What follows belongs to an exercise in optimizing a design on an open flow for small area, a short achievable clock period and few clock cycles; a production flow would make more cautious choices.
At most, simulation tests tie the RTL to the original design; equivalence was not proved.
Some runs may be left out. An edit can pass the tests and still lose a function that they never use.
The RTL of runs 1 to 4 and 6 was laid out without a check of its function.

### The metal 3 layer, run 1

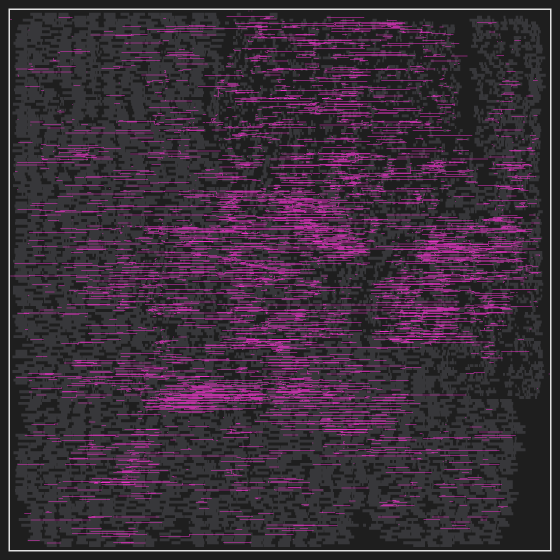
### The metal 1 layer, run 1

Bar = 200 um. Supply wires on this layer in grey.
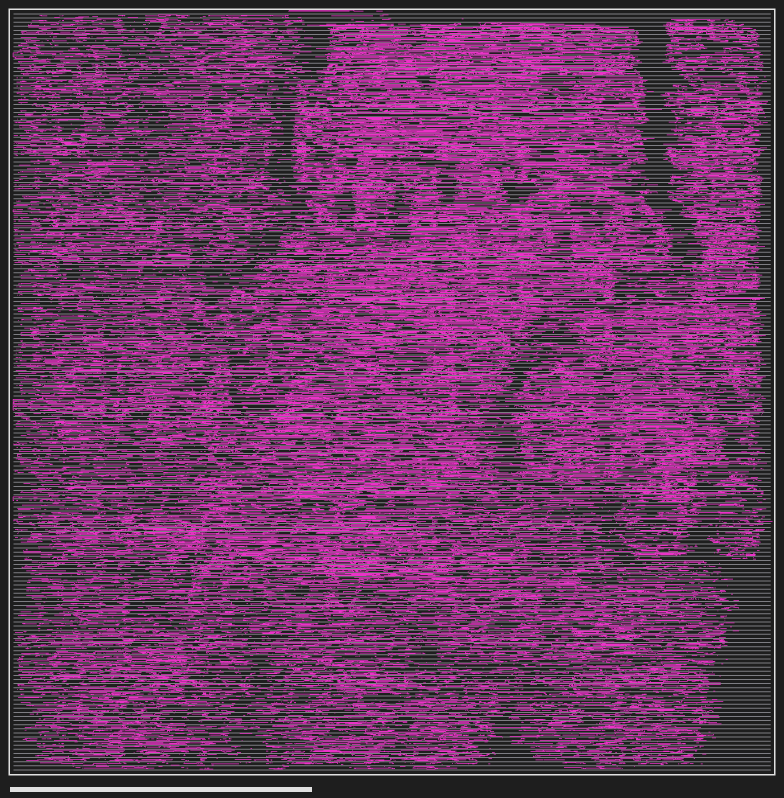
### Metal 2, run 1

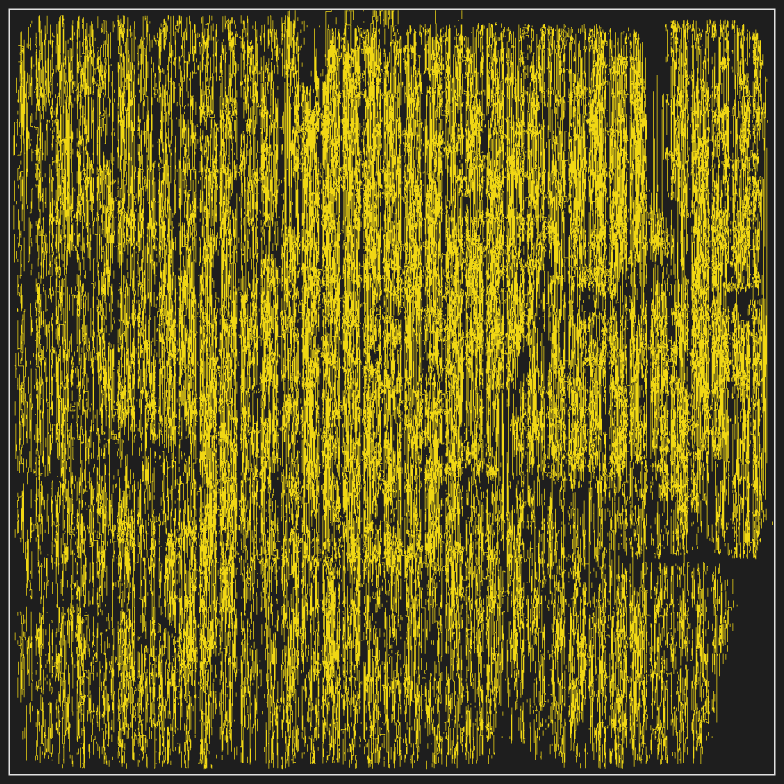
### Final layout, run 1

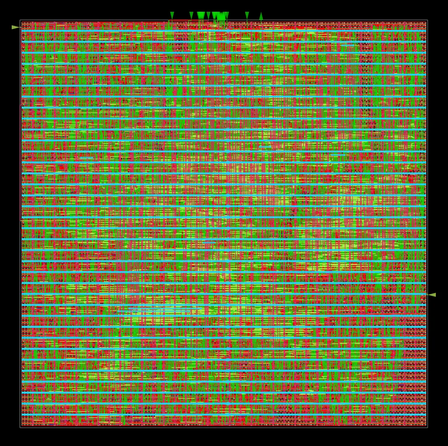
**config.mk**
```make
export PLATFORM = sky130hd
export DESIGN_NAME = processor
export DESIGN_NICKNAME = processor
export VERILOG_FILES = /design/flow/design.v
export SDC_FILE = /design/flow/constraint.sdc
export NUM_CORES = 8
export LEC_CHECK = 0
export CAP_MARGIN = 20
export CORE_MARGIN = 2
export CORE_UTILIZATION = 50
export PLACE_DENSITY = 0.6
export SETUP_SLACK_MARGIN = 3
export SLEW_MARGIN = 20
```
**constraint.sdc**
```tcl
create_clock -name core_clock -period 12.5 [get_ports {clk}]
set_input_delay 2.5000 -clock core_clock [delete_from_list [all_inputs] [get_ports {clk}]]
set_output_delay 2.5000 -clock core_clock [all_outputs]
set_load 0.01 [all_outputs]
```
**design.v**
```verilog
module div8(input wire [7:0] a, input wire [7:0] d, output wire [7:0] q);
  wire [3:0] x1 = a[7:4];
  wire [7:0] ix = {x1, d[3:0]};
  localparam [255:0] TQ0 = 256'hff3f7f153f931f910fcf07cd03eb01e100f70075003b0019000f000500030001;
  localparam [255:0] TR0 = 256'h55d52a00d57d0a80f5750288fd5500a0ff5d0020ffd50008fff50000fffd0000;
  localparam [255:0] TQ1 = 256'h00f700f700750075003b003b00190019000f000f000500050003000300010001;
  localparam [255:0] TR1 = 256'h335199590ca00620f319f99100c00068ff31ff9100080000fff1fff900000000;
  localparam [255:0] TQ2 = 256'h000f000f000f000f000500050005000500030003000300030001000100010001;
  localparam [255:0] TR2 = 256'h0f018721c381e18100c0004000200000ff01ff81ffc1ffe10000000000000000;
  localparam [255:0] TQ3 = 256'h0003000300030003000300030003000300010001000100010001000100010001;
  localparam [255:0] TR3 = 256'h00018001c001e001f001f801fc01fe0100000000000000000000000000000000;
  wire [3:0] qh0 = {TQ3[ix], TQ2[ix], TQ1[ix], TQ0[ix]};
  wire [3:0] r10 = {TR3[ix], TR2[ix], TR1[ix], TR0[ix]};
  wire dhi = |d[7:4];
  wire [3:0] qh = dhi ? 4'd0 : qh0;
  wire [3:0] r1 = dhi ? x1 : r10;
  wire [9:0]  d3  = {2'b0, d} + {1'b0, d, 1'b0};
  wire [10:0] d5  = {3'b0, d} + {1'b0, d, 2'b0};
  wire [10:0] d7  = {d, 3'b0} - {3'b0, d};
  wire [11:0] d9  = {1'b0, d, 3'b0} + {4'b0, d};
  wire [11:0] d11 = {1'b0, d, 3'b0} + {2'b0, d3};
  wire [11:0] d13 = {1'b0, d, 3'b0} + {1'b0, d5};
  wire [11:0] d15 = {d, 4'b0} - {4'b0, d};
  wire [11:0] m1  = {4'b0, d};
  wire [11:0] m2  = {3'b0, d, 1'b0};
  wire [11:0] m3  = {2'b0, d3};
  wire [11:0] m4  = {2'b0, d, 2'b0};
  wire [11:0] m5  = {1'b0, d5};
  wire [11:0] m6  = {1'b0, d3, 1'b0};
  wire [11:0] m7  = {1'b0, d7};
  wire [11:0] m8  = {1'b0, d, 3'b0};
  wire [11:0] m9  = d9;
  wire [11:0] m10 = {d5, 1'b0};
  wire [11:0] m11 = d11;
  wire [11:0] m12 = {d3, 2'b0};
  wire [11:0] m13 = d13;
  wire [11:0] m14 = {d7, 1'b0};
  wire [11:0] m15 = d15;
  wire [7:0] x2 = {r1, a[3:0]};
  wire [15:1] t;
  assign t[1]  = (m1[11:8]  == 4'd0) && (m1[7:0]  <= x2);
  assign t[2]  = (m2[11:8]  == 4'd0) && (m2[7:0]  <= x2);
  assign t[3]  = (m3[11:8]  == 4'd0) && (m3[7:0]  <= x2);
  assign t[4]  = (m4[11:8]  == 4'd0) && (m4[7:0]  <= x2);
  assign t[5]  = (m5[11:8]  == 4'd0) && (m5[7:0]  <= x2);
  assign t[6]  = (m6[11:8]  == 4'd0) && (m6[7:0]  <= x2);
  assign t[7]  = (m7[11:8]  == 4'd0) && (m7[7:0]  <= x2);
  assign t[8]  = (m8[11:8]  == 4'd0) && (m8[7:0]  <= x2);
  assign t[9]  = (m9[11:8]  == 4'd0) && (m9[7:0]  <= x2);
  assign t[10] = (m10[11:8] == 4'd0) && (m10[7:0] <= x2);
  assign t[11] = (m11[11:8] == 4'd0) && (m11[7:0] <= x2);
  assign t[12] = (m12[11:8] == 4'd0) && (m12[7:0] <= x2);
  assign t[13] = (m13[11:8] == 4'd0) && (m13[7:0] <= x2);
  assign t[14] = (m14[11:8] == 4'd0) && (m14[7:0] <= x2);
  assign t[15] = (m15[11:8] == 4'd0) && (m15[7:0] <= x2);
  wire [3:0] ql;
  assign ql[3] = t[8];
  assign ql[2] = t[4] & ~t[8] | t[12];
  assign ql[1] = t[2] & ~t[4] | t[6] & ~t[8] | t[10] & ~t[12] | t[14];
  assign ql[0] = t[1] & ~t[2] | t[3] & ~t[4] | t[5] & ~t[6] | t[7] & ~t[8]
               | t[9] & ~t[10] | t[11] & ~t[12] | t[13] & ~t[14] | t[15];
  assign q = {qh, ql};
endmodule
module execute(
  input wire [7:0] ra, rb, rc, rd,
  input wire [23:0] w,               
  input wire [3:0] u1a, u1b,
  input wire [1:0] u1op,
  input wire [3:0] u2a, u2b,
  input wire u2sub, u2mul,
  input wire [3:0] ta, tb, tc, td, s0t, s1t,
  output wire [7:0] na, nb, nc, nd, s0d, s1d
);
  localparam [3:0] T_U1 = 4'd7, T_U2 = 4'd8;
  function [7:0] early;
    input [3:0] t;
    input [7:0] a, b, c, d;
    input [23:0] w;
    begin
      case (t[2:0])
        3'd0: early = a;
        3'd1: early = b;
        3'd2: early = c;
        3'd3: early = d;
        3'd4: early = w[7:0];
        3'd5: early = w[15:8];
        default: early = w[23:16];
      endcase
    end
  endfunction
  wire [7:0] x1a = early(u1a, ra, rb, rc, rd, w);
  wire [7:0] x1b = early(u1b, ra, rb, rc, rd, w);
  wire [7:0] dv = u1b[1] ? (u1b[0] ? rd : rc) : rb;
  wire [7:0] q;
  div8 divider(.a(ra), .d(dv), .q(q));
  reg [7:0] u1m;
  always @* begin
    case (u1op[1:0])
      2'd0: u1m = x1a + x1b;
      2'd1: u1m = x1a - x1b;
      default: u1m = x1a * x1b;
    endcase
  end
  wire [7:0] u1 = (u1op == 2'd3) ? q : u1m;
  wire [7:0] e2a = early(u2a, ra, rb, rc, rd, w);
  wire [7:0] e2b = early(u2b, ra, rb, rc, rd, w);
  wire [7:0] x2a = (u2a == T_U1) ? u1 : e2a;
  wire [7:0] x2b = (u2b == T_U1) ? u1 : e2b;
  wire [7:0] m2a = (u2a == T_U1) ? u1m : e2a;
  wire [7:0] m2b = (u2b == T_U1) ? u1m : e2b;
  wire [7:0] u2 = u2mul ? m2a * m2b : u2sub ? x2a - x2b : x2a + x2b;
  function [7:0] pick;
    input [3:0] t;
    input [7:0] e, r1, r2;
    begin
      pick = (t == T_U2) ? r2 : (t == T_U1) ? r1 : e;
    end
  endfunction
  assign na = pick(ta, early(ta, ra, rb, rc, rd, w), u1, u2);
  assign nb = pick(tb, early(tb, ra, rb, rc, rd, w), u1, u2);
  assign nc = pick(tc, early(tc, ra, rb, rc, rd, w), u1, u2);
  assign nd = pick(td, early(td, ra, rb, rc, rd, w), u1, u2);
  assign s0d = pick(s0t, early(s0t, ra, rb, rc, rd, w), u1, u2);
  assign s1d = pick(s1t, early(s1t, ra, rb, rc, rd, w), u1, u2);
endmodule
module membank(
  input wire clk,
  input wire we,
  input wire [4:0] wrow,
  input wire [7:0] wdata,
  input wire [4:0] rrow,
  output wire [7:0] rdata
);
  reg [7:0] mem [0:31];
  always @(posedge clk)
    if (we)
      mem[wrow] <= wdata;
  assign rdata = mem[rrow];
endmodule
module group_decoder(
  input wire [63:0] win_all,      
  input wire [4:0] row_lo,        
  input wire [4:0] row_hi,        
  output wire [8:1] len_oh,       
  output wire halt,
  output wire [3:0] u1a, u1b,     
  output wire [1:0] u1op,         
  output wire [3:0] u2a, u2b,     
  output wire u2sub, u2mul,
  output wire [3:0] ta, tb, tc, td,  
  output wire [23:0] imm,         
  output wire s0v, s1v,           
  output wire [7:0] s0a, s1a,
  output wire [3:0] s0t, s1t
);
  localparam [3:0] T_U1 = 4'd7, T_U2 = 4'd8;
  wire [7:0] win [0:8];
  genvar j, r, k;
  generate for (j = 0; j < 8; j = j + 1) begin: wb
    assign win[j] = win_all[8*j +: 8];
  end endgenerate
  assign win[8] = 8'd0;
  wire [7:0] len2, is_mov, is_alu, is_as, is_mul, is_mvi, is_st, is_halt, is_div;
  wire [3:0] wr [0:7];    
  wire [3:0] rd [0:7];    
  wire [1:0] aop [0:7];
  generate for (j = 0; j < 8; j = j + 1) begin: dc
    wire [7:0] o = win[j];
    assign len2[j]    = (o[7:3] == 5'b00011);
    assign is_mov[j]  = (o <= 8'h0b);
    assign is_alu[j]  = (o >= 8'h0c) && (o <= 8'h17);
    assign is_as[j]   = (o >= 8'h0c) && (o <= 8'h11);
    assign is_mul[j]  = (o >= 8'h12) && (o <= 8'h14);
    assign is_div[j]  = (o >= 8'h15) && (o <= 8'h17);
    assign is_mvi[j]  = (o[7:2] == 6'b000110);
    assign is_st[j]   = (o[7:2] == 6'b000111);
    assign is_halt[j] = (o == 8'hff);
    reg [3:0] w, s;
    always @* begin
      w = 4'b0000; s = 4'b0000;
      if (o <= 8'h0b) begin
        case (o[3:0])
          4'h0: begin w = 4'b0001; s = 4'b0010; end
          4'h1: begin w = 4'b0001; s = 4'b0100; end
          4'h2: begin w = 4'b0001; s = 4'b1000; end
          4'h3: begin w = 4'b0010; s = 4'b0001; end
          4'h4: begin w = 4'b0010; s = 4'b0100; end
          4'h5: begin w = 4'b0010; s = 4'b1000; end
          4'h6: begin w = 4'b0100; s = 4'b0010; end
          4'h7: begin w = 4'b0100; s = 4'b0001; end
          4'h8: begin w = 4'b0100; s = 4'b1000; end
          4'h9: begin w = 4'b1000; s = 4'b0010; end
          4'ha: begin w = 4'b1000; s = 4'b0100; end
          default: begin w = 4'b1000; s = 4'b0001; end
        endcase
      end else if (o <= 8'h17) begin
        w = 4'b0001;
        case (o[4:0])
          5'h0c, 5'h0f, 5'h12, 5'h15: s = 4'b0010;
          5'h0d, 5'h10, 5'h13, 5'h16: s = 4'b0100;
          default: s = 4'b1000;
        endcase
      end else if (o[7:2] == 6'b000110) begin
        w = 4'b0001 << o[1:0];
      end else if (o[7:2] == 6'b000111) begin
        s = 4'b0001 << o[1:0];
      end
    end
    assign wr[j] = w;
    assign rd[j] = s;
    assign aop[j] = (o <= 8'h0e) ? 2'd0 : (o <= 8'h11) ? 2'd1 : (o <= 8'h14) ? 2'd2 : 2'd3;
  end endgenerate
  wire [7:0] st;
  assign st[0] = 1'b1;
  generate for (j = 1; j < 8; j = j + 1) begin: sc
    assign st[j] = ~(st[j-1] & len2[j-1]);
  end endgenerate
  wire [7:0] alu_s = st & is_alu;
  wire [7:0] st_s  = st & is_st;
  wire [7:0] mvi_s = st & is_mvi;
  wire [7:0] alu_ge1, alu_ge2, st_ge1, st_ge2, mvi_ge1, mvi_ge2, mvi_ge3, div_ge1;
  wire [3:0] wb4 [0:7];
  assign alu_ge1[0] = 1'b0; assign alu_ge2[0] = 1'b0;
  assign st_ge1[0]  = 1'b0; assign st_ge2[0]  = 1'b0;
  assign mvi_ge1[0] = 1'b0; assign mvi_ge2[0] = 1'b0; assign mvi_ge3[0] = 1'b0;
  assign div_ge1[0] = 1'b0;
  assign wb4[0] = 4'b0000;
  generate for (j = 1; j < 8; j = j + 1) begin: cnt
    assign alu_ge1[j] = alu_ge1[j-1] | alu_s[j-1];
    assign alu_ge2[j] = alu_ge2[j-1] | (alu_ge1[j-1] & alu_s[j-1]);
    assign st_ge1[j]  = st_ge1[j-1] | st_s[j-1];
    assign st_ge2[j]  = st_ge2[j-1] | (st_ge1[j-1] & st_s[j-1]);
    assign mvi_ge1[j] = mvi_ge1[j-1] | mvi_s[j-1];
    assign mvi_ge2[j] = mvi_ge2[j-1] | (mvi_ge1[j-1] & mvi_s[j-1]);
    assign mvi_ge3[j] = mvi_ge3[j-1] | (mvi_ge2[j-1] & mvi_s[j-1]);
    assign div_ge1[j] = div_ge1[j-1] | (alu_s[j-1] & is_div[j-1]);
    assign wb4[j] = wb4[j-1] | ({4{st[j-1]}} & wr[j-1]);
  end endgenerate
  wire [3:0] w2 [0:7];
  assign w2[0] = 4'b0000;
  generate for (j = 1; j < 8; j = j + 1) begin: w2c
    assign w2[j] = w2[j-1] | ({4{st[j-1] & (alu_ge2[j-1] | (alu_ge1[j-1] & alu_s[j-1]))}} & wr[j-1]);
  end endgenerate
  wire [7:0] smc;
  generate for (j = 0; j < 8; j = j + 1) begin: sm
    assign smc[j] = (win[j+1][7:3] == row_lo) | (win[j+1][7:3] == row_hi);
  end endgenerate
  wire [7:0] bank_clash;
  generate for (j = 0; j < 8; j = j + 1) begin: bc
    if (j < 2) begin: n
      assign bank_clash[j] = 1'b0;
    end else begin: y
      wire [j-2:0] hit;
      for (k = 0; k < j - 1; k = k + 1) begin: hq
        assign hit[k] = st_s[k] & (win[k+1][2:0] == win[j+1][2:0]);
      end
      assign bank_clash[j] = |hit;
    end
  end endgenerate
  wire [7:0] cb, ca;
  generate for (j = 0; j < 8; j = j + 1) begin: cut
    wire nofit = (j == 7) & len2[j];
    wire div_late = is_div[j] & (wb4[j][0] | |(wb4[j] & rd[j]));
    assign cb[j] = st[j] & (nofit
                   | (is_st[j] & |(w2[j] & rd[j]))
                   | (is_alu[j] & (alu_ge2[j] | div_late
                                   | (alu_ge1[j] & (is_div[j] | (is_mul[j] & div_ge1[j])))))
                   | (is_st[j] & (st_ge2[j] | bank_clash[j]))
                   | (is_mvi[j] & mvi_ge3[j]));
    assign ca[j] = st[j] & (is_halt[j] | (is_st[j] & smc[j]));
  end endgenerate
  wire [8:1] bnd;
  generate for (j = 1; j <= 8; j = j + 1) begin: bd
    wire b_cb = (j < 8) ? cb[(j < 8) ? j : 0] : 1'b1;
    wire b_c1 = ca[j-1] & ~len2[j-1];
    wire b_c2 = (j >= 2) ? (ca[(j >= 2) ? j-2 : 0] & len2[(j >= 2) ? j-2 : 0]) : 1'b0;
    assign bnd[j] = b_cb | b_c1 | b_c2;
  end endgenerate
  wire [8:1] prior;    
  assign prior[1] = 1'b0;
  generate for (j = 2; j <= 8; j = j + 1) begin: bf
    assign prior[j] = prior[j-1] | bnd[j-1];
  end endgenerate
  assign len_oh = bnd & ~prior;
  wire [7:0] inc;
  generate for (j = 0; j < 8; j = j + 1) begin: ic
    assign inc[j] = st[j] & ~prior[j+1];
  end endgenerate
  wire [3:0] t [0:8][0:3];
  wire [3:0] srct [0:7];
  generate for (r = 0; r < 4; r = r + 1) begin: t0
    assign t[0][r] = r;
  end endgenerate
  generate for (j = 0; j < 8; j = j + 1) begin: tg
    assign srct[j] = ({4{rd[j][0]}} & t[j][0]) | ({4{rd[j][1]}} & t[j][1])
                   | ({4{rd[j][2]}} & t[j][2]) | ({4{rd[j][3]}} & t[j][3]);
    wire [3:0] cv = is_mvi[j] ? (mvi_ge2[j] ? 4'd6 : mvi_ge1[j] ? 4'd5 : 4'd4)
                              : (alu_ge1[j] ? T_U2 : T_U1);
    for (r = 0; r < 4; r = r + 1) begin: rg
      wire w  = st[j] & wr[j][r];
      wire wm = w & is_mov[j];
      wire wc = w & ~is_mov[j];
      assign t[j+1][r] = ({4{~w}} & t[j][r]) | ({4{wm}} & srct[j]) | ({4{wc}} & cv);
    end
  end endgenerate
  reg [3:0] tend [0:3];
  integer i, m;
  always @* begin
    for (m = 0; m < 4; m = m + 1) begin
      tend[m] = 4'd0;
      for (i = 1; i <= 8; i = i + 1)
        tend[m] = tend[m] | ({4{len_oh[i]}} & t[i][m]);
    end
  end
  assign ta = tend[0];
  assign tb = tend[1];
  assign tc = tend[2];
  assign td = tend[3];
  wire [7:0] first_alu  = alu_s & ~alu_ge1;
  wire [7:0] second_alu = alu_s & alu_ge1 & ~alu_ge2;
  wire [7:0] first_st   = st_s & ~st_ge1;
  wire [7:0] second_st  = st_s & st_ge1 & ~st_ge2;
  wire [7:0] mvi0 = mvi_s & ~mvi_ge1;
  wire [7:0] mvi1 = mvi_s & mvi_ge1 & ~mvi_ge2;
  wire [7:0] mvi2 = mvi_s & mvi_ge2 & ~mvi_ge3;
  reg [3:0] r_u1a, r_u1b, r_u2a, r_u2b, r_s0t, r_s1t;
  reg [1:0] r_u1op;
  reg       r_u2sub, r_u2mul, r_s0v, r_s1v, r_halt;
  reg [7:0] r_s0a, r_s1a;
  reg [23:0] r_imm;
  always @* begin
    r_u1a = 4'd0; r_u1b = 4'd0; r_u2a = 4'd0; r_u2b = 4'd0;
    r_s0t = 4'd0; r_s1t = 4'd0; r_u1op = 2'd0; r_u2sub = 1'b0; r_u2mul = 1'b0;
    r_s0v = 1'b0; r_s1v = 1'b0; r_halt = 1'b0;
    r_s0a = 8'd0; r_s1a = 8'd0; r_imm = 24'd0;
    for (i = 0; i < 8; i = i + 1) begin
      r_u1a = r_u1a | ({4{first_alu[i]}} & t[i][0]);
      r_u1b = r_u1b | ({4{first_alu[i]}} & srct[i]);
      r_u1op = r_u1op | ({2{first_alu[i]}} & aop[i]);
      r_u2a = r_u2a | ({4{second_alu[i]}} & t[i][0]);
      r_u2b = r_u2b | ({4{second_alu[i]}} & srct[i]);
      r_u2sub = r_u2sub | (second_alu[i] & (aop[i] == 2'd1));
      r_u2mul = r_u2mul | (second_alu[i] & (aop[i] == 2'd2));
      r_s0t = r_s0t | ({4{first_st[i]}} & srct[i]);
      r_s0a = r_s0a | ({8{first_st[i]}} & win[i+1]);
      r_s0v = r_s0v | (first_st[i] & inc[i]);
      r_s1t = r_s1t | ({4{second_st[i]}} & srct[i]);
      r_s1a = r_s1a | ({8{second_st[i]}} & win[i+1]);
      r_s1v = r_s1v | (second_st[i] & inc[i]);
      r_imm[7:0]   = r_imm[7:0]   | ({8{mvi0[i]}} & win[i+1]);
      r_imm[15:8]  = r_imm[15:8]  | ({8{mvi1[i]}} & win[i+1]);
      r_imm[23:16] = r_imm[23:16] | ({8{mvi2[i]}} & win[i+1]);
      r_halt = r_halt | (is_halt[i] & inc[i]);
    end
  end
  assign u1a = r_u1a; assign u1b = r_u1b; assign u1op = r_u1op;
  assign u2a = r_u2a; assign u2b = r_u2b; assign u2sub = r_u2sub; assign u2mul = r_u2mul;
  assign s0t = r_s0t; assign s1t = r_s1t;
  assign s0v = r_s0v; assign s1v = r_s1v;
  assign s0a = r_s0a; assign s1a = r_s1a;
  assign imm = r_imm;
  assign halt = r_halt;
endmodule
module processor(
  input wire clk, reset,
  input wire op,  
  input wire [7:0] in_data,
  input wire user_write_memory,
  input wire [7:0] user_address,
  output wire [7:0] out_data,  
  output wire done             
);
  reg [7:0] reg_a, reg_b, reg_c, reg_d;
  reg [7:0] pc;
  reg       f_halted;     
  reg       done_r;
  reg [63:0] rb0, rb1;
  reg [7:0]  rv0, rv1;    
  reg        g_valid;
  reg        g_halt;
  reg [23:0] g_imm;       
  reg [3:0]  g_u1a, g_u1b;
  reg [1:0]  g_u1op;
  reg [3:0]  g_u2a, g_u2b;
  reg        g_u2sub, g_u2mul;
  reg [3:0]  g_ta, g_tb, g_tc, g_td;
  reg        g_s0v, g_s1v;
  reg [7:0]  g_s0a, g_s1a;
  reg [3:0]  g_s0t, g_s1t;
  wire [4:0] row0 = pc[7:3];
  wire [4:0] row1 = row0 + 5'd1;
  wire [4:0] row2 = row0 + 5'd2;
  wire [7:0] a_new, b_new, c_new, d_new, s0d, s1d;
  execute ex(
    .ra(reg_a), .rb(reg_b), .rc(reg_c), .rd(reg_d), .w(g_imm),
    .u1a(g_u1a), .u1b(g_u1b), .u1op(g_u1op),
    .u2a(g_u2a), .u2b(g_u2b), .u2sub(g_u2sub), .u2mul(g_u2mul),
    .ta(g_ta), .tb(g_tb), .tc(g_tc), .td(g_td), .s0t(g_s0t), .s1t(g_s1t),
    .na(a_new), .nb(b_new), .nc(c_new), .nd(d_new), .s0d(s0d), .s1d(s1d)
  );
  wire all0 = &rv0;
  wire all1 = &rv1;
  wire [4:0] frow = ~all0 ? row0 : ~all1 ? row1 : row2;
  wire [4:0] rrow = op ? frow : user_address[7:3];
  wire [7:0] cw0 = {8{g_valid & g_s0v}} & (8'd1 << g_s0a[2:0]);
  wire [7:0] cw1 = {8{g_valid & g_s1v}} & (8'd1 << g_s1a[2:0]);
  wire [7:0] uwb = {8{~op & user_write_memory}} & (8'd1 << user_address[2:0]);
  wire [63:0] bank_row;
  genvar b;
  generate for (b = 0; b < 8; b = b + 1) begin: bk
    wire       we   = cw0[b] | cw1[b] | uwb[b];
    wire [4:0] wrow = cw0[b] ? g_s0a[7:3] : cw1[b] ? g_s1a[7:3] : user_address[7:3];
    wire [7:0] wdat = cw0[b] ? s0d : cw1[b] ? s1d : in_data;
    membank m(.clk(clk), .we(we), .wrow(wrow), .wdata(wdat), .rrow(rrow),
              .rdata(bank_row[8*b +: 8]));
  end endgenerate
  assign out_data = bank_row[{user_address[2:0], 3'b000} +: 8];
  wire [2:0] pcl = pc[2:0];
  wire [127:0] rbuf = {rb1, rb0};
  wire [63:0] win_all = rbuf[{pcl, 3'b000} +: 64];
  wire [8:1] f_len_oh;
  wire [23:0] f_imm;
  wire       f_halt;
  wire [3:0] f_u1a, f_u1b, f_u2a, f_u2b;
  wire [1:0] f_u1op;
  wire       f_u2sub, f_u2mul;
  wire [3:0] f_ta, f_tb, f_tc, f_td;
  wire       f_s0v, f_s1v;
  wire [7:0] f_s0a, f_s1a;
  wire [3:0] f_s0t, f_s1t;
  group_decoder dec(
    .win_all(win_all), .row_lo(row0), .row_hi(row1),
    .len_oh(f_len_oh), .halt(f_halt), .imm(f_imm),
    .u1a(f_u1a), .u1b(f_u1b), .u1op(f_u1op),
    .u2a(f_u2a), .u2b(f_u2b), .u2sub(f_u2sub), .u2mul(f_u2mul),
    .ta(f_ta), .tb(f_tb), .tc(f_tc), .td(f_td),
    .s0v(f_s0v), .s1v(f_s1v), .s0a(f_s0a), .s1a(f_s1a), .s0t(f_s0t), .s1t(f_s1t)
  );
  wire hz0 = g_s0v & ((g_s0a[7:3] == row0) | (g_s0a[7:3] == row1) | (g_s0a[7:3] == row2));
  wire hz1 = g_s1v & ((g_s1a[7:3] == row0) | (g_s1a[7:3] == row1) | (g_s1a[7:3] == row2));
  wire hz = g_valid & (hz0 | hz1);
  wire f_run = op & ~f_halted & ~done_r;
  wire f_go = f_run & all0 & all1 & ~hz;
  wire f_load = f_run & ~(all0 & all1) & ~hz;    
  reg [3:0] pcl_sum;
  integer k;
  always @* begin
    pcl_sum = 4'd0;
    for (k = 1; k <= 8; k = k + 1)
      pcl_sum = pcl_sum | ({4{f_len_oh[k]}} & ({1'b0, pcl} + k));
  end
  wire f_carry = pcl_sum[3];
  wire [7:0] snoop0 = {8{uwb != 8'd0 && user_address[7:3] == row0}} & uwb;
  wire [7:0] snoop1 = {8{uwb != 8'd0 && user_address[7:3] == row1}} & uwb;
  always @(posedge clk, posedge reset)
    if (reset) begin
      reg_a <= 8'h55; reg_b <= 8'h11; reg_c <= 8'h11; reg_d <= 8'h11;
      pc <= 8'd0;
      f_halted <= 1'b0; done_r <= 1'b0;
      g_valid <= 1'b0;
      rv0 <= 8'd0; rv1 <= 8'd0;
    end else begin
      if (g_valid) begin
        reg_a <= a_new; reg_b <= b_new; reg_c <= c_new; reg_d <= d_new;
      end
      if (f_go) pc <= {f_carry ? row1 : row0, pcl_sum[2:0]};
      g_valid <= f_go;
      if (!op) begin
        f_halted <= 1'b0;
        done_r <= 1'b0;
      end else begin
        if (f_go && f_halt) f_halted <= 1'b1;
        if (g_valid && g_halt) done_r <= 1'b1;
      end
      if (hz) begin
        rv0 <= 8'd0; rv1 <= 8'd0;
      end else if (f_go && f_carry) begin
        rv0 <= rv1; rv1 <= 8'hff;
      end else if (f_load) begin
        if (!all0) rv0 <= 8'hff;
        else rv1 <= 8'hff;
      end else begin
        rv0 <= rv0 | snoop0;
        rv1 <= rv1 | snoop1;
      end
    end
  genvar y;
  generate for (y = 0; y < 8; y = y + 1) begin: rbb
    always @(posedge clk) begin
      if (f_go && f_carry) begin
        rb0[8*y +: 8] <= rb1[8*y +: 8];
        rb1[8*y +: 8] <= bank_row[8*y +: 8];
      end else if (f_load) begin
        if (!all0) rb0[8*y +: 8] <= bank_row[8*y +: 8];
        else rb1[8*y +: 8] <= bank_row[8*y +: 8];
      end else begin
        if (snoop0[y]) rb0[8*y +: 8] <= in_data;
        if (snoop1[y]) rb1[8*y +: 8] <= in_data;
      end
    end
  end endgenerate
  always @(posedge clk) begin
    g_halt <= f_halt;
    g_imm <= f_imm;
    g_u1a <= f_u1a; g_u1b <= f_u1b; g_u1op <= f_u1op;
    g_u2a <= f_u2a; g_u2b <= f_u2b; g_u2sub <= f_u2sub; g_u2mul <= f_u2mul;
    g_ta <= f_ta; g_tb <= f_tb; g_tc <= f_tc; g_td <= f_td;
    g_s0v <= f_s0v; g_s0a <= f_s0a; g_s0t <= f_s0t;
    g_s1v <= f_s1v; g_s1a <= f_s1a; g_s1t <= f_s1t;
  end
  assign done = done_r;
endmodule
```
**run.sh**
```bash
#!/bin/bash
# synth_recipe.tcl (not shown) runs the flow's synth.tcl, then flattens the netlist and writes it again
# the make line also repeats each setting of config.mk as NAME=value (left out here)
make -C /OpenROAD-flow-scripts/flow DESIGN_CONFIG=/design/flow/config.mk WORK_HOME=/design/flow/orfs CLKGATE_MAP_FILE= SYNTH_SCRIPT=/design/flow/synth_recipe.tcl finish
```
==> notes.md, run 1 <==
outcome=no timing/DRC/antenna violations; EDFF count, synth=2176; global-route wire length before repair=667 mm; vias per cell=6.84; largest family of logic cells by synthesized area=multiplexers; Die Area=256000 um2; CP Capture Type=primary output; CTS tree=yes; utilization after layout=56.9%; antenna violations before repair=20; Worst setup SP type=primary input; Initial Util=50.2%; CP Depth=14; synth unique cells=126; Slew Limit Headroom=16.9%; commonest non-fill, non-tap cell in the layout=edfxtp_1; Max Cap Violations=0; Fill cells=20458; Hold/Removal Path Class=reg -> reg; proportion of layout cells with a drive suffix above 1=20.2%; Mapped Cells=10222; CP Launch Point=user_address[3]; worst setup path end=out_data[4]; gr usage total=35.7%; Clock Sinks=2320; area delta synth->final=13.5%; Well Taps=3348; Seq Cell Count=2320; Worst-Margin Slew=1240 ps; Post-Syn Area=126000 um2; wire length on met3=45.7 mm; Seq/Total Area, Yosys=54.4%; bufs w/o clock=621; CTS buffer count=232; Max Buffers Root-to-Sink=3; Buffers & Inverters on Critical Path=7; fraction of area in non-clock buffers=4.14%; worst hold margin=492 ps; area leader, netlist=edfxtp_1; synthesis warning total=5; RSZ-0062 raised after global routing=yes; max-slew violation count=0; Initial DRC Count=13091; max FFs per register=2048
Back to the opening pictures, 'The metal 3 layer':
- nets with wire on the layer: 1574
- wire length on this layer: 45.7 mm
- share of all routed wire: 9.7%
- main direction: horizontal
final WL: 471 mm
total number of vias: 95319
GR Util met3: 7.00%

Back to the opening pictures, 'The metal 1 layer':
- main direction: horizontal
- longest straight run: 170 um
met1 Use GR: 47.3%

Back to the opening pictures, 'Metal 2':
- longest straight run: 209 um
- nets with wire on the layer: 9106
- main direction: vertical
- share of all routed wire: 45%
met2 Usage GRT: 55.2%

Back to the opening pictures, 'Final layout':
Final Cell Area: 143000 um2
die height: 506 um
IO Pins: 29
Cell Rows: 184
fin cells: 13932

## Run 2: files that changed since run 1, shown whole
==> design.v <==
module div8(input wire [7:0] a, input wire [7:0] d, output wire [7:0] q);
  wire [3:0] x1 = a[7:4];
  wire [7:0] ix = {x1, d[3:0]};
  localparam [255:0] TQ0 = 256'hff3f7f153f931f910fcf07cd03eb01e100f70075003b0019000f000500030001;
  localparam [255:0] TR0 = 256'h55d52a00d57d0a80f5750288fd5500a0ff5d0020ffd50008fff50000fffd0000;
  localparam [255:0] TQ1 = 256'h00f700f700750075003b003b00190019000f000f000500050003000300010001;
  localparam [255:0] TR1 = 256'h335199590ca00620f319f99100c00068ff31ff9100080000fff1fff900000000;
  localparam [255:0] TQ2 = 256'h000f000f000f000f000500050005000500030003000300030001000100010001;
  localparam [255:0] TR2 = 256'h0f018721c381e18100c0004000200000ff01ff81ffc1ffe10000000000000000;
  localparam [255:0] TQ3 = 256'h0003000300030003000300030003000300010001000100010001000100010001;
  localparam [255:0] TR3 = 256'h00018001c001e001f001f801fc01fe0100000000000000000000000000000000;
  wire [3:0] qh0 = {TQ3[ix], TQ2[ix], TQ1[ix], TQ0[ix]};
  wire [3:0] r10 = {TR3[ix], TR2[ix], TR1[ix], TR0[ix]};
  wire dhi = |d[7:4];
  wire [3:0] qh = dhi ? 4'd0 : qh0;
  wire [3:0] r1 = dhi ? x1 : r10;
  wire [9:0]  d3  = {2'b0, d} + {1'b0, d, 1'b0};
  wire [10:0] d5  = {3'b0, d} + {1'b0, d, 2'b0};
  wire [10:0] d7  = {d, 3'b0} - {3'b0, d};
  wire [11:0] d9  = {1'b0, d, 3'b0} + {4'b0, d};
  wire [11:0] d11 = {1'b0, d, 3'b0} + {2'b0, d3};
  wire [11:0] d13 = {1'b0, d, 3'b0} + {1'b0, d5};
  wire [11:0] d15 = {d, 4'b0} - {4'b0, d};
  wire [11:0] m1  = {4'b0, d};
  wire [11:0] m2  = {3'b0, d, 1'b0};
  wire [11:0] m3  = {2'b0, d3};
  wire [11:0] m4  = {2'b0, d, 2'b0};
  wire [11:0] m5  = {1'b0, d5};
  wire [11:0] m6  = {1'b0, d3, 1'b0};
  wire [11:0] m7  = {1'b0, d7};
  wire [11:0] m8  = {1'b0, d, 3'b0};
  wire [11:0] m9  = d9;
  wire [11:0] m10 = {d5, 1'b0};
  wire [11:0] m11 = d11;
  wire [11:0] m12 = {d3, 2'b0};
  wire [11:0] m13 = d13;
  wire [11:0] m14 = {d7, 1'b0};
  wire [11:0] m15 = d15;
  wire [7:0] x2 = {r1, a[3:0]};
  wire [15:1] t;
  assign t[1]  = (m1[11:8]  == 4'd0) && (m1[7:0]  <= x2);
  assign t[2]  = (m2[11:8]  == 4'd0) && (m2[7:0]  <= x2);
  assign t[3]  = (m3[11:8]  == 4'd0) && (m3[7:0]  <= x2);
  assign t[4]  = (m4[11:8]  == 4'd0) && (m4[7:0]  <= x2);
  assign t[5]  = (m5[11:8]  == 4'd0) && (m5[7:0]  <= x2);
  assign t[6]  = (m6[11:8]  == 4'd0) && (m6[7:0]  <= x2);
  assign t[7]  = (m7[11:8]  == 4'd0) && (m7[7:0]  <= x2);
  assign t[8]  = (m8[11:8]  == 4'd0) && (m8[7:0]  <= x2);
  assign t[9]  = (m9[11:8]  == 4'd0) && (m9[7:0]  <= x2);
  assign t[10] = (m10[11:8] == 4'd0) && (m10[7:0] <= x2);
  assign t[11] = (m11[11:8] == 4'd0) && (m11[7:0] <= x2);
  assign t[12] = (m12[11:8] == 4'd0) && (m12[7:0] <= x2);
  assign t[13] = (m13[11:8] == 4'd0) && (m13[7:0] <= x2);
  assign t[14] = (m14[11:8] == 4'd0) && (m14[7:0] <= x2);
  assign t[15] = (m15[11:8] == 4'd0) && (m15[7:0] <= x2);
  wire [3:0] ql;
  assign ql[3] = t[8];
  assign ql[2] = t[4] & ~t[8] | t[12];
  assign ql[1] = t[2] & ~t[4] | t[6] & ~t[8] | t[10] & ~t[12] | t[14];
  assign ql[0] = t[1] & ~t[2] | t[3] & ~t[4] | t[5] & ~t[6] | t[7] & ~t[8]
               | t[9] & ~t[10] | t[11] & ~t[12] | t[13] & ~t[14] | t[15];
  assign q = {qh, ql};
endmodule
module execute(
  input wire [7:0] ra, rb, rc, rd,
  input wire [23:0] w,               
  input wire [3:0] u1a, u1b,
  input wire [1:0] u1op,
  input wire [3:0] u2a, u2b,
  input wire u2sub,
  input wire [3:0] ta, tb, tc, td, s0t, s1t,
  output wire [7:0] na, nb, nc, nd, s0d, s1d
);
  localparam [3:0] T_U1 = 4'd7, T_U2 = 4'd8;
  function [7:0] early;
    input [3:0] t;
    input [7:0] a, b, c, d;
    input [23:0] w;
    begin
      case (t[2:0])
        3'd0: early = a;
        3'd1: early = b;
        3'd2: early = c;
        3'd3: early = d;
        3'd4: early = w[7:0];
        3'd5: early = w[15:8];
        default: early = w[23:16];
      endcase
    end
  endfunction
  wire [7:0] x1a = early(u1a, ra, rb, rc, rd, w);
  wire [7:0] x1b = early(u1b, ra, rb, rc, rd, w);
  wire [7:0] dv = u1b[1] ? (u1b[0] ? rd : rc) : rb;
  wire [7:0] q;
  div8 divider(.a(ra), .d(dv), .q(q));
  reg [7:0] u1;
  always @* begin
    case (u1op)
      2'd0: u1 = x1a + x1b;
      2'd1: u1 = x1a - x1b;
      2'd2: u1 = x1a * x1b;
      default: u1 = q;
    endcase
  end
  wire [7:0] x2a = (u2a == T_U1) ? u1 : early(u2a, ra, rb, rc, rd, w);
  wire [7:0] x2b = (u2b == T_U1) ? u1 : early(u2b, ra, rb, rc, rd, w);
  wire [7:0] u2 = u2sub ? x2a - x2b : x2a + x2b;
  function [7:0] pick;
    input [3:0] t;
    input [7:0] e, r1, r2;
    begin
      pick = (t == T_U2) ? r2 : (t == T_U1) ? r1 : e;
    end
  endfunction
  assign na = pick(ta, early(ta, ra, rb, rc, rd, w), u1, u2);
  assign nb = pick(tb, early(tb, ra, rb, rc, rd, w), u1, u2);
  assign nc = pick(tc, early(tc, ra, rb, rc, rd, w), u1, u2);
  assign nd = pick(td, early(td, ra, rb, rc, rd, w), u1, u2);
  assign s0d = pick(s0t, early(s0t, ra, rb, rc, rd, w), u1, u2);
  assign s1d = pick(s1t, early(s1t, ra, rb, rc, rd, w), u1, u2);
endmodule
module membank(
  input wire clk,
  input wire we,
  input wire [4:0] wrow,
  input wire [7:0] wdata,
  input wire [4:0] rrow,
  output wire [7:0] rdata
);
  reg [7:0] mem [0:31];
  always @(posedge clk)
    if (we)
      mem[wrow] <= wdata;
  assign rdata = mem[rrow];
endmodule
module group_decoder(
  input wire [63:0] win_all,      
  input wire [4:0] row_lo,        
  input wire [4:0] row_hi,        
  output wire [8:1] len_oh,       
  output wire halt,
  output wire [3:0] u1a, u1b,     
  output wire [1:0] u1op,         
  output wire [3:0] u2a, u2b,     
  output wire u2sub,
  output wire [3:0] ta, tb, tc, td,  
  output wire [23:0] imm,         
  output wire s0v, s1v,           
  output wire [7:0] s0a, s1a,
  output wire [3:0] s0t, s1t
);
  localparam [3:0] T_U1 = 4'd7, T_U2 = 4'd8;
  wire [7:0] win [0:8];
  genvar j, r, k;
  generate for (j = 0; j < 8; j = j + 1) begin: wb
    assign win[j] = win_all[8*j +: 8];
  end endgenerate
  assign win[8] = 8'd0;
  wire [7:0] len2, is_mov, is_alu, is_as, is_mvi, is_st, is_halt, is_div;
  wire [3:0] wr [0:7];    
  wire [3:0] rd [0:7];    
  wire [1:0] aop [0:7];
  generate for (j = 0; j < 8; j = j + 1) begin: dc
    wire [7:0] o = win[j];
    assign len2[j]    = (o[7:3] == 5'b00011);
    assign is_mov[j]  = (o <= 8'h0b);
    assign is_alu[j]  = (o >= 8'h0c) && (o <= 8'h17);
    assign is_as[j]   = (o >= 8'h0c) && (o <= 8'h11);
    assign is_div[j]  = (o >= 8'h15) && (o <= 8'h17);
    assign is_mvi[j]  = (o[7:2] == 6'b000110);
    assign is_st[j]   = (o[7:2] == 6'b000111);
    assign is_halt[j] = (o == 8'hff);
    reg [3:0] w, s;
    always @* begin
      w = 4'b0000; s = 4'b0000;
      if (o <= 8'h0b) begin
        case (o[3:0])
          4'h0: begin w = 4'b0001; s = 4'b0010; end
          4'h1: begin w = 4'b0001; s = 4'b0100; end
          4'h2: begin w = 4'b0001; s = 4'b1000; end
          4'h3: begin w = 4'b0010; s = 4'b0001; end
          4'h4: begin w = 4'b0010; s = 4'b0100; end
          4'h5: begin w = 4'b0010; s = 4'b1000; end
          4'h6: begin w = 4'b0100; s = 4'b0010; end
          4'h7: begin w = 4'b0100; s = 4'b0001; end
          4'h8: begin w = 4'b0100; s = 4'b1000; end
          4'h9: begin w = 4'b1000; s = 4'b0010; end
          4'ha: begin w = 4'b1000; s = 4'b0100; end
          default: begin w = 4'b1000; s = 4'b0001; end
        endcase
      end else if (o <= 8'h17) begin
        w = 4'b0001;
        case (o[4:0])
          5'h0c, 5'h0f, 5'h12, 5'h15: s = 4'b0010;
          5'h0d, 5'h10, 5'h13, 5'h16: s = 4'b0100;
          default: s = 4'b1000;
        endcase
      end else if (o[7:2] == 6'b000110) begin
        w = 4'b0001 << o[1:0];
      end else if (o[7:2] == 6'b000111) begin
        s = 4'b0001 << o[1:0];
      end
    end
    assign wr[j] = w;
    assign rd[j] = s;
    assign aop[j] = (o <= 8'h0e) ? 2'd0 : (o <= 8'h11) ? 2'd1 : (o <= 8'h14) ? 2'd2 : 2'd3;
  end endgenerate
  wire [7:0] st;
  assign st[0] = 1'b1;
  generate for (j = 1; j < 8; j = j + 1) begin: sc
    assign st[j] = ~(st[j-1] & len2[j-1]);
  end endgenerate
  wire [7:0] alu_s = st & is_alu;
  wire [7:0] st_s  = st & is_st;
  wire [7:0] mvi_s = st & is_mvi;
  wire [7:0] alu_ge1, alu_ge2, st_ge1, st_ge2, mvi_ge1, mvi_ge2, mvi_ge3;
  wire [3:0] wb4 [0:7];
  assign alu_ge1[0] = 1'b0; assign alu_ge2[0] = 1'b0;
  assign st_ge1[0]  = 1'b0; assign st_ge2[0]  = 1'b0;
  assign mvi_ge1[0] = 1'b0; assign mvi_ge2[0] = 1'b0; assign mvi_ge3[0] = 1'b0;
  assign wb4[0] = 4'b0000;
  generate for (j = 1; j < 8; j = j + 1) begin: cnt
    assign alu_ge1[j] = alu_ge1[j-1] | alu_s[j-1];
    assign alu_ge2[j] = alu_ge2[j-1] | (alu_ge1[j-1] & alu_s[j-1]);
    assign st_ge1[j]  = st_ge1[j-1] | st_s[j-1];
    assign st_ge2[j]  = st_ge2[j-1] | (st_ge1[j-1] & st_s[j-1]);
    assign mvi_ge1[j] = mvi_ge1[j-1] | mvi_s[j-1];
    assign mvi_ge2[j] = mvi_ge2[j-1] | (mvi_ge1[j-1] & mvi_s[j-1]);
    assign mvi_ge3[j] = mvi_ge3[j-1] | (mvi_ge2[j-1] & mvi_s[j-1]);
    assign wb4[j] = wb4[j-1] | ({4{st[j-1]}} & wr[j-1]);
  end endgenerate
  wire [7:0] smc;
  generate for (j = 0; j < 8; j = j + 1) begin: sm
    assign smc[j] = (win[j+1][7:3] == row_lo) | (win[j+1][7:3] == row_hi);
  end endgenerate
  wire [7:0] bank_clash;
  generate for (j = 0; j < 8; j = j + 1) begin: bc
    if (j < 2) begin: n
      assign bank_clash[j] = 1'b0;
    end else begin: y
      wire [j-2:0] hit;
      for (k = 0; k < j - 1; k = k + 1) begin: hq
        assign hit[k] = st_s[k] & (win[k+1][2:0] == win[j+1][2:0]);
      end
      assign bank_clash[j] = |hit;
    end
  end endgenerate
  wire [7:0] cb, ca;
  generate for (j = 0; j < 8; j = j + 1) begin: cut
    wire nofit = (j == 7) & len2[j];
    wire div_late = is_div[j] & (wb4[j][0] | |(wb4[j] & rd[j]));
    assign cb[j] = st[j] & (nofit
                   | (is_alu[j] & (alu_ge2[j] | (alu_ge1[j] & ~is_as[j]) | div_late))
                   | (is_st[j] & (st_ge2[j] | bank_clash[j]))
                   | (is_mvi[j] & mvi_ge3[j]));
    assign ca[j] = st[j] & (is_halt[j] | (is_st[j] & smc[j]));
  end endgenerate
  wire [8:1] bnd;
  generate for (j = 1; j <= 8; j = j + 1) begin: bd
    wire b_cb = (j < 8) ? cb[(j < 8) ? j : 0] : 1'b1;
    wire b_c1 = ca[j-1] & ~len2[j-1];
    wire b_c2 = (j >= 2) ? (ca[(j >= 2) ? j-2 : 0] & len2[(j >= 2) ? j-2 : 0]) : 1'b0;
    assign bnd[j] = b_cb | b_c1 | b_c2;
  end endgenerate
  wire [8:1] prior;    
  assign prior[1] = 1'b0;
  generate for (j = 2; j <= 8; j = j + 1) begin: bf
    assign prior[j] = prior[j-1] | bnd[j-1];
  end endgenerate
  assign len_oh = bnd & ~prior;
  wire [7:0] inc;
  generate for (j = 0; j < 8; j = j + 1) begin: ic
    assign inc[j] = st[j] & ~prior[j+1];
  end endgenerate
  wire [3:0] t [0:8][0:3];
  wire [3:0] srct [0:7];
  generate for (r = 0; r < 4; r = r + 1) begin: t0
    assign t[0][r] = r;
  end endgenerate
  generate for (j = 0; j < 8; j = j + 1) begin: tg
    assign srct[j] = ({4{rd[j][0]}} & t[j][0]) | ({4{rd[j][1]}} & t[j][1])
                   | ({4{rd[j][2]}} & t[j][2]) | ({4{rd[j][3]}} & t[j][3]);
    wire [3:0] cv = is_mvi[j] ? (mvi_ge2[j] ? 4'd6 : mvi_ge1[j] ? 4'd5 : 4'd4)
                              : (alu_ge1[j] ? T_U2 : T_U1);
    for (r = 0; r < 4; r = r + 1) begin: rg
      wire w  = st[j] & wr[j][r];
      wire wm = w & is_mov[j];
      wire wc = w & ~is_mov[j];
      assign t[j+1][r] = ({4{~w}} & t[j][r]) | ({4{wm}} & srct[j]) | ({4{wc}} & cv);
    end
  end endgenerate
  reg [3:0] tend [0:3];
  integer i, m;
  always @* begin
    for (m = 0; m < 4; m = m + 1) begin
      tend[m] = 4'd0;
      for (i = 1; i <= 8; i = i + 1)
        tend[m] = tend[m] | ({4{len_oh[i]}} & t[i][m]);
    end
  end
  assign ta = tend[0];
  assign tb = tend[1];
  assign tc = tend[2];
  assign td = tend[3];
  wire [7:0] first_alu  = alu_s & ~alu_ge1;
  wire [7:0] second_alu = alu_s & alu_ge1 & ~alu_ge2;
  wire [7:0] first_st   = st_s & ~st_ge1;
  wire [7:0] second_st  = st_s & st_ge1 & ~st_ge2;
  wire [7:0] mvi0 = mvi_s & ~mvi_ge1;
  wire [7:0] mvi1 = mvi_s & mvi_ge1 & ~mvi_ge2;
  wire [7:0] mvi2 = mvi_s & mvi_ge2 & ~mvi_ge3;
  reg [3:0] r_u1a, r_u1b, r_u2a, r_u2b, r_s0t, r_s1t;
  reg [1:0] r_u1op;
  reg       r_u2sub, r_s0v, r_s1v, r_halt;
  reg [7:0] r_s0a, r_s1a;
  reg [23:0] r_imm;
  always @* begin
    r_u1a = 4'd0; r_u1b = 4'd0; r_u2a = 4'd0; r_u2b = 4'd0;
    r_s0t = 4'd0; r_s1t = 4'd0; r_u1op = 2'd0; r_u2sub = 1'b0;
    r_s0v = 1'b0; r_s1v = 1'b0; r_halt = 1'b0;
    r_s0a = 8'd0; r_s1a = 8'd0; r_imm = 24'd0;
    for (i = 0; i < 8; i = i + 1) begin
      r_u1a = r_u1a | ({4{first_alu[i]}} & t[i][0]);
      r_u1b = r_u1b | ({4{first_alu[i]}} & srct[i]);
      r_u1op = r_u1op | ({2{first_alu[i]}} & aop[i]);
      r_u2a = r_u2a | ({4{second_alu[i]}} & t[i][0]);
      r_u2b = r_u2b | ({4{second_alu[i]}} & srct[i]);
      r_u2sub = r_u2sub | (second_alu[i] & aop[i][0]);
      r_s0t = r_s0t | ({4{first_st[i]}} & srct[i]);
      r_s0a = r_s0a | ({8{first_st[i]}} & win[i+1]);
      r_s0v = r_s0v | (first_st[i] & inc[i]);
      r_s1t = r_s1t | ({4{second_st[i]}} & srct[i]);
      r_s1a = r_s1a | ({8{second_st[i]}} & win[i+1]);
      r_s1v = r_s1v | (second_st[i] & inc[i]);
      r_imm[7:0]   = r_imm[7:0]   | ({8{mvi0[i]}} & win[i+1]);
      r_imm[15:8]  = r_imm[15:8]  | ({8{mvi1[i]}} & win[i+1]);
      r_imm[23:16] = r_imm[23:16] | ({8{mvi2[i]}} & win[i+1]);
      r_halt = r_halt | (is_halt[i] & inc[i]);
    end
  end
  assign u1a = r_u1a; assign u1b = r_u1b; assign u1op = r_u1op;
  assign u2a = r_u2a; assign u2b = r_u2b; assign u2sub = r_u2sub;
  assign s0t = r_s0t; assign s1t = r_s1t;
  assign s0v = r_s0v; assign s1v = r_s1v;
  assign s0a = r_s0a; assign s1a = r_s1a;
  assign imm = r_imm;
  assign halt = r_halt;
endmodule
module processor(
  input wire clk, reset,
  input wire op,  
  input wire [7:0] in_data,
  input wire user_write_memory,
  input wire [7:0] user_address,
  output wire [7:0] out_data,  
  output wire done             
);
  reg [7:0] reg_a, reg_b, reg_c, reg_d;
  reg [7:0] pc;           
  reg       running;      
  reg       f_halted;     
  reg       done_r;
  reg [63:0] rb0, rb1, rb2;
  reg [7:0]  rv0, rv1, rv2;
  reg        g_ready;
  reg [7:0]  pcf;         
  reg        pcf_up;      
  reg        g_valid;
  reg        g_halt;
  reg [23:0] g_imm;       
  reg [3:0]  g_u1a, g_u1b;
  reg [1:0]  g_u1op;
  reg [3:0]  g_u2a, g_u2b;
  reg        g_u2sub;
  reg [3:0]  g_ta, g_tb, g_tc, g_td;
  reg        g_s0v, g_s1v;
  reg [7:0]  g_s0a, g_s1a;
  reg [3:0]  g_s0t, g_s1t;
  wire       sel1 = g_ready & ~running;
  wire       up1 = sel1 & pcf_up;
  wire [7:0] fp = sel1 ? pcf : pc;
  wire [4:0] row0 = pc[7:3];
  wire [4:0] row1 = row0 + 5'd1;
  wire [4:0] row2 = row0 + 5'd2;
  wire [4:0] frow0 = fp[7:3];
  wire [4:0] frow1 = frow0 + 5'd1;
  wire [4:0] frow2 = frow0 + 5'd2;
  wire all0 = &rv0;
  wire all1 = &rv1;
  wire all2 = &rv2;
  wire [63:0] pair_lo = up1 ? rb1 : rb0;
  wire [63:0] pair_hi = up1 ? rb2 : rb1;
  wire pair_ok = up1 ? (all1 & all2) : (all0 & all1);
  wire e_go = g_valid | (sel1 & op);
  wire [7:0] a_new, b_new, c_new, d_new, s0d, s1d;
  execute ex(
    .ra(reg_a), .rb(reg_b), .rc(reg_c), .rd(reg_d), .w(g_imm),
    .u1a(g_u1a), .u1b(g_u1b), .u1op(g_u1op),
    .u2a(g_u2a), .u2b(g_u2b), .u2sub(g_u2sub),
    .ta(g_ta), .tb(g_tb), .tc(g_tc), .td(g_td), .s0t(g_s0t), .s1t(g_s1t),
    .na(a_new), .nb(b_new), .nc(c_new), .nd(d_new), .s0d(s0d), .s1d(s1d)
  );
  wire [4:0] frow = ~all0 ? row0 : ~all1 ? row1 : frow2;
  wire [4:0] rrow = op ? frow : user_address[7:3];
  wire [7:0] cw0 = {8{e_go & g_s0v}} & (8'd1 << g_s0a[2:0]);
  wire [7:0] cw1 = {8{e_go & g_s1v}} & (8'd1 << g_s1a[2:0]);
  wire [7:0] uwb = {8{~op & user_write_memory}} & (8'd1 << user_address[2:0]);
  wire [63:0] bank_row;
  genvar b;
  generate for (b = 0; b < 8; b = b + 1) begin: bk
    wire       we   = cw0[b] | cw1[b] | uwb[b];
    wire [4:0] wrow = cw0[b] ? g_s0a[7:3] : cw1[b] ? g_s1a[7:3] : user_address[7:3];
    wire [7:0] wdat = cw0[b] ? s0d : cw1[b] ? s1d : in_data;
    membank m(.clk(clk), .we(we), .wrow(wrow), .wdata(wdat), .rrow(rrow),
              .rdata(bank_row[8*b +: 8]));
  end endgenerate
  assign out_data = bank_row[{user_address[2:0], 3'b000} +: 8];
  wire [2:0] fpl = fp[2:0];
  wire [127:0] pair = {pair_hi, pair_lo};
  wire [63:0] win_all = pair[{fpl, 3'b000} +: 64];
  wire [8:1] f_len_oh;
  wire [23:0] f_imm;
  wire       f_halt;
  wire [3:0] f_u1a, f_u1b, f_u2a, f_u2b;
  wire [1:0] f_u1op;
  wire       f_u2sub;
  wire [3:0] f_ta, f_tb, f_tc, f_td;
  wire       f_s0v, f_s1v;
  wire [7:0] f_s0a, f_s1a;
  wire [3:0] f_s0t, f_s1t;
  group_decoder dec(
    .win_all(win_all), .row_lo(frow0), .row_hi(frow1),
    .len_oh(f_len_oh), .halt(f_halt), .imm(f_imm),
    .u1a(f_u1a), .u1b(f_u1b), .u1op(f_u1op),
    .u2a(f_u2a), .u2b(f_u2b), .u2sub(f_u2sub),
    .ta(f_ta), .tb(f_tb), .tc(f_tc), .td(f_td),
    .s0v(f_s0v), .s1v(f_s1v), .s0a(f_s0a), .s1a(f_s1a), .s0t(f_s0t), .s1t(f_s1t)
  );
  wire hz0 = g_s0v & ((g_s0a[7:3] == frow0) | (g_s0a[7:3] == frow1) | (g_s0a[7:3] == frow2));
  wire hz1 = g_s1v & ((g_s1a[7:3] == frow0) | (g_s1a[7:3] == frow1) | (g_s1a[7:3] == frow2));
  wire hz = e_go & (hz0 | hz1);
  wire f_run = op & ~f_halted & ~done_r & ~(sel1 & g_halt);
  wire f_go = f_run & pair_ok & ~hz;
  wire f_load = f_run & ~pair_ok & ~hz;    
  wire f_rb2 = op & ~f_run & ~sel1 & all0 & all1 & ~hz;
  reg [3:0] fpl_sum;
  integer k;
  always @* begin
    fpl_sum = 4'd0;
    for (k = 1; k <= 8; k = k + 1)
      fpl_sum = fpl_sum | ({4{f_len_oh[k]}} & ({1'b0, fpl} + k));
  end
  wire f_carry = fpl_sum[3];
  wire [7:0] fp_next = {f_carry ? frow1 : frow0, fpl_sum[2:0]};
  wire uw = ~op & user_write_memory;
  wire [7:0] snoop0 = {8{uw && user_address[7:3] == row0}} & uwb;
  wire [7:0] snoop1 = {8{uw && user_address[7:3] == row1}} & uwb;
  wire [7:0] snoop2 = {8{uw && user_address[7:3] == row2}} & uwb;
  wire snoop01 = |(snoop0 | snoop1);
  always @(posedge clk, posedge reset)
    if (reset) begin
      reg_a <= 8'h55; reg_b <= 8'h11; reg_c <= 8'h11; reg_d <= 8'h11;
      pc <= 8'd0;
      running <= 1'b0; f_halted <= 1'b0; done_r <= 1'b0;
      g_valid <= 1'b0; g_ready <= 1'b0;
      rv0 <= 8'd0; rv1 <= 8'd0; rv2 <= 8'd0;
    end else begin
      running <= op;
      if (e_go) begin
        reg_a <= a_new; reg_b <= b_new; reg_c <= c_new; reg_d <= d_new;
      end
      g_valid <= f_go;
      if (op) begin
        pc <= f_go ? fp_next : fp;
        g_ready <= 1'b0;
        if ((f_go && f_halt) || (sel1 && g_halt)) f_halted <= 1'b1;
        if (e_go && g_halt) done_r <= 1'b1;
        if (hz) begin
          rv0 <= 8'd0; rv1 <= 8'd0; rv2 <= 8'd0;
        end else if (sel1) begin
          rv0 <= 8'hff; rv1 <= 8'hff; rv2 <= 8'd0;
        end else if (f_go) begin
          if (f_carry) begin
            rv0 <= rv1; rv1 <= 8'hff;
          end
          rv2 <= 8'd0;
        end else if (f_load) begin
          if (!all0) rv0 <= 8'hff;
          else rv1 <= 8'hff;
        end else if (f_rb2) begin
          rv2 <= 8'hff;
        end
      end else begin
        f_halted <= 1'b0;
        done_r <= 1'b0;
        rv0 <= rv0 | snoop0;
        rv1 <= rv1 | snoop1;
        rv2 <= rv2 | snoop2;
        if (!g_ready) begin
          pcf <= fp_next;
          pcf_up <= f_carry;
          g_ready <= all0 & all1 & (all2 | ~f_carry) & ~snoop01;
        end else if (snoop01) begin
          g_ready <= 1'b0;
        end
      end
    end
  genvar y;
  generate for (y = 0; y < 8; y = y + 1) begin: rbb
    always @(posedge clk) begin
      if (op) begin
        if (sel1) begin
          rb0[8*y +: 8] <= (f_go && f_carry) ? pair_hi[8*y +: 8] : pair_lo[8*y +: 8];
          rb1[8*y +: 8] <= (f_go && f_carry) ? bank_row[8*y +: 8] : pair_hi[8*y +: 8];
        end else if (f_go && f_carry) begin
          rb0[8*y +: 8] <= rb1[8*y +: 8];
          rb1[8*y +: 8] <= bank_row[8*y +: 8];
        end else if (f_load) begin
          if (!all0) rb0[8*y +: 8] <= bank_row[8*y +: 8];
          else rb1[8*y +: 8] <= bank_row[8*y +: 8];
        end else if (f_rb2) begin
          rb2[8*y +: 8] <= bank_row[8*y +: 8];
        end
      end else begin
        if (snoop0[y]) rb0[8*y +: 8] <= in_data;
        if (snoop1[y]) rb1[8*y +: 8] <= in_data;
        if (snoop2[y]) rb2[8*y +: 8] <= in_data;
      end
    end
  end endgenerate
  always @(posedge clk)
    if (op || !g_ready) begin
      g_halt <= f_halt;
      g_imm <= f_imm;
      g_u1a <= f_u1a; g_u1b <= f_u1b; g_u1op <= f_u1op;
      g_u2a <= f_u2a; g_u2b <= f_u2b; g_u2sub <= f_u2sub;
      g_ta <= f_ta; g_tb <= f_tb; g_tc <= f_tc; g_td <= f_td;
      g_s0v <= f_s0v; g_s0a <= f_s0a; g_s0t <= f_s0t;
      g_s1v <= f_s1v; g_s1a <= f_s1a; g_s1t <= f_s1t;
    end
  assign done = done_r;
endmodule
==> config.mk <==
export PLATFORM = sky130hd
export DESIGN_NAME = processor
export DESIGN_NICKNAME = processor
export VERILOG_FILES = /design/flow/design.v
export SDC_FILE = /design/flow/constraint.sdc
export NUM_CORES = 8
export LEC_CHECK = 0
export CAP_MARGIN = 20
export CORE_MARGIN = 2
export CORE_UTILIZATION = 50
export PLACE_DENSITY = 0.6
export SETUP_SLACK_MARGIN = 4
export SLEW_MARGIN = 20
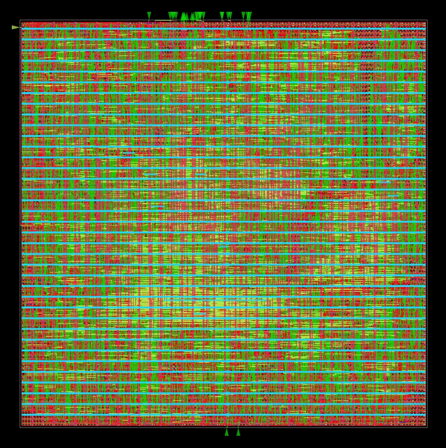
*Final layout, run 2*
utilization after layout: 58.9%
fin cells: 15101

==> run 2 against run 1 <==
  * Core utilization increased by 2.0 points
  * Synthesized cell count increased by 7.2%
  * Routed wire length increased by 12%
  * Final cell count increased by 8.4%
  * Critical path type is now reg -> reg
  * Register-to-register slack improved by 630 ps
  * Critical endpoint is now bk[7].m.mem[17][7]
  * Clock skew decreased by 89 ps
  * Maximum frequency increased by 8.9%
  * Still clean
  * Critical path depth increased by 30
  * Cell area increased by 8.0%
  * Die area increased by 4.5%
  * Highest routed layer unchanged
==> notes.md, run 2 <==
commonest non-fill, non-tap cell in the layout=edfxtp_1; Seq/Total Area, Yosys=54.6%; vias per cell=6.88; RSZ-0062 raised after global routing=yes; CP Depth=44; area leader, netlist=edfxtp_1; worst hold margin=480 ps; Worst-Margin Slew=1340 ps; outcome=no timing/DRC/antenna violations; synth unique cells=122; proportion of layout cells with a drive suffix above 1=22.0%; Cell Rows=188; Final Cell Area=154000 um2; Max Buffers Root-to-Sink=4; area delta synth->final=17.3%; Slew Limit Headroom=10.5%; synthesis warning total=5; Post-Syn Area=132000 um2; die height=517 um; antenna violations before repair=34; Initial Util=50.2%; largest family of logic cells by synthesized area=multiplexers; bufs w/o clock=873; IO Pins=29; met2 Usage GRT=58.3%; Hold/Removal Path Class=reg -> reg; Buffers & Inverters on Critical Path=9; max-slew violation count=0; Mapped Cells=10962; Well Taps=3515; met1 Use GR=50.3%; fraction of area in non-clock buffers=5.70%; CTS tree=yes; Seq Cell Count=2402; wire length on met3=56.2 mm; Max Cap Violations=0; worst setup path end=bk[7].m.mem[17][7]; max FFs per register=2048; gr usage total=38.4%
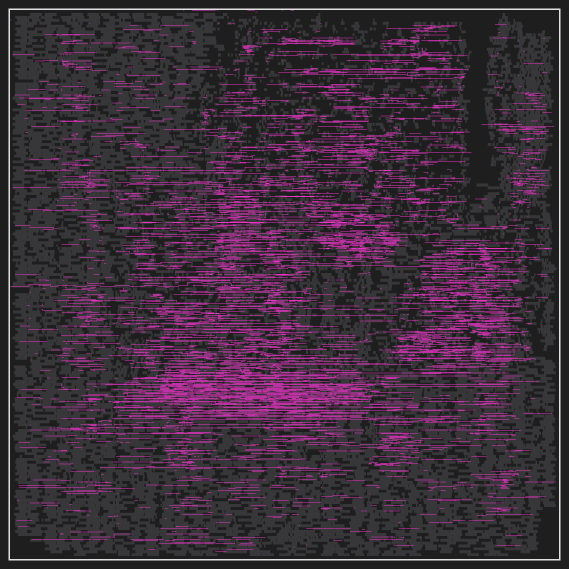
*The metal 3 layer, run 2*
- main direction: horizontal
- longest straight run: 207 um
- wire length on this layer: 56.2 mm
- nets with wire on the layer: 1765
final WL: 525 mm
total number of vias: 103902
GR Util met3: 9.03%

--- run 3 (changed files replaced; the others as in run 2) ---
==> design.v <==
module div8(input wire [7:0] a, input wire [7:0] d, output wire [7:0] q);
  wire [3:0] x1 = a[7:4];
  wire [7:0] ix = {x1, d[3:0]};
  localparam [255:0] TQ0 = 256'hff3f7f153f931f910fcf07cd03eb01e100f70075003b0019000f000500030001;
  localparam [255:0] TR0 = 256'h55d52a00d57d0a80f5750288fd5500a0ff5d0020ffd50008fff50000fffd0000;
  localparam [255:0] TQ1 = 256'h00f700f700750075003b003b00190019000f000f000500050003000300010001;
  localparam [255:0] TR1 = 256'h335199590ca00620f319f99100c00068ff31ff9100080000fff1fff900000000;
  localparam [255:0] TQ2 = 256'h000f000f000f000f000500050005000500030003000300030001000100010001;
  localparam [255:0] TR2 = 256'h0f018721c381e18100c0004000200000ff01ff81ffc1ffe10000000000000000;
  localparam [255:0] TQ3 = 256'h0003000300030003000300030003000300010001000100010001000100010001;
  localparam [255:0] TR3 = 256'h00018001c001e001f001f801fc01fe0100000000000000000000000000000000;
  wire [3:0] qh0 = {TQ3[ix], TQ2[ix], TQ1[ix], TQ0[ix]};
  wire [3:0] r10 = {TR3[ix], TR2[ix], TR1[ix], TR0[ix]};
  wire dhi = |d[7:4];
  wire [3:0] qh = dhi ? 4'd0 : qh0;
  wire [3:0] r1 = dhi ? x1 : r10;
  wire [9:0]  d3  = {2'b0, d} + {1'b0, d, 1'b0};
  wire [10:0] d5  = {3'b0, d} + {1'b0, d, 2'b0};
  wire [10:0] d7  = {d, 3'b0} - {3'b0, d};
  wire [11:0] d9  = {1'b0, d, 3'b0} + {4'b0, d};
  wire [11:0] d11 = {1'b0, d, 3'b0} + {2'b0, d3};
  wire [11:0] d13 = {1'b0, d, 3'b0} + {1'b0, d5};
  wire [11:0] d15 = {d, 4'b0} - {4'b0, d};
  wire [11:0] m1  = {4'b0, d};
  wire [11:0] m2  = {3'b0, d, 1'b0};
  wire [11:0] m3  = {2'b0, d3};
  wire [11:0] m4  = {2'b0, d, 2'b0};
  wire [11:0] m5  = {1'b0, d5};
  wire [11:0] m6  = {1'b0, d3, 1'b0};
  wire [11:0] m7  = {1'b0, d7};
  wire [11:0] m8  = {1'b0, d, 3'b0};
  wire [11:0] m9  = d9;
  wire [11:0] m10 = {d5, 1'b0};
  wire [11:0] m11 = d11;
  wire [11:0] m12 = {d3, 2'b0};
  wire [11:0] m13 = d13;
  wire [11:0] m14 = {d7, 1'b0};
  wire [11:0] m15 = d15;
  wire [7:0] x2 = {r1, a[3:0]};
  wire [15:1] t;
  assign t[1]  = (m1[11:8]  == 4'd0) && (m1[7:0]  <= x2);
  assign t[2]  = (m2[11:8]  == 4'd0) && (m2[7:0]  <= x2);
  assign t[3]  = (m3[11:8]  == 4'd0) && (m3[7:0]  <= x2);
  assign t[4]  = (m4[11:8]  == 4'd0) && (m4[7:0]  <= x2);
  assign t[5]  = (m5[11:8]  == 4'd0) && (m5[7:0]  <= x2);
  assign t[6]  = (m6[11:8]  == 4'd0) && (m6[7:0]  <= x2);
  assign t[7]  = (m7[11:8]  == 4'd0) && (m7[7:0]  <= x2);
  assign t[8]  = (m8[11:8]  == 4'd0) && (m8[7:0]  <= x2);
  assign t[9]  = (m9[11:8]  == 4'd0) && (m9[7:0]  <= x2);
  assign t[10] = (m10[11:8] == 4'd0) && (m10[7:0] <= x2);
  assign t[11] = (m11[11:8] == 4'd0) && (m11[7:0] <= x2);
  assign t[12] = (m12[11:8] == 4'd0) && (m12[7:0] <= x2);
  assign t[13] = (m13[11:8] == 4'd0) && (m13[7:0] <= x2);
  assign t[14] = (m14[11:8] == 4'd0) && (m14[7:0] <= x2);
  assign t[15] = (m15[11:8] == 4'd0) && (m15[7:0] <= x2);
  wire [3:0] ql;
  assign ql[3] = t[8];
  assign ql[2] = t[4] & ~t[8] | t[12];
  assign ql[1] = t[2] & ~t[4] | t[6] & ~t[8] | t[10] & ~t[12] | t[14];
  assign ql[0] = t[1] & ~t[2] | t[3] & ~t[4] | t[5] & ~t[6] | t[7] & ~t[8]
               | t[9] & ~t[10] | t[11] & ~t[12] | t[13] & ~t[14] | t[15];
  assign q = {qh, ql};
endmodule
module add8c(input wire [7:0] x, input wire [7:0] y, input wire ci, output wire [7:0] s);
  wire [7:0] g0 = x & y;
  wire [7:0] p0 = x ^ y;
  wire [7:0] g1, p1, g2, p2, g3;
  genvar i;
  generate for (i = 0; i < 8; i = i + 1) begin: l1
    if (i == 0) begin: a
      assign g1[i] = g0[0] | (p0[0] & ci);
      assign p1[i] = 1'b0;
    end else begin: b
      assign g1[i] = g0[i] | (p0[i] & g0[i-1]);
      assign p1[i] = p0[i] & p0[i-1];
    end
  end endgenerate
  generate for (i = 0; i < 8; i = i + 1) begin: l2
    if (i == 1) begin: a
      assign g2[i] = g1[1] | (p1[1] & ci);
      assign p2[i] = 1'b0;
    end else if (i < 2) begin: b
      assign g2[i] = g1[i];
      assign p2[i] = 1'b0;
    end else begin: c
      assign g2[i] = g1[i] | (p1[i] & g1[i-2]);
      assign p2[i] = p1[i] & p1[i-2];
    end
  end endgenerate
  generate for (i = 0; i < 7; i = i + 1) begin: l3
    if (i < 4) begin: a
      assign g3[i] = (i == 2 || i == 3) ? (g2[i] | (p2[i] & ci)) : g2[i];
    end else begin: b
      assign g3[i] = g2[i] | (p2[i] & g2[i-4]);
    end
  end endgenerate
  assign g3[7] = 1'b0;
  wire [7:0] c = {g3[6:0], ci};
  assign s = p0 ^ c;
endmodule
module mul8(input wire [7:0] a, input wire [7:0] b, output wire [7:0] p);
  wire pp0_0 = a[0] & b[0];
  wire pp0_1 = a[1] & b[0];
  wire pp0_2 = a[2] & b[0];
  wire pp0_3 = a[3] & b[0];
  wire pp0_4 = a[4] & b[0];
  wire pp0_5 = a[5] & b[0];
  wire pp0_6 = a[6] & b[0];
  wire pp0_7 = a[7] & b[0];
  wire pp1_0 = a[0] & b[1];
  wire pp1_1 = a[1] & b[1];
  wire pp1_2 = a[2] & b[1];
  wire pp1_3 = a[3] & b[1];
  wire pp1_4 = a[4] & b[1];
  wire pp1_5 = a[5] & b[1];
  wire pp1_6 = a[6] & b[1];
  wire pp2_0 = a[0] & b[2];
  wire pp2_1 = a[1] & b[2];
  wire pp2_2 = a[2] & b[2];
  wire pp2_3 = a[3] & b[2];
  wire pp2_4 = a[4] & b[2];
  wire pp2_5 = a[5] & b[2];
  wire pp3_0 = a[0] & b[3];
  wire pp3_1 = a[1] & b[3];
  wire pp3_2 = a[2] & b[3];
  wire pp3_3 = a[3] & b[3];
  wire pp3_4 = a[4] & b[3];
  wire pp4_0 = a[0] & b[4];
  wire pp4_1 = a[1] & b[4];
  wire pp4_2 = a[2] & b[4];
  wire pp4_3 = a[3] & b[4];
  wire pp5_0 = a[0] & b[5];
  wire pp5_1 = a[1] & b[5];
  wire pp5_2 = a[2] & b[5];
  wire pp6_0 = a[0] & b[6];
  wire pp6_1 = a[1] & b[6];
  wire pp7_0 = a[0] & b[7];
  wire s1 = pp0_6 ^ pp1_5;
  wire c1 = pp0_6 & pp1_5;
  wire s2 = pp0_7 ^ pp1_6 ^ pp2_5;
  wire c2 = (pp0_7 & pp1_6) | (pp0_7 & pp2_5) | (pp1_6 & pp2_5);
  wire s3 = pp3_4 ^ pp4_3;
  wire c3 = pp3_4 & pp4_3;
  wire s4 = pp0_4 ^ pp1_3;
  wire c4 = pp0_4 & pp1_3;
  wire s5 = pp0_5 ^ pp1_4 ^ pp2_3;
  wire c5 = (pp0_5 & pp1_4) | (pp0_5 & pp2_3) | (pp1_4 & pp2_3);
  wire s6 = pp3_2 ^ pp4_1;
  wire c6 = pp3_2 & pp4_1;
  wire s7 = s1 ^ pp2_4 ^ pp3_3;
  wire c7 = (s1 & pp2_4) | (s1 & pp3_3) | (pp2_4 & pp3_3);
  wire s8 = pp4_2 ^ pp5_1 ^ pp6_0;
  wire c8 = (pp4_2 & pp5_1) | (pp4_2 & pp6_0) | (pp5_1 & pp6_0);
  wire s9 = c1 ^ s2 ^ s3;
  wire c9 = (c1 & s2) | (c1 & s3) | (s2 & s3);
  wire s10 = pp5_2 ^ pp6_1 ^ pp7_0;
  wire c10 = (pp5_2 & pp6_1) | (pp5_2 & pp7_0) | (pp6_1 & pp7_0);
  wire s11 = pp0_3 ^ pp1_2;
  wire c11 = pp0_3 & pp1_2;
  wire s12 = s4 ^ pp2_2 ^ pp3_1;
  wire c12 = (s4 & pp2_2) | (s4 & pp3_1) | (pp2_2 & pp3_1);
  wire s13 = c4 ^ s5 ^ s6;
  wire c13 = (c4 & s5) | (c4 & s6) | (s5 & s6);
  wire s14 = c5 ^ c6 ^ s7;
  wire c14 = (c5 & c6) | (c5 & s7) | (c6 & s7);
  wire s15 = c7 ^ c8 ^ s9;
  wire c15 = (c7 & c8) | (c7 & s9) | (c8 & s9);
  wire s16 = pp0_2 ^ pp1_1;
  wire c16 = pp0_2 & pp1_1;
  wire s17 = s11 ^ pp2_1 ^ pp3_0;
  wire c17 = (s11 & pp2_1) | (s11 & pp3_0) | (pp2_1 & pp3_0);
  wire s18 = c11 ^ s12 ^ pp4_0;
  wire c18 = (c11 & s12) | (c11 & pp4_0) | (s12 & pp4_0);
  wire s19 = c12 ^ s13 ^ pp5_0;
  wire c19 = (c12 & s13) | (c12 & pp5_0) | (s13 & pp5_0);
  wire s20 = c13 ^ s14 ^ s8;
  wire c20 = (c13 & s14) | (c13 & s8) | (s14 & s8);
  wire s21 = c14 ^ s15 ^ s10;
  wire c21 = (c14 & s15) | (c14 & s10) | (s15 & s10);
  wire [7:0] ra = {c20, c19, c18, c17, c16, s16, pp0_1, pp0_0};
  wire [7:0] rb = {s21, s20, s19, s18, s17, pp2_0, pp1_0, 1'b0};
  add8c fin(.x(ra), .y(rb), .ci(1'b0), .s(p));
endmodule
module execute(
  input wire [7:0] ra, rb, rc, rd,
  input wire [23:0] w,               
  input wire [3:0] u1a, u1b,
  input wire [1:0] u1op,
  input wire [3:0] u2a, u2b,
  input wire u2sub, u2mul,
  input wire [3:0] ta, tb, tc, td, s0t, s1t, s2t,
  output wire [7:0] na, nb, nc, nd, s0d, s1d, s2d
);
  localparam [3:0] T_U1 = 4'd7, T_U2 = 4'd8;
  function [7:0] early;
    input [3:0] t;
    input [7:0] a, b, c, d;
    input [23:0] w;
    begin
      case (t[2:0])
        3'd0: early = a;
        3'd1: early = b;
        3'd2: early = c;
        3'd3: early = d;
        3'd4: early = w[7:0];
        3'd5: early = w[15:8];
        default: early = w[23:16];
      endcase
    end
  endfunction
  wire [7:0] x1a = early(u1a, ra, rb, rc, rd, w);
  wire [7:0] x1b = early(u1b, ra, rb, rc, rd, w);
  wire [7:0] dv = u1b[1] ? (u1b[0] ? rd : rc) : rb;
  wire [7:0] q;
  div8 divider(.a(ra), .d(dv), .q(q));
  wire       sub1 = (u1op == 2'd1);
  wire [7:0] as1, mu1;
  add8c add1(.x(x1a), .y(x1b ^ {8{sub1}}), .ci(sub1), .s(as1));
  mul8 mul1(.a(x1a), .b(x1b), .p(mu1));
  wire [7:0] u1m = u1op[1] ? mu1 : as1;
  wire [7:0] u1 = (u1op == 2'd3) ? q : u1m;
  wire [7:0] e2a = early(u2a, ra, rb, rc, rd, w);
  wire [7:0] e2b = early(u2b, ra, rb, rc, rd, w);
  wire [7:0] x2a = (u2a == T_U1) ? u1 : e2a;
  wire [7:0] x2b = (u2b == T_U1) ? u1 : e2b;
  wire [7:0] m2a = (u2a == T_U1) ? u1m : e2a;
  wire [7:0] m2b = (u2b == T_U1) ? u1m : e2b;
  wire [7:0] as2, mu2;
  add8c add2(.x(x2a), .y(x2b ^ {8{u2sub}}), .ci(u2sub), .s(as2));
  mul8 mul2(.a(m2a), .b(m2b), .p(mu2));
  wire [7:0] u2 = u2mul ? mu2 : as2;
  function [7:0] pick;
    input [3:0] t;
    input [7:0] e, r1, r2;
    begin
      pick = (t == T_U2) ? r2 : (t == T_U1) ? r1 : e;
    end
  endfunction
  assign na = pick(ta, early(ta, ra, rb, rc, rd, w), u1, u2);
  assign nb = pick(tb, early(tb, ra, rb, rc, rd, w), u1, u2);
  assign nc = pick(tc, early(tc, ra, rb, rc, rd, w), u1, u2);
  assign nd = pick(td, early(td, ra, rb, rc, rd, w), u1, u2);
  assign s0d = pick(s0t, early(s0t, ra, rb, rc, rd, w), u1, u2);
  assign s1d = pick(s1t, early(s1t, ra, rb, rc, rd, w), u1, u2);
  assign s2d = pick(s2t, early(s2t, ra, rb, rc, rd, w), u1, u2);
endmodule
module membank(
  input wire clk,
  input wire we,
  input wire [4:0] wrow,
  input wire [7:0] wdata,
  input wire [4:0] rrow,
  output wire [7:0] rdata
);
  reg [7:0] mem [0:31];
  always @(posedge clk)
    if (we)
      mem[wrow] <= wdata;
  assign rdata = mem[rrow];
endmodule
module group_decoder(
  input wire [71:0] win_all,      
  input wire [4:0] row_lo,        
  input wire [4:0] row_hi,        
  input wire short,               
  output wire [9:1] len_oh,       
  output wire halt,
  output wire [3:0] u1a, u1b,     
  output wire [1:0] u1op,         
  output wire [3:0] u2a, u2b,     
  output wire u2sub, u2mul,
  output wire [3:0] ta, tb, tc, td,  
  output wire [23:0] imm,         
  output wire s0v, s1v, s2v,      
  output wire [7:0] s0a, s1a, s2a,
  output wire [3:0] s0t, s1t, s2t
);
  localparam integer W = 9;       
  localparam integer K = 6;       
  localparam [3:0] T_U1 = 4'd7, T_U2 = 4'd8;
  wire [7:0] win [0:W];
  genvar j, r, k;
  generate for (j = 0; j < W; j = j + 1) begin: wb
    assign win[j] = win_all[8*j +: 8];
  end endgenerate
  assign win[W] = 8'd0;
  wire [W:0] two;    
  generate for (j = 0; j < W; j = j + 1) begin: tw
    assign two[j] = (win[j][7:3] == 5'b00011);
  end endgenerate
  assign two[W] = 1'b0;
  wire [W+2:0] sp [0:K];
  assign sp[0] = {{(W+2){1'b0}}, 1'b1};
  generate for (k = 0; k < K; k = k + 1) begin: spk
    reg [W+2:0] nxt;
    integer p;
    always @* begin
      nxt = {(W+3){1'b0}};
      for (p = 0; p <= W; p = p + 1) begin
        nxt[p+1] = nxt[p+1] | (sp[k][p] & ~two[p]);
        nxt[p+2] = nxt[p+2] | (sp[k][p] & two[p]);
      end
    end
    assign sp[k+1] = nxt;
  end endgenerate
  wire [7:0] op [0:K-1];
  wire [7:0] nx [0:K-1];
  wire [K-1:0] fit;
  generate for (k = 0; k < K; k = k + 1) begin: sl
    reg [7:0] o, n;
    integer p;
    always @* begin
      o = 8'd0; n = 8'd0;
      for (p = k; p < W; p = p + 1) begin
        o = o | ({8{sp[k][p]}} & win[p]);
        n = n | ({8{sp[k][p]}} & win[p+1]);
      end
    end
    assign op[k] = o;
    assign nx[k] = n;
    assign fit[k] = ~|sp[k+1][W+2:W+1] & ~(short & sp[k+1][W]);
  end endgenerate
  wire [K-1:0] is_mov, is_alu, is_as, is_mul, is_mvi, is_st, is_halt, is_div;
  wire [3:0] wr [0:K-1];    
  wire [3:0] rd [0:K-1];    
  wire [1:0] aop [0:K-1];
  generate for (k = 0; k < K; k = k + 1) begin: dc
    wire [7:0] o = op[k];
    assign is_mov[k]  = (o <= 8'h0b);
    assign is_alu[k]  = (o >= 8'h0c) && (o <= 8'h17);
    assign is_as[k]   = (o >= 8'h0c) && (o <= 8'h11);
    assign is_mul[k]  = (o >= 8'h12) && (o <= 8'h14);
    assign is_div[k]  = (o >= 8'h15) && (o <= 8'h17);
    assign is_mvi[k]  = (o[7:2] == 6'b000110);
    assign is_st[k]   = (o[7:2] == 6'b000111);
    assign is_halt[k] = (o == 8'hff);
    reg [3:0] w, s;
    always @* begin
      w = 4'b0000; s = 4'b0000;
      if (o <= 8'h0b) begin
        case (o[3:0])
          4'h0: begin w = 4'b0001; s = 4'b0010; end
          4'h1: begin w = 4'b0001; s = 4'b0100; end
          4'h2: begin w = 4'b0001; s = 4'b1000; end
          4'h3: begin w = 4'b0010; s = 4'b0001; end
          4'h4: begin w = 4'b0010; s = 4'b0100; end
          4'h5: begin w = 4'b0010; s = 4'b1000; end
          4'h6: begin w = 4'b0100; s = 4'b0010; end
          4'h7: begin w = 4'b0100; s = 4'b0001; end
          4'h8: begin w = 4'b0100; s = 4'b1000; end
          4'h9: begin w = 4'b1000; s = 4'b0010; end
          4'ha: begin w = 4'b1000; s = 4'b0100; end
          default: begin w = 4'b1000; s = 4'b0001; end
        endcase
      end else if (o <= 8'h17) begin
        w = 4'b0001;
        case (o[4:0])
          5'h0c, 5'h0f, 5'h12, 5'h15: s = 4'b0010;
          5'h0d, 5'h10, 5'h13, 5'h16: s = 4'b0100;
          default: s = 4'b1000;
        endcase
      end else if (o[7:2] == 6'b000110) begin
        w = 4'b0001 << o[1:0];
      end else if (o[7:2] == 6'b000111) begin
        s = 4'b0001 << o[1:0];
      end
    end
    assign wr[k] = w;
    assign rd[k] = s;
    assign aop[k] = (o <= 8'h0e) ? 2'd0 : (o <= 8'h11) ? 2'd1 : (o <= 8'h14) ? 2'd2 : 2'd3;
  end endgenerate
  wire [K-1:0] alu_ge1, alu_ge2, st_ge1, st_ge2, st_ge3, mvi_ge1, mvi_ge2, mvi_ge3, div_ge1;
  wire [3:0] wb4 [0:K-1];
  wire [3:0] w2 [0:K-1];
  assign alu_ge1[0] = 1'b0; assign alu_ge2[0] = 1'b0;
  assign st_ge1[0]  = 1'b0; assign st_ge2[0]  = 1'b0; assign st_ge3[0] = 1'b0;
  assign mvi_ge1[0] = 1'b0; assign mvi_ge2[0] = 1'b0; assign mvi_ge3[0] = 1'b0;
  assign div_ge1[0] = 1'b0;
  assign wb4[0] = 4'b0000;
  assign w2[0] = 4'b0000;
  generate for (k = 1; k < K; k = k + 1) begin: cnt
    assign alu_ge1[k] = alu_ge1[k-1] | is_alu[k-1];
    assign alu_ge2[k] = alu_ge2[k-1] | (alu_ge1[k-1] & is_alu[k-1]);
    assign st_ge1[k]  = st_ge1[k-1] | is_st[k-1];
    assign st_ge2[k]  = st_ge2[k-1] | (st_ge1[k-1] & is_st[k-1]);
    assign st_ge3[k]  = st_ge3[k-1] | (st_ge2[k-1] & is_st[k-1]);
    assign mvi_ge1[k] = mvi_ge1[k-1] | is_mvi[k-1];
    assign mvi_ge2[k] = mvi_ge2[k-1] | (mvi_ge1[k-1] & is_mvi[k-1]);
    assign mvi_ge3[k] = mvi_ge3[k-1] | (mvi_ge2[k-1] & is_mvi[k-1]);
    assign div_ge1[k] = div_ge1[k-1] | (is_alu[k-1] & is_div[k-1]);
    assign wb4[k] = wb4[k-1] | wr[k-1];
    assign w2[k] = w2[k-1] | ({4{alu_ge2[k-1] | (alu_ge1[k-1] & is_alu[k-1])}} & wr[k-1]);
  end endgenerate
  wire [K-1:0] first_alu  = is_alu & ~alu_ge1;
  wire [K-1:0] second_alu = is_alu & alu_ge1 & ~alu_ge2;
  wire [K-1:0] first_st   = is_st & ~st_ge1;
  wire [K-1:0] second_st  = is_st & st_ge1 & ~st_ge2;
  wire [K-1:0] third_st   = is_st & st_ge2 & ~st_ge3;
  wire [K-1:0] mvi0 = is_mvi & ~mvi_ge1;
  wire [K-1:0] mvi1 = is_mvi & mvi_ge1 & ~mvi_ge2;
  wire [K-1:0] mvi2 = is_mvi & mvi_ge2 & ~mvi_ge3;
  reg [7:0] r_s0a, r_s1a, r_s2a;
  integer i;
  always @* begin
    r_s0a = 8'd0; r_s1a = 8'd0; r_s2a = 8'd0;
    for (i = 0; i < K; i = i + 1) begin
      r_s0a = r_s0a | ({8{first_st[i]}} & nx[i]);
      r_s1a = r_s1a | ({8{second_st[i]}} & nx[i]);
      r_s2a = r_s2a | ({8{third_st[i]}} & nx[i]);
    end
  end
  assign s0a = r_s0a; assign s1a = r_s1a; assign s2a = r_s2a;
  wire smc0 = (r_s0a[7:3] == row_lo) | (r_s0a[7:3] == row_hi);
  wire smc1 = (r_s1a[7:3] == row_lo) | (r_s1a[7:3] == row_hi);
  wire smc2 = (r_s2a[7:3] == row_lo) | (r_s2a[7:3] == row_hi);
  wire clash1 = (r_s1a[2:0] == r_s0a[2:0]);
  wire clash2 = (r_s2a[2:0] == r_s0a[2:0]) | (r_s2a[2:0] == r_s1a[2:0]);
  wire [K-1:0] cb, ca;
  generate for (k = 0; k < K; k = k + 1) begin: cut
    wire div_late = is_div[k] & (wb4[k][0] | |(wb4[k] & rd[k]));
    assign cb[k] = ~fit[k]
                 | (is_alu[k] & (alu_ge2[k] | div_late
                                 | (alu_ge1[k] & (is_div[k] | (is_mul[k] & div_ge1[k])))))
                 | (is_st[k] & (st_ge3[k] | |(w2[k] & rd[k])
                                | (second_st[k] & clash1) | (third_st[k] & clash2)))
                 | (is_mvi[k] & mvi_ge3[k]);
    assign ca[k] = is_halt[k] | (first_st[k] & smc0) | (second_st[k] & smc1) | (third_st[k] & smc2);
  end endgenerate
  wire [K:1] stop;
  generate for (k = 1; k <= K; k = k + 1) begin: sp1
    if (k < K) begin: m
      assign stop[k] = cb[k] | ca[k-1];
    end else begin: l
      assign stop[k] = 1'b1;
    end
  end endgenerate
  wire [K:1] prior;    
  assign prior[1] = 1'b0;
  generate for (k = 2; k <= K; k = k + 1) begin: pr
    assign prior[k] = prior[k-1] | stop[k-1];
  end endgenerate
  wire [K:1] n_oh = stop & ~prior;
  wire [K-1:0] inc;
  assign inc[0] = 1'b1;
  generate for (k = 1; k < K; k = k + 1) begin: ic
    assign inc[k] = ~prior[k+1 > K ? K : k+1] & ~stop[k];
  end endgenerate
  reg [9:1] r_len;
  always @* begin
    r_len = 9'd0;
    for (i = 1; i <= K; i = i + 1)
      r_len = r_len | ({9{n_oh[i]}} & sp[i][9:1]);
  end
  assign len_oh = r_len;
  wire [3:0] t [0:K][0:3];
  wire [3:0] srct [0:K-1];
  generate for (r = 0; r < 4; r = r + 1) begin: t0
    assign t[0][r] = r;
  end endgenerate
  generate for (k = 0; k < K; k = k + 1) begin: tg
    assign srct[k] = ({4{rd[k][0]}} & t[k][0]) | ({4{rd[k][1]}} & t[k][1])
                   | ({4{rd[k][2]}} & t[k][2]) | ({4{rd[k][3]}} & t[k][3]);
    wire [3:0] cv = is_mvi[k] ? (mvi_ge2[k] ? 4'd6 : mvi_ge1[k] ? 4'd5 : 4'd4)
                              : (alu_ge1[k] ? T_U2 : T_U1);
    for (r = 0; r < 4; r = r + 1) begin: rg
      wire w  = wr[k][r];
      wire wm = w & is_mov[k];
      wire wc = w & ~is_mov[k];
      assign t[k+1][r] = ({4{~w}} & t[k][r]) | ({4{wm}} & srct[k]) | ({4{wc}} & cv);
    end
  end endgenerate
  reg [3:0] tend [0:3];
  integer m;
  always @* begin
    for (m = 0; m < 4; m = m + 1) begin
      tend[m] = 4'd0;
      for (i = 1; i <= K; i = i + 1)
        tend[m] = tend[m] | ({4{n_oh[i]}} & t[i][m]);
    end
  end
  assign ta = tend[0];
  assign tb = tend[1];
  assign tc = tend[2];
  assign td = tend[3];
  reg [3:0] r_u1a, r_u1b, r_u2a, r_u2b, r_s0t, r_s1t, r_s2t;
  reg [1:0] r_u1op;
  reg       r_u2sub, r_u2mul, r_s0v, r_s1v, r_s2v, r_halt;
  reg [23:0] r_imm;
  always @* begin
    r_u1a = 4'd0; r_u1b = 4'd0; r_u2a = 4'd0; r_u2b = 4'd0;
    r_s0t = 4'd0; r_s1t = 4'd0; r_s2t = 4'd0;
    r_u1op = 2'd0; r_u2sub = 1'b0; r_u2mul = 1'b0;
    r_s0v = 1'b0; r_s1v = 1'b0; r_s2v = 1'b0; r_halt = 1'b0;
    r_imm = 24'd0;
    for (i = 0; i < K; i = i + 1) begin
      r_u1a = r_u1a | ({4{first_alu[i]}} & t[i][0]);
      r_u1b = r_u1b | ({4{first_alu[i]}} & srct[i]);
      r_u1op = r_u1op | ({2{first_alu[i]}} & aop[i]);
      r_u2a = r_u2a | ({4{second_alu[i]}} & t[i][0]);
      r_u2b = r_u2b | ({4{second_alu[i]}} & srct[i]);
      r_u2sub = r_u2sub | (second_alu[i] & (aop[i] == 2'd1));
      r_u2mul = r_u2mul | (second_alu[i] & (aop[i] == 2'd2));
      r_s0t = r_s0t | ({4{first_st[i]}} & srct[i]);
      r_s0v = r_s0v | (first_st[i] & inc[i]);
      r_s1t = r_s1t | ({4{second_st[i]}} & srct[i]);
      r_s1v = r_s1v | (second_st[i] & inc[i]);
      r_s2t = r_s2t | ({4{third_st[i]}} & srct[i]);
      r_s2v = r_s2v | (third_st[i] & inc[i]);
      r_imm[7:0]   = r_imm[7:0]   | ({8{mvi0[i]}} & nx[i]);
      r_imm[15:8]  = r_imm[15:8]  | ({8{mvi1[i]}} & nx[i]);
      r_imm[23:16] = r_imm[23:16] | ({8{mvi2[i]}} & nx[i]);
      r_halt = r_halt | (is_halt[i] & inc[i]);
    end
  end
  assign u1a = r_u1a; assign u1b = r_u1b; assign u1op = r_u1op;
  assign u2a = r_u2a; assign u2b = r_u2b; assign u2sub = r_u2sub; assign u2mul = r_u2mul;
  assign s0t = r_s0t; assign s1t = r_s1t; assign s2t = r_s2t;
  assign s0v = r_s0v; assign s1v = r_s1v; assign s2v = r_s2v;
  assign imm = r_imm;
  assign halt = r_halt;
endmodule
module processor(
  input wire clk, reset,
  input wire op,  
  input wire [7:0] in_data,
  input wire user_write_memory,
  input wire [7:0] user_address,
  output wire [7:0] out_data,  
  output wire done             
);
  reg [7:0] reg_a, reg_b, reg_c, reg_d;
  reg [7:0] pc;
  reg       f_halted;     
  reg       done_r;
  reg [63:0] rb0, rb1;
  reg [7:0]  rv0, rv1;    
  reg        g_valid;
  reg        g_halt;
  reg [23:0] g_imm;       
  reg [3:0]  g_u1a, g_u1b;
  reg [1:0]  g_u1op;
  reg [3:0]  g_u2a, g_u2b;
  reg        g_u2sub, g_u2mul;
  reg [3:0]  g_ta, g_tb, g_tc, g_td;
  reg        g_s0v, g_s1v, g_s2v;
  reg [7:0]  g_s0a, g_s1a, g_s2a;
  reg [3:0]  g_s0t, g_s1t, g_s2t;
  wire [4:0] row0 = pc[7:3];
  wire [4:0] row1 = row0 + 5'd1;
  wire [4:0] row2 = row0 + 5'd2;
  wire [7:0] a_new, b_new, c_new, d_new, s0d, s1d, s2d;
  execute ex(
    .ra(reg_a), .rb(reg_b), .rc(reg_c), .rd(reg_d), .w(g_imm),
    .u1a(g_u1a), .u1b(g_u1b), .u1op(g_u1op),
    .u2a(g_u2a), .u2b(g_u2b), .u2sub(g_u2sub), .u2mul(g_u2mul),
    .ta(g_ta), .tb(g_tb), .tc(g_tc), .td(g_td), .s0t(g_s0t), .s1t(g_s1t), .s2t(g_s2t),
    .na(a_new), .nb(b_new), .nc(c_new), .nd(d_new), .s0d(s0d), .s1d(s1d), .s2d(s2d)
  );
  wire all0 = &rv0;
  wire all1 = &rv1;
  wire [4:0] frow = ~all0 ? row0 : ~all1 ? row1 : row2;
  wire [4:0] rrow = op ? frow : user_address[7:3];
  wire [7:0] cw0 = {8{g_valid & g_s0v}} & (8'd1 << g_s0a[2:0]);
  wire [7:0] cw1 = {8{g_valid & g_s1v}} & (8'd1 << g_s1a[2:0]);
  wire [7:0] cw2 = {8{g_valid & g_s2v}} & (8'd1 << g_s2a[2:0]);
  wire [7:0] uwb = {8{~op & user_write_memory}} & (8'd1 << user_address[2:0]);
  wire [63:0] bank_row;
  genvar b;
  generate for (b = 0; b < 8; b = b + 1) begin: bk
    wire       we   = cw0[b] | cw1[b] | cw2[b] | uwb[b];
    wire [4:0] wrow = cw0[b] ? g_s0a[7:3] : cw1[b] ? g_s1a[7:3] : cw2[b] ? g_s2a[7:3] : user_address[7:3];
    wire [7:0] wdat = cw0[b] ? s0d : cw1[b] ? s1d : cw2[b] ? s2d : in_data;
    membank m(.clk(clk), .we(we), .wrow(wrow), .wdata(wdat), .rrow(rrow),
              .rdata(bank_row[8*b +: 8]));
  end endgenerate
  assign out_data = bank_row[{user_address[2:0], 3'b000} +: 8];
  wire [2:0] pcl = pc[2:0];
  wire [127:0] rbuf = {rb1, rb0};
  wire [71:0] win_all = rbuf[{pcl, 3'b000} +: 72];
  wire [9:1] f_len_oh;
  wire [23:0] f_imm;
  wire       f_halt;
  wire [3:0] f_u1a, f_u1b, f_u2a, f_u2b;
  wire [1:0] f_u1op;
  wire       f_u2sub, f_u2mul;
  wire [3:0] f_ta, f_tb, f_tc, f_td;
  wire       f_s0v, f_s1v, f_s2v;
  wire [7:0] f_s0a, f_s1a, f_s2a;
  wire [3:0] f_s0t, f_s1t, f_s2t;
  group_decoder dec(
    .win_all(win_all), .row_lo(row0), .row_hi(row1), .short(pcl == 3'd7),
    .len_oh(f_len_oh), .halt(f_halt), .imm(f_imm),
    .u1a(f_u1a), .u1b(f_u1b), .u1op(f_u1op),
    .u2a(f_u2a), .u2b(f_u2b), .u2sub(f_u2sub), .u2mul(f_u2mul),
    .ta(f_ta), .tb(f_tb), .tc(f_tc), .td(f_td),
    .s0v(f_s0v), .s1v(f_s1v), .s2v(f_s2v), .s0a(f_s0a), .s1a(f_s1a), .s2a(f_s2a),
    .s0t(f_s0t), .s1t(f_s1t), .s2t(f_s2t)
  );
  wire hz0 = g_s0v & ((g_s0a[7:3] == row0) | (g_s0a[7:3] == row1) | (g_s0a[7:3] == row2));
  wire hz1 = g_s1v & ((g_s1a[7:3] == row0) | (g_s1a[7:3] == row1) | (g_s1a[7:3] == row2));
  wire hz2 = g_s2v & ((g_s2a[7:3] == row0) | (g_s2a[7:3] == row1) | (g_s2a[7:3] == row2));
  wire hz = g_valid & (hz0 | hz1 | hz2);
  wire f_run = op & ~f_halted & ~done_r;
  wire f_go = f_run & all0 & all1 & ~hz;
  wire f_load = f_run & ~(all0 & all1) & ~hz;    
  reg [4:0] pcl_sum;
  integer k;
  always @* begin
    pcl_sum = 5'd0;
    for (k = 1; k <= 9; k = k + 1)
      pcl_sum = pcl_sum | ({5{f_len_oh[k]}} & ({2'b0, pcl} + k));
  end
  wire f_carry = pcl_sum[3];
  wire f_carry2 = pcl_sum[4];
  wire [7:0] snoop0 = {8{uwb != 8'd0 && user_address[7:3] == row0}} & uwb;
  wire [7:0] snoop1 = {8{uwb != 8'd0 && user_address[7:3] == row1}} & uwb;
  always @(posedge clk, posedge reset)
    if (reset) begin
      reg_a <= 8'h55; reg_b <= 8'h11; reg_c <= 8'h11; reg_d <= 8'h11;
      pc <= 8'd0;
      f_halted <= 1'b0; done_r <= 1'b0;
      g_valid <= 1'b0;
      rv0 <= 8'd0; rv1 <= 8'd0;
    end else begin
      if (g_valid) begin
        reg_a <= a_new; reg_b <= b_new; reg_c <= c_new; reg_d <= d_new;
      end
      if (f_go) pc <= {f_carry2 ? row2 : f_carry ? row1 : row0, pcl_sum[2:0]};
      g_valid <= f_go;
      if (!op) begin
        f_halted <= 1'b0;
        done_r <= 1'b0;
      end else begin
        if (f_go && f_halt) f_halted <= 1'b1;
        if (g_valid && g_halt) done_r <= 1'b1;
      end
      if (hz) begin
        rv0 <= 8'd0; rv1 <= 8'd0;
      end else if (f_go && f_carry2) begin
        rv0 <= 8'hff; rv1 <= 8'd0;
      end else if (f_go && f_carry) begin
        rv0 <= rv1; rv1 <= 8'hff;
      end else if (f_load) begin
        if (!all0) rv0 <= 8'hff;
        else rv1 <= 8'hff;
      end else begin
        rv0 <= rv0 | snoop0;
        rv1 <= rv1 | snoop1;
      end
    end
  genvar y;
  generate for (y = 0; y < 8; y = y + 1) begin: rbb
    always @(posedge clk) begin
      if (f_go && f_carry2) begin
        rb0[8*y +: 8] <= bank_row[8*y +: 8];
      end else if (f_go && f_carry) begin
        rb0[8*y +: 8] <= rb1[8*y +: 8];
        rb1[8*y +: 8] <= bank_row[8*y +: 8];
      end else if (f_load) begin
        if (!all0) rb0[8*y +: 8] <= bank_row[8*y +: 8];
        else rb1[8*y +: 8] <= bank_row[8*y +: 8];
      end else begin
        if (snoop0[y]) rb0[8*y +: 8] <= in_data;
        if (snoop1[y]) rb1[8*y +: 8] <= in_data;
      end
    end
  end endgenerate
  always @(posedge clk) begin
    g_halt <= f_halt;
    g_imm <= f_imm;
    g_u1a <= f_u1a; g_u1b <= f_u1b; g_u1op <= f_u1op;
    g_u2a <= f_u2a; g_u2b <= f_u2b; g_u2sub <= f_u2sub; g_u2mul <= f_u2mul;
    g_ta <= f_ta; g_tb <= f_tb; g_tc <= f_tc; g_td <= f_td;
    g_s0v <= f_s0v; g_s0a <= f_s0a; g_s0t <= f_s0t;
    g_s1v <= f_s1v; g_s1a <= f_s1a; g_s1t <= f_s1t;
    g_s2v <= f_s2v; g_s2a <= f_s2a; g_s2t <= f_s2t;
  end
  assign done = done_r;
endmodule
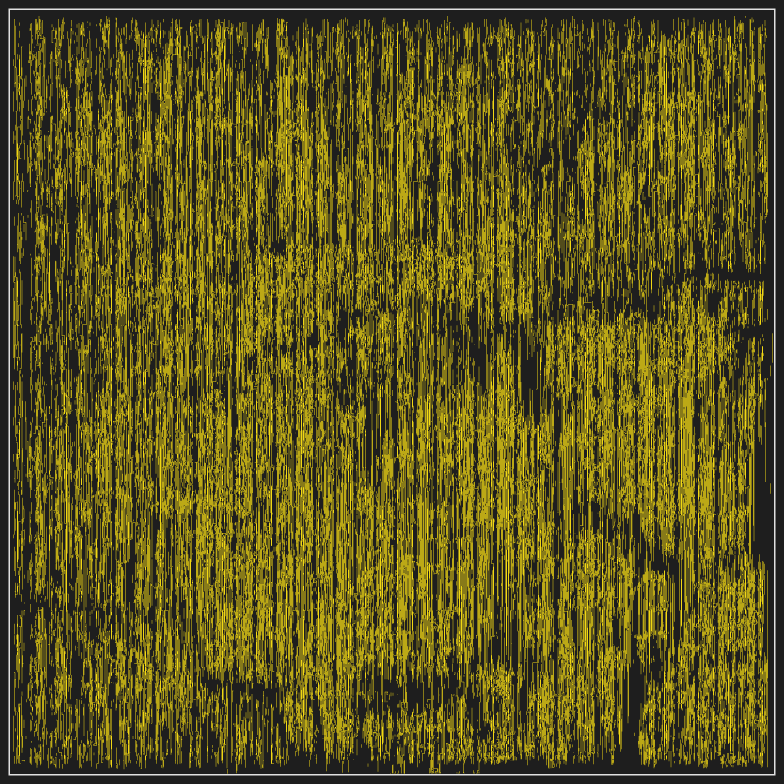
*Metal 2, run 3*
- longest straight run: 140 um
- wire length on this layer: 241 mm
- nets with wire on the layer: 10705
final WL: 556 mm
met2 Usage GRT: 59.3%

==> run 3 against run 2 <==
  * Clock skew increased by 81 ps
  * Routed wire length increased by 5.9%
  * First-iteration DRC count increased by 6.4%
  * Synthesized area decreased by 0.37%
  * Critical path depth decreased by 6
  * Count of clock-buffer cells in the layout decreased by 19
  * Register-to-register slack got worse by 360 ps
  * Core utilization increased by 0.86 points
  * Critical endpoint is now bk[7].m.mem[26][7]
  * Largest cell class unchanged
==> notes.md, run 3 <==
outcome=no timing/DRC/antenna violations; max-slew violation count=0; EDFF count, synth=2176; CP Launch Point=g_imm[8]; vias per cell=6.89; fraction of area in non-clock buffers=6.61%; Max Buffers Root-to-Sink=4; Mapped Cells=12533; global-route wire length before repair=770 mm; Well Taps=3496; max FFs per register=2048; antenna violations before repair=25; worst setup path end=bk[7].m.mem[26][7]; Post-Syn Area=131000 um2; commonest non-fill, non-tap cell in the layout=edfxtp_1; met1 Use GR=52.6%; Max Cap Violations=0; largest family of logic cells by synthesized area=compound AO/OA/AOI/OAI gates; Cell Rows=187; utilization after layout=59.8%; CP Depth=38; synth unique cells=133; Clock Sinks=2333; area delta synth->final=18.6%; Hold/Removal Path Class=reg -> reg; Initial Util=50.4%; Seq Cell Count=2333; RSZ-0062 raised after global routing=yes; Die Area=266000 um2; die height=516 um; area leader, netlist=edfxtp_1; proportion of layout cells with a drive suffix above 1=18.5%; CTS tree=yes; Seq/Total Area, Yosys=52.5%; worst hold margin=495 ps; Final Cell Area=155000 um2; Initial DRC Count=16704; Slew Limit Headroom=7.49%
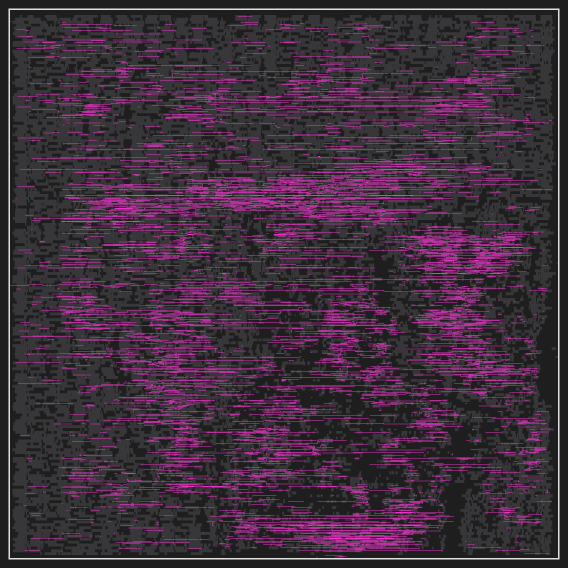
*The metal 3 layer, run 3*
GR Util met3: 9.07%
total number of vias: 113984

## Run 4: large edit since run 3, in outline
design.v: 679 -> 707 lines; modules unchanged: 2
  addk: new, 23 lines
  add8c: edited, 37 -> 3 lines
  mul8: edited, 83 -> 98 lines
  ge8: new, 17 lines
  div8: edited, 63 -> 54 lines
  membank: edited, 14 -> 26 lines
  processor: edited, 158 -> 162 lines
==> module mul8 as of run 4 <==
module mul8(input wire [7:0] a, input wire [7:0] b, output wire [7:0] p);
  wire pp0_0 = a[0] & b[0];
  wire pp0_1 = a[1] & b[0];
  wire pp0_2 = a[2] & b[0];
  wire pp0_3 = a[3] & b[0];
  wire pp0_4 = a[4] & b[0];
  wire pp0_5 = a[5] & b[0];
  wire pp0_6 = a[6] & b[0];
  wire pp0_7 = a[7] & b[0];
  wire pp1_0 = a[0] & b[1];
  wire pp1_1 = a[1] & b[1];
  wire pp1_2 = a[2] & b[1];
  wire pp1_3 = a[3] & b[1];
  wire pp1_4 = a[4] & b[1];
  wire pp1_5 = a[5] & b[1];
  wire pp1_6 = a[6] & b[1];
  wire pp2_0 = a[0] & b[2];
  wire pp2_1 = a[1] & b[2];
  wire pp2_2 = a[2] & b[2];
  wire pp2_3 = a[3] & b[2];
  wire pp2_4 = a[4] & b[2];
  wire pp2_5 = a[5] & b[2];
  wire pp3_0 = a[0] & b[3];
  wire pp3_1 = a[1] & b[3];
  wire pp3_2 = a[2] & b[3];
  wire pp3_3 = a[3] & b[3];
  wire pp3_4 = a[4] & b[3];
  wire pp4_0 = a[0] & b[4];
  wire pp4_1 = a[1] & b[4];
  wire pp4_2 = a[2] & b[4];
  wire pp4_3 = a[3] & b[4];
  wire pp5_0 = a[0] & b[5];
  wire pp5_1 = a[1] & b[5];
  wire pp5_2 = a[2] & b[5];
  wire pp6_0 = a[0] & b[6];
  wire pp6_1 = a[1] & b[6];
  wire pp7_0 = a[0] & b[7];
  wire s1 = pp0_6 ^ pp1_5;
  wire c1 = s1 ? 1'b0 : pp0_6;
  wire h2 = pp0_7 ^ pp1_6;
  wire s2 = h2 ^ pp2_5;
  wire c2 = h2 ? pp2_5 : pp0_7;
  wire s3 = pp3_4 ^ pp4_3;
  wire c3 = s3 ? 1'b0 : pp3_4;
  wire s4 = pp0_4 ^ pp1_3;
  wire c4 = s4 ? 1'b0 : pp0_4;
  wire h5 = pp0_5 ^ pp1_4;
  wire s5 = h5 ^ pp2_3;
  wire c5 = h5 ? pp2_3 : pp0_5;
  wire s6 = pp3_2 ^ pp4_1;
  wire c6 = s6 ? 1'b0 : pp3_2;
  wire h7 = s1 ^ pp2_4;
  wire s7 = h7 ^ pp3_3;
  wire c7 = h7 ? pp3_3 : s1;
  wire h8 = pp4_2 ^ pp5_1;
  wire s8 = h8 ^ pp6_0;
  wire c8 = h8 ? pp6_0 : pp4_2;
  wire h9 = c1 ^ s2;
  wire s9 = h9 ^ s3;
  wire c9 = h9 ? s3 : c1;
  wire h10 = pp5_2 ^ pp6_1;
  wire s10 = h10 ^ pp7_0;
  wire c10 = h10 ? pp7_0 : pp5_2;
  wire s11 = pp0_3 ^ pp1_2;
  wire c11 = s11 ? 1'b0 : pp0_3;
  wire h12 = s4 ^ pp2_2;
  wire s12 = h12 ^ pp3_1;
  wire c12 = h12 ? pp3_1 : s4;
  wire h13 = c4 ^ s5;
  wire s13 = h13 ^ s6;
  wire c13 = h13 ? s6 : c4;
  wire h14 = c5 ^ c6;
  wire s14 = h14 ^ s7;
  wire c14 = h14 ? s7 : c5;
  wire h15 = c7 ^ c8;
  wire s15 = h15 ^ s9;
  wire c15 = h15 ? s9 : c7;
  wire s16 = pp0_2 ^ pp1_1;
  wire c16 = s16 ? 1'b0 : pp0_2;
  wire h17 = s11 ^ pp2_1;
  wire s17 = h17 ^ pp3_0;
  wire c17 = h17 ? pp3_0 : s11;
  wire h18 = c11 ^ s12;
  wire s18 = h18 ^ pp4_0;
  wire c18 = h18 ? pp4_0 : c11;
  wire h19 = c12 ^ s13;
  wire s19 = h19 ^ pp5_0;
  wire c19 = h19 ? pp5_0 : c12;
  wire h20 = c13 ^ s14;
  wire s20 = h20 ^ s8;
  wire c20 = h20 ? s8 : c13;
  wire h21 = c14 ^ s15;
  wire s21 = h21 ^ s10;
  wire c21 = h21 ? s10 : c14;
  wire [7:0] ra = {c20, c19, c18, c17, c16, s16, pp0_1, pp0_0};
  wire [7:0] rb = {s21, s20, s19, s18, s17, pp2_0, pp1_0, 1'b0};
  addk #(8) fin(.x(ra), .y(rb), .ci(1'b0), .s(p));
endmodule
==> module membank as of run 4 <==
module membank(
  input wire clk,
  input wire we,
  input wire [4:0] wrow,
  input wire [7:0] wdata,
  input wire [31:0] rsel,
  input wire usel,             
  output wire [7:0] rdata,
  output wire [7:0] udata      
);
  reg [7:0] mem [0:31];
  always @(posedge clk)
    if (we)
      mem[wrow] <= wdata;
  reg [7:0] qt [0:3];
  integer i, j;
  always @* begin
    for (j = 0; j < 4; j = j + 1) begin
      qt[j] = 8'd0;
      for (i = 8 * j; i < 8 * j + 8; i = i + 1)
        qt[j] = qt[j] | ({8{rsel[i]}} & mem[i]);
    end
  end
  assign rdata = qt[0] | qt[1] | qt[2] | qt[3];
  assign udata = ({8{usel}} & qt[0]) | ({8{usel}} & qt[1]) | ({8{usel}} & qt[2]) | ({8{usel}} & qt[3]);
endmodule
==> module ge8 as of run 4 <==
module ge8(input wire [7:0] x, input wire [7:0] y, output wire ge);
  wire [7:0] eq = ~(x ^ y);
  wire [3:0] e1, g1;
  genvar i;
  generate for (i = 0; i < 4; i = i + 1) begin: l1
    assign e1[i] = eq[2*i+1] & eq[2*i];
    assign g1[i] = eq[2*i+1] ? x[2*i] : x[2*i+1];
  end endgenerate
  wire [1:0] e2, g2;
  generate for (i = 0; i < 2; i = i + 1) begin: l2
    assign e2[i] = e1[2*i+1] & e1[2*i];
    assign g2[i] = e1[2*i+1] ? g1[2*i] : g1[2*i+1];
  end endgenerate
  wire e3 = e2[1] & e2[0];
  wire g3 = e2[1] ? g2[0] : g2[1];
  assign ge = e3 | g3;
endmodule
==> module addk as of run 4 <==
module addk #(parameter W = 8) (input wire [W-1:0] x, input wire [W-1:0] y,
                                input wire ci, output wire [W-1:0] s);
  localparam integer NL = (W <= 1) ? 0 : (W <= 2) ? 1 : (W <= 4) ? 2 : (W <= 8) ? 3 : 4;
  wire [W-1:0] p = x ^ y;
  wire [W:0] P [0:NL];
  wire [W:0] V [0:NL];
  assign P[0] = {p, 1'b0};
  assign V[0] = {x, ci};
  genvar i, l;
  generate for (l = 0; l < NL; l = l + 1) begin: lv
    for (i = 0; i <= W; i = i + 1) begin: bt
      if (i >= (1 << l)) begin: m
        assign P[l+1][i] = P[l][i] & P[l][i - (1 << l)];
        assign V[l+1][i] = P[l][i] ? V[l][i - (1 << l)] : V[l][i];
      end else begin: k
        assign P[l+1][i] = P[l][i];
        assign V[l+1][i] = V[l][i];
      end
    end
  end endgenerate
  wire [W-1:0] c = V[NL][W-1:0];
  assign s = p ^ c;
endmodule
==> module add8c as of run 4 <==
module add8c(input wire [7:0] x, input wire [7:0] y, input wire ci, output wire [7:0] s);
  addk #(8) a(.x(x), .y(y), .ci(ci), .s(s));
endmodule
==> flow/run.sh (new file) <==
#!/bin/bash
# The standard flow's own layout (standard.sh), except that synthesis skips ORFS's adder
# step (Yosys extract_fa and the full/half-adder cell map): ABC then maps the
# arithmetic as plain logic and times it as a whole. Everything else, the
# registers included, is the standard synthesis and layout.
set -euo pipefail
here=$(pwd)

# ORFS's synth.tcl without the block from "Technology mapping of adders" up
# to "Technology mapping of latches"
sed '/^# Technology mapping of adders/,/^# Technology mapping of latches/{/^# Technology mapping of latches/!d}' \
  "$FLOW_HOME/scripts/synth.tcl" > "$here/synth_noadder.tcl"
grep -q '^# Technology mapping of latches' "$here/synth_noadder.tcl"
! grep -q 'extract_fa' "$here/synth_noadder.tcl"

# The standard flow's synthesis script, sourcing that instead of ORFS's synth.tcl
sed "s#source \$::env(SCRIPTS_DIR)/synth.tcl#source $here/synth_noadder.tcl#" \
  synth_recipe.tcl > "$here/synth_recipe_noadder.tcl"
grep -q 'synth_noadder.tcl' "$here/synth_recipe_noadder.tcl"

# standard.sh with that synthesis script
sed "s#SYNTH_SCRIPT=[^ ]*#SYNTH_SCRIPT=$here/synth_recipe_noadder.tcl#" standard.sh > "$here/standard_noadder.sh"
grep -q 'synth_recipe_noadder.tcl' "$here/standard_noadder.sh"

bash "$here/standard_noadder.sh" finish > "$here/orfs_make.log" 2>&1
==> standard.sh (new file) <==
#!/bin/bash
# synth_recipe.tcl (not shown) runs the flow's synth.tcl, then flattens the netlist and writes it again
# the make line also repeats each setting of config.mk as NAME=value (left out here)
make -C /OpenROAD-flow-scripts/flow DESIGN_CONFIG=/design/flow/config.mk WORK_HOME=/design/flow/orfs CLKGATE_MAP_FILE= SYNTH_SCRIPT=/design/flow/synth_recipe.tcl "${@:-finish}"
removed: run.sh
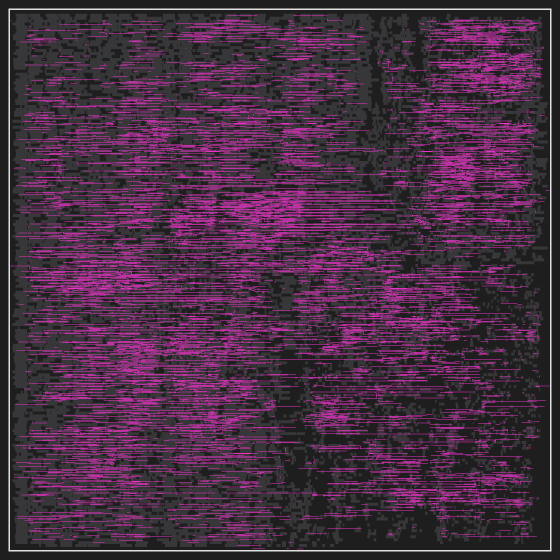
*The metal 3 layer, run 4*
final WL: 591 mm
GR Util met3: 12.9%
total number of vias: 109782

==> run 4 against run 3 <==
  * Worst setup slack better by 450 ps
  * Die area shrank 6.7%
  * Synthesized area is 6.7% lower
  * Critical path type is now in -> out
==> notes.md, run 4 <==
synth unique cells=142; proportion of layout cells with a drive suffix above 1=21.6%; EDFF count, synth=2176; gr usage total=45.8%; Mapped Cells=10814; Die Area=249000 um2; met2 Usage GRT=68.3%; Initial Util=50.3%; utilization after layout=60.0%; Worst setup SP type=primary input; antenna violations before repair=28; worst hold margin=498 ps; synthesis warning total=9; CP Launch Point=user_address[7]; worst hold endpoint=rv0[1]; bufs w/o clock=1157; IO Pins=29; max FFs per register=2048; Hold/Removal Path Class=reg -> reg; Slew Limit Headroom=9.35%; Buffers & Inverters on Critical Path=7; wire length on met3=79.5 mm; worst setup path end=out_data[6]; reg2reg start=reg_d[4]; area leader, netlist=edfxtp_1; Clock Sinks=2333; area delta synth->final=19.3%; Initial DRC Count=18794; max-slew violation count=0; met1 Use GR=56.6%; busiest grt layer=met2; outcome=no timing/DRC/antenna violations; largest family of logic cells by synthesized area=compound AO/OA/AOI/OAI gates; CP Depth=16; global-route wire length before repair=803 mm; Max Cap Violations=0; CTS buffer count=229; fraction of area in non-clock buffers=7.30%; vias per cell=7.40; RSZ-0062 raised after global routing=yes; Fill cells=19549; Post-Syn Area=122000 um2; Max Buffers Root-to-Sink=3; Worst-Margin Slew=1360 ps; Well Taps=3202; Seq/Total Area, Yosys=56.3%; Final Cell Area=146000 um2; Cell Rows=181; Routed met1 length=201 mm
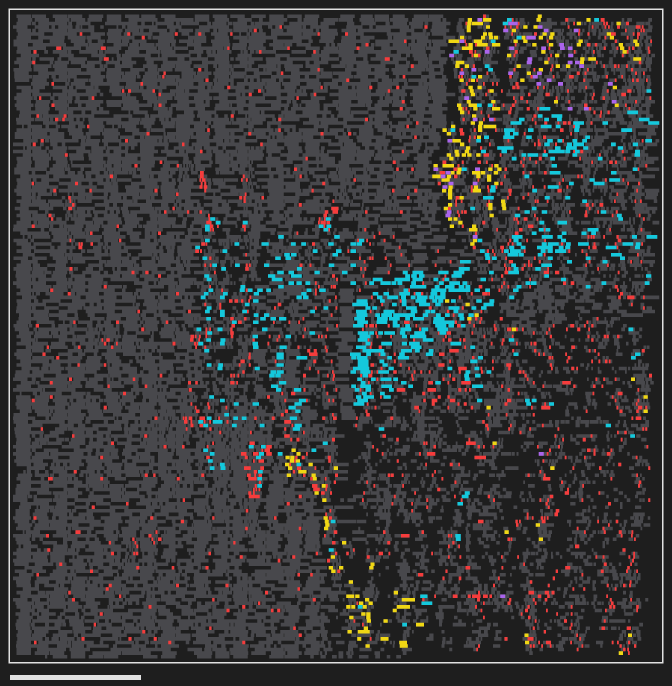
*Selected gate families, run 4*
Bar = 100 um.
- cyan: multiplexers (cells 543; most used mux2i_1)
- purple: adder and majority cells (cells 51; most used maj3_1; where top right)
- red: NAND gates (cells 1479; most used nand2_1; where spread over the die)
- yellow: XOR/XNOR gates (cells 235; most used xnor2_1)
fin cells: 14837
commonest non-fill, non-tap cell in the layout: edfxtp_1

## Run 5: what changed since run 4
--- a/design.v
+++ b/design.v
@@ -262,25 +262,20 @@
   input wire [4:0] wrow,
   input wire [7:0] wdata,
   input wire [31:0] rsel,
-  input wire usel,             
-  output wire [7:0] rdata,
-  output wire [7:0] udata      
+  output wire [7:0] rdata
 );
   reg [7:0] mem [0:31];
   always @(posedge clk)
     if (we)
       mem[wrow] <= wdata;
-  reg [7:0] qt [0:3];
-  integer i, j;
+  reg [7:0] r;
+  integer i;
   always @* begin
-    for (j = 0; j < 4; j = j + 1) begin
-      qt[j] = 8'd0;
-      for (i = 8 * j; i < 8 * j + 8; i = i + 1)
-        qt[j] = qt[j] | ({8{rsel[i]}} & mem[i]);
-    end
+    r = 8'd0;
+    for (i = 0; i < 32; i = i + 1)
+      r = r | ({8{rsel[i]}} & mem[i]);
   end
-  assign rdata = qt[0] | qt[1] | qt[2] | qt[3];
-  assign udata = ({8{usel}} & qt[0]) | ({8{usel}} & qt[1]) | ({8{usel}} & qt[2]) | ({8{usel}} & qt[3]);
+  assign rdata = r;
 endmodule
 module group_decoder(
   input wire [71:0] win_all,      
@@ -590,18 +585,15 @@
   wire [7:0] cw2 = {8{g_valid & g_s2v}} & (8'd1 << g_s2a[2:0]);
   wire [7:0] uwb = {8{~op & user_write_memory}} & (8'd1 << user_address[2:0]);
   wire [63:0] bank_row;
-  wire [63:0] bank_user;
-  wire [7:0]  ubank = 8'd1 << user_address[2:0];
   genvar b;
   generate for (b = 0; b < 8; b = b + 1) begin: bk
     wire       we   = cw0[b] | cw1[b] | cw2[b] | uwb[b];
     wire [4:0] wrow = cw0[b] ? g_s0a[7:3] : cw1[b] ? g_s1a[7:3] : cw2[b] ? g_s2a[7:3] : user_address[7:3];
     wire [7:0] wdat = cw0[b] ? s0d : cw1[b] ? s1d : cw2[b] ? s2d : in_data;
     membank m(.clk(clk), .we(we), .wrow(wrow), .wdata(wdat), .rsel(rsel),
-              .usel(ubank[b]), .rdata(bank_row[8*b +: 8]), .udata(bank_user[8*b +: 8]));
+              .rdata(bank_row[8*b +: 8]));
   end endgenerate
-  assign out_data = bank_user[7:0] | bank_user[15:8] | bank_user[23:16] | bank_user[31:24]
-                  | bank_user[39:32] | bank_user[47:40] | bank_user[55:48] | bank_user[63:56];
+  assign out_data = bank_row[{user_address[2:0], 3'b000} +: 8];
   wire [2:0] pcl = pc[2:0];
   wire [127:0] rbuf = {rb1, rb0};
   wire [71:0] win_all = rbuf[{pcl, 3'b000} +: 72];
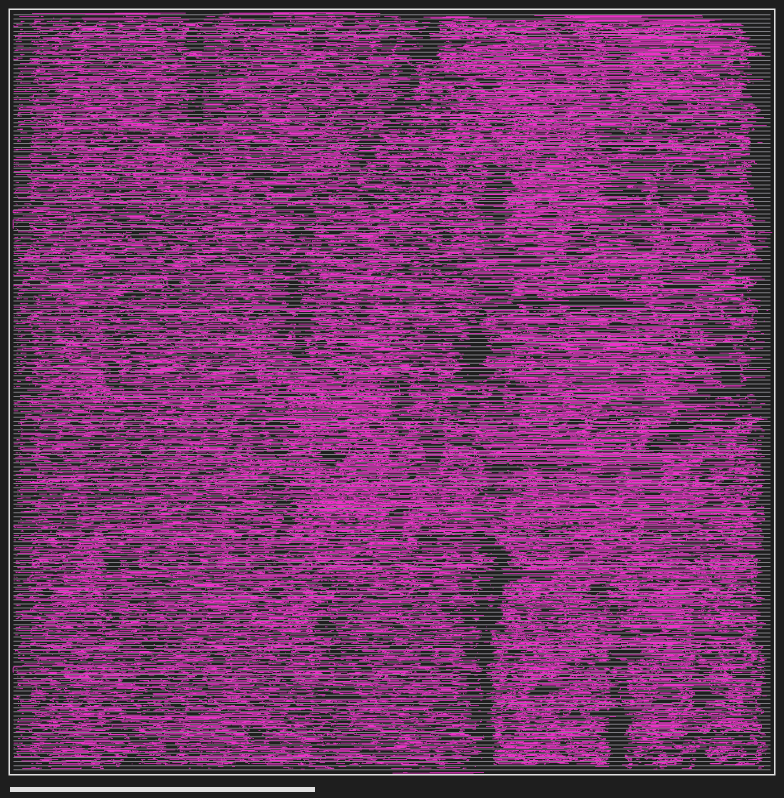
*The metal 1 layer, run 5*
Bar = 200 um. Supply wires on this layer in grey.
- longest straight run: 149 um
- nets with wire on the layer: 11201
- main direction: horizontal
- share of all routed wire: 33%
- wire length on this layer: 210 mm
total number of vias: 114107
met1 Use GR: 59.1%
final WL: 635 mm

==> run 5 against run 4 <==
  * Routed wire length increased by 7.4%
  * Critical endpoint is now out_data[3]
  * Still clean on timing, DRC and antenna
  * Worst setup slack improved by 22 ps
  * Via count increased by 3.9%
  * Synthesized area increased by 0.99%
  * Count of clock-buffer cells in the layout unchanged
  * First-iteration DRC count increased by 12%
  * Final cell count increased by 1.4%
  * Highest routed layer unchanged
  * Clock skew increased by 38 ps
  * Critical path depth unchanged
==> notes.md, run 5 <==
Max Cap Violations=0; busiest grt layer=met2; commonest non-fill, non-tap cell in the layout=edfxtp_1; CTS tree=yes; largest family of logic cells by synthesized area=compound AO/OA/AOI/OAI gates; Final Cell Area=150000 um2; Seq/Total Area, Yosys=55.7%; CP Launch Point=user_address[6]; Layout Skew=148 ps; Fill cells=19250; utilization after layout=61.0%; Max Buffers Root-to-Sink=3; synth unique cells=120; Hold/Removal Path Class=reg -> reg; Mapped Cells=10950; met2 Usage GRT=70.3%; Initial Util=50.3%; GR Util met3=15.6%; wire length on met3=91.6 mm; Post-Syn Area=123000 um2; Routed met1 length=210 mm; multi-input gate count=7614; Buffers & Inverters on Critical Path=7; Cell Rows=182; EDFF count, synth=2176; share of synthesized area spent on multiplexers=6.46%; IO Pins=29; RSZ-0062 raised after global routing=yes; reg2reg start=pc[1]; vias per cell=7.59; outcome=no timing/DRC/antenna violations; Initial DRC Count=21016; proportion of layout cells with a drive suffix above 1=22.8%; synthesis warning total=8; area leader, netlist=edfxtp_1; antenna violations before repair=54; met2 wire length=264 mm; global-route wire length before repair=847 mm; fraction of area in non-clock buffers=8.41%; max-slew violation count=0; CTS Hold Bufs=0; Worst setup SP type=primary input; CTS buffer count=227; max FFs per register=2048; worst setup path end=out_data[3]; Clock Sinks=2333; die height=501 um; Slew Limit Headroom=13.2%; CP Capture Type=primary output; area delta synth->final=21.4%; CP Depth=16; worst hold margin=524 ps
Testbench counts for the RTL of run 5, summed over its fixed seeds: cycles 1,339.
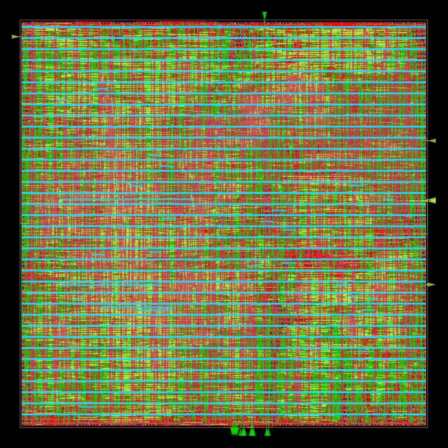
*Final layout, run 5*
Die Area: 251000 um2
fin cells: 15042

==> run 6: too many edits to list; what changed since run 5 <==
design.v: 699 -> 729 lines; modules unchanged: 5
  execute: edited, 63 -> 69 lines
  membank: edited, 21 -> 26 lines
  group_decoder: edited, 261 -> 270 lines
  processor: edited, 159 -> 169 lines
==> module membank as of run 6 <==
module membank(
  input wire clk,
  input wire we,
  input wire [4:0] wrow,
  input wire [7:0] wdata,
  input wire [31:0] rsel,
  input wire usel,             
  output wire [7:0] rdata,
  output wire [7:0] udata      
);
  reg [7:0] mem [0:31];
  always @(posedge clk)
    if (we)
      mem[wrow] <= wdata;
  reg [7:0] qt [0:3];
  integer i, j;
  always @* begin
    for (j = 0; j < 4; j = j + 1) begin
      qt[j] = 8'd0;
      for (i = 8 * j; i < 8 * j + 8; i = i + 1)
        qt[j] = qt[j] | ({8{rsel[i]}} & mem[i]);
    end
  end
  assign rdata = qt[0] | qt[1] | qt[2] | qt[3];
  assign udata = ({8{usel}} & qt[0]) | ({8{usel}} & qt[1]) | ({8{usel}} & qt[2]) | ({8{usel}} & qt[3]);
endmodule
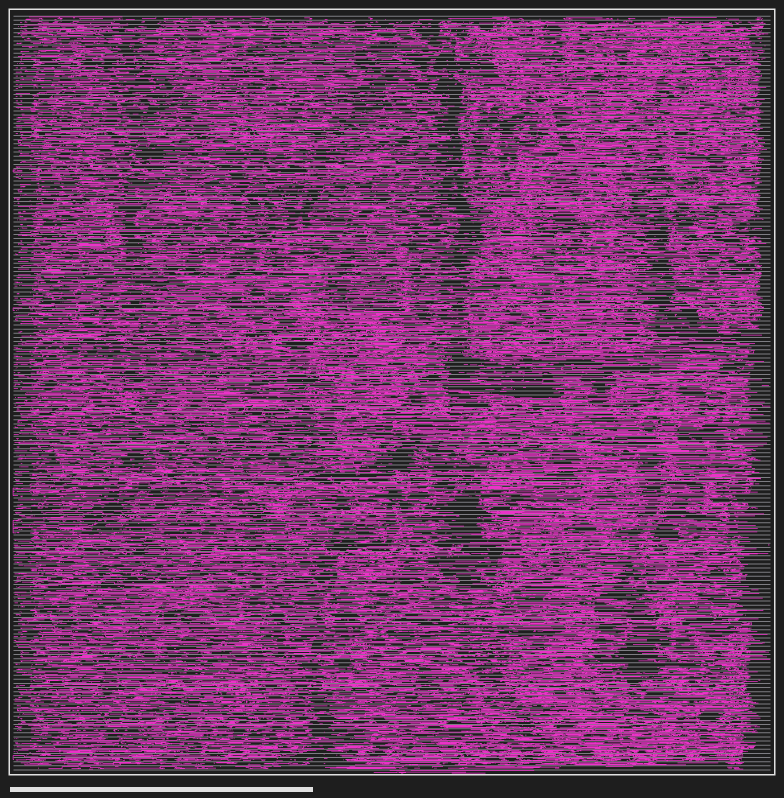
*The metal 1 layer, run 6*
Bar = 200 um. Supply wires on this layer in grey.
- longest straight run: 106 um
- wire length on this layer: 209 mm
- main direction: horizontal
- nets with wire on the layer: 11534
total number of vias: 114479
final WL: 602 mm
met1 Use GR: 58.3%

==> run 6 against run 5 <==
  * Still clean
  * Global-route usage decreased by 3.4 points
  * Final cell count rose by 2.9%
==> notes.md, run 6 <==
outcome=no timing/DRC/antenna violations; global-route wire length before repair=818 mm; Final Cell Area=151000 um2; Routed met1 length=209 mm; busiest grt layer=met2; Max Buffers Root-to-Sink=3; utilization after layout=60.7%; Seq Cell Count=2342; CP Launch Point=user_address[4]; vias per cell=7.40; CP Depth=16; area leader, netlist=edfxtp_1; commonest non-fill, non-tap cell in the layout=edfxtp_1; Fill cells=19937; area delta synth->final=20.5%; synth unique cells=143; max FFs per register=2048; max-slew violation count=0; Well Taps=3330; CP Capture Type=primary output; largest family of logic cells by synthesized area=compound AO/OA/AOI/OAI gates; IO Pins=29; Clock Sinks=2342; share of synthesized area spent on multiplexers=4.98%; CTS buffer count=228
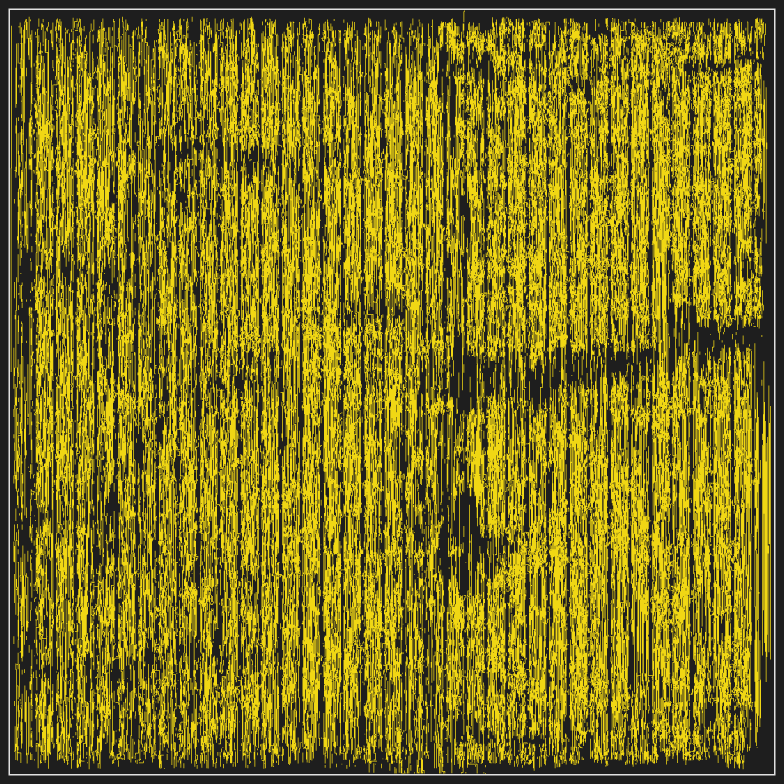
*Metal 2, run 6*
met2 Usage GRT: 67.0%

## afterwards: timing with drivers on the ports
The flow's constraints put no driver on any port. The routed layouts listed below were extracted and timed again, unchanged, in two steps.
Step 1 assumes that a clkbuf_16 drives the clock port and a buf_2 every other input.
Step 2 also shifts input and output timing later by t, the mid clock arrival at the registers, as if the neighbouring blocks saw the same clock.
Three values: ideal ports, drivers, drivers and shift; two values: the first two.
run	shift t [ns]	setup slack, ns	worst setup path at the end
run 1	0.978	2.921 / 2.784 / 2.784	input to output
run 2	0.986	3.705 / 3.705 / 3.705	register to register
run 3	1.009	3.343 / 3.343 / 3.343	register to register
run 4	0.998	3.790 / 3.562 / 3.562	input to output
run 5	0.996	3.813 / 3.647 / 3.647	input to output
run 6	0.995	3.818 / 3.650 / 3.650	input to output
After both steps setup and hold are still met in every run listed. For run 4, which loses most, drivers alone change the setup slack by -0.228 ns; drivers and shift together by -0.228 ns.
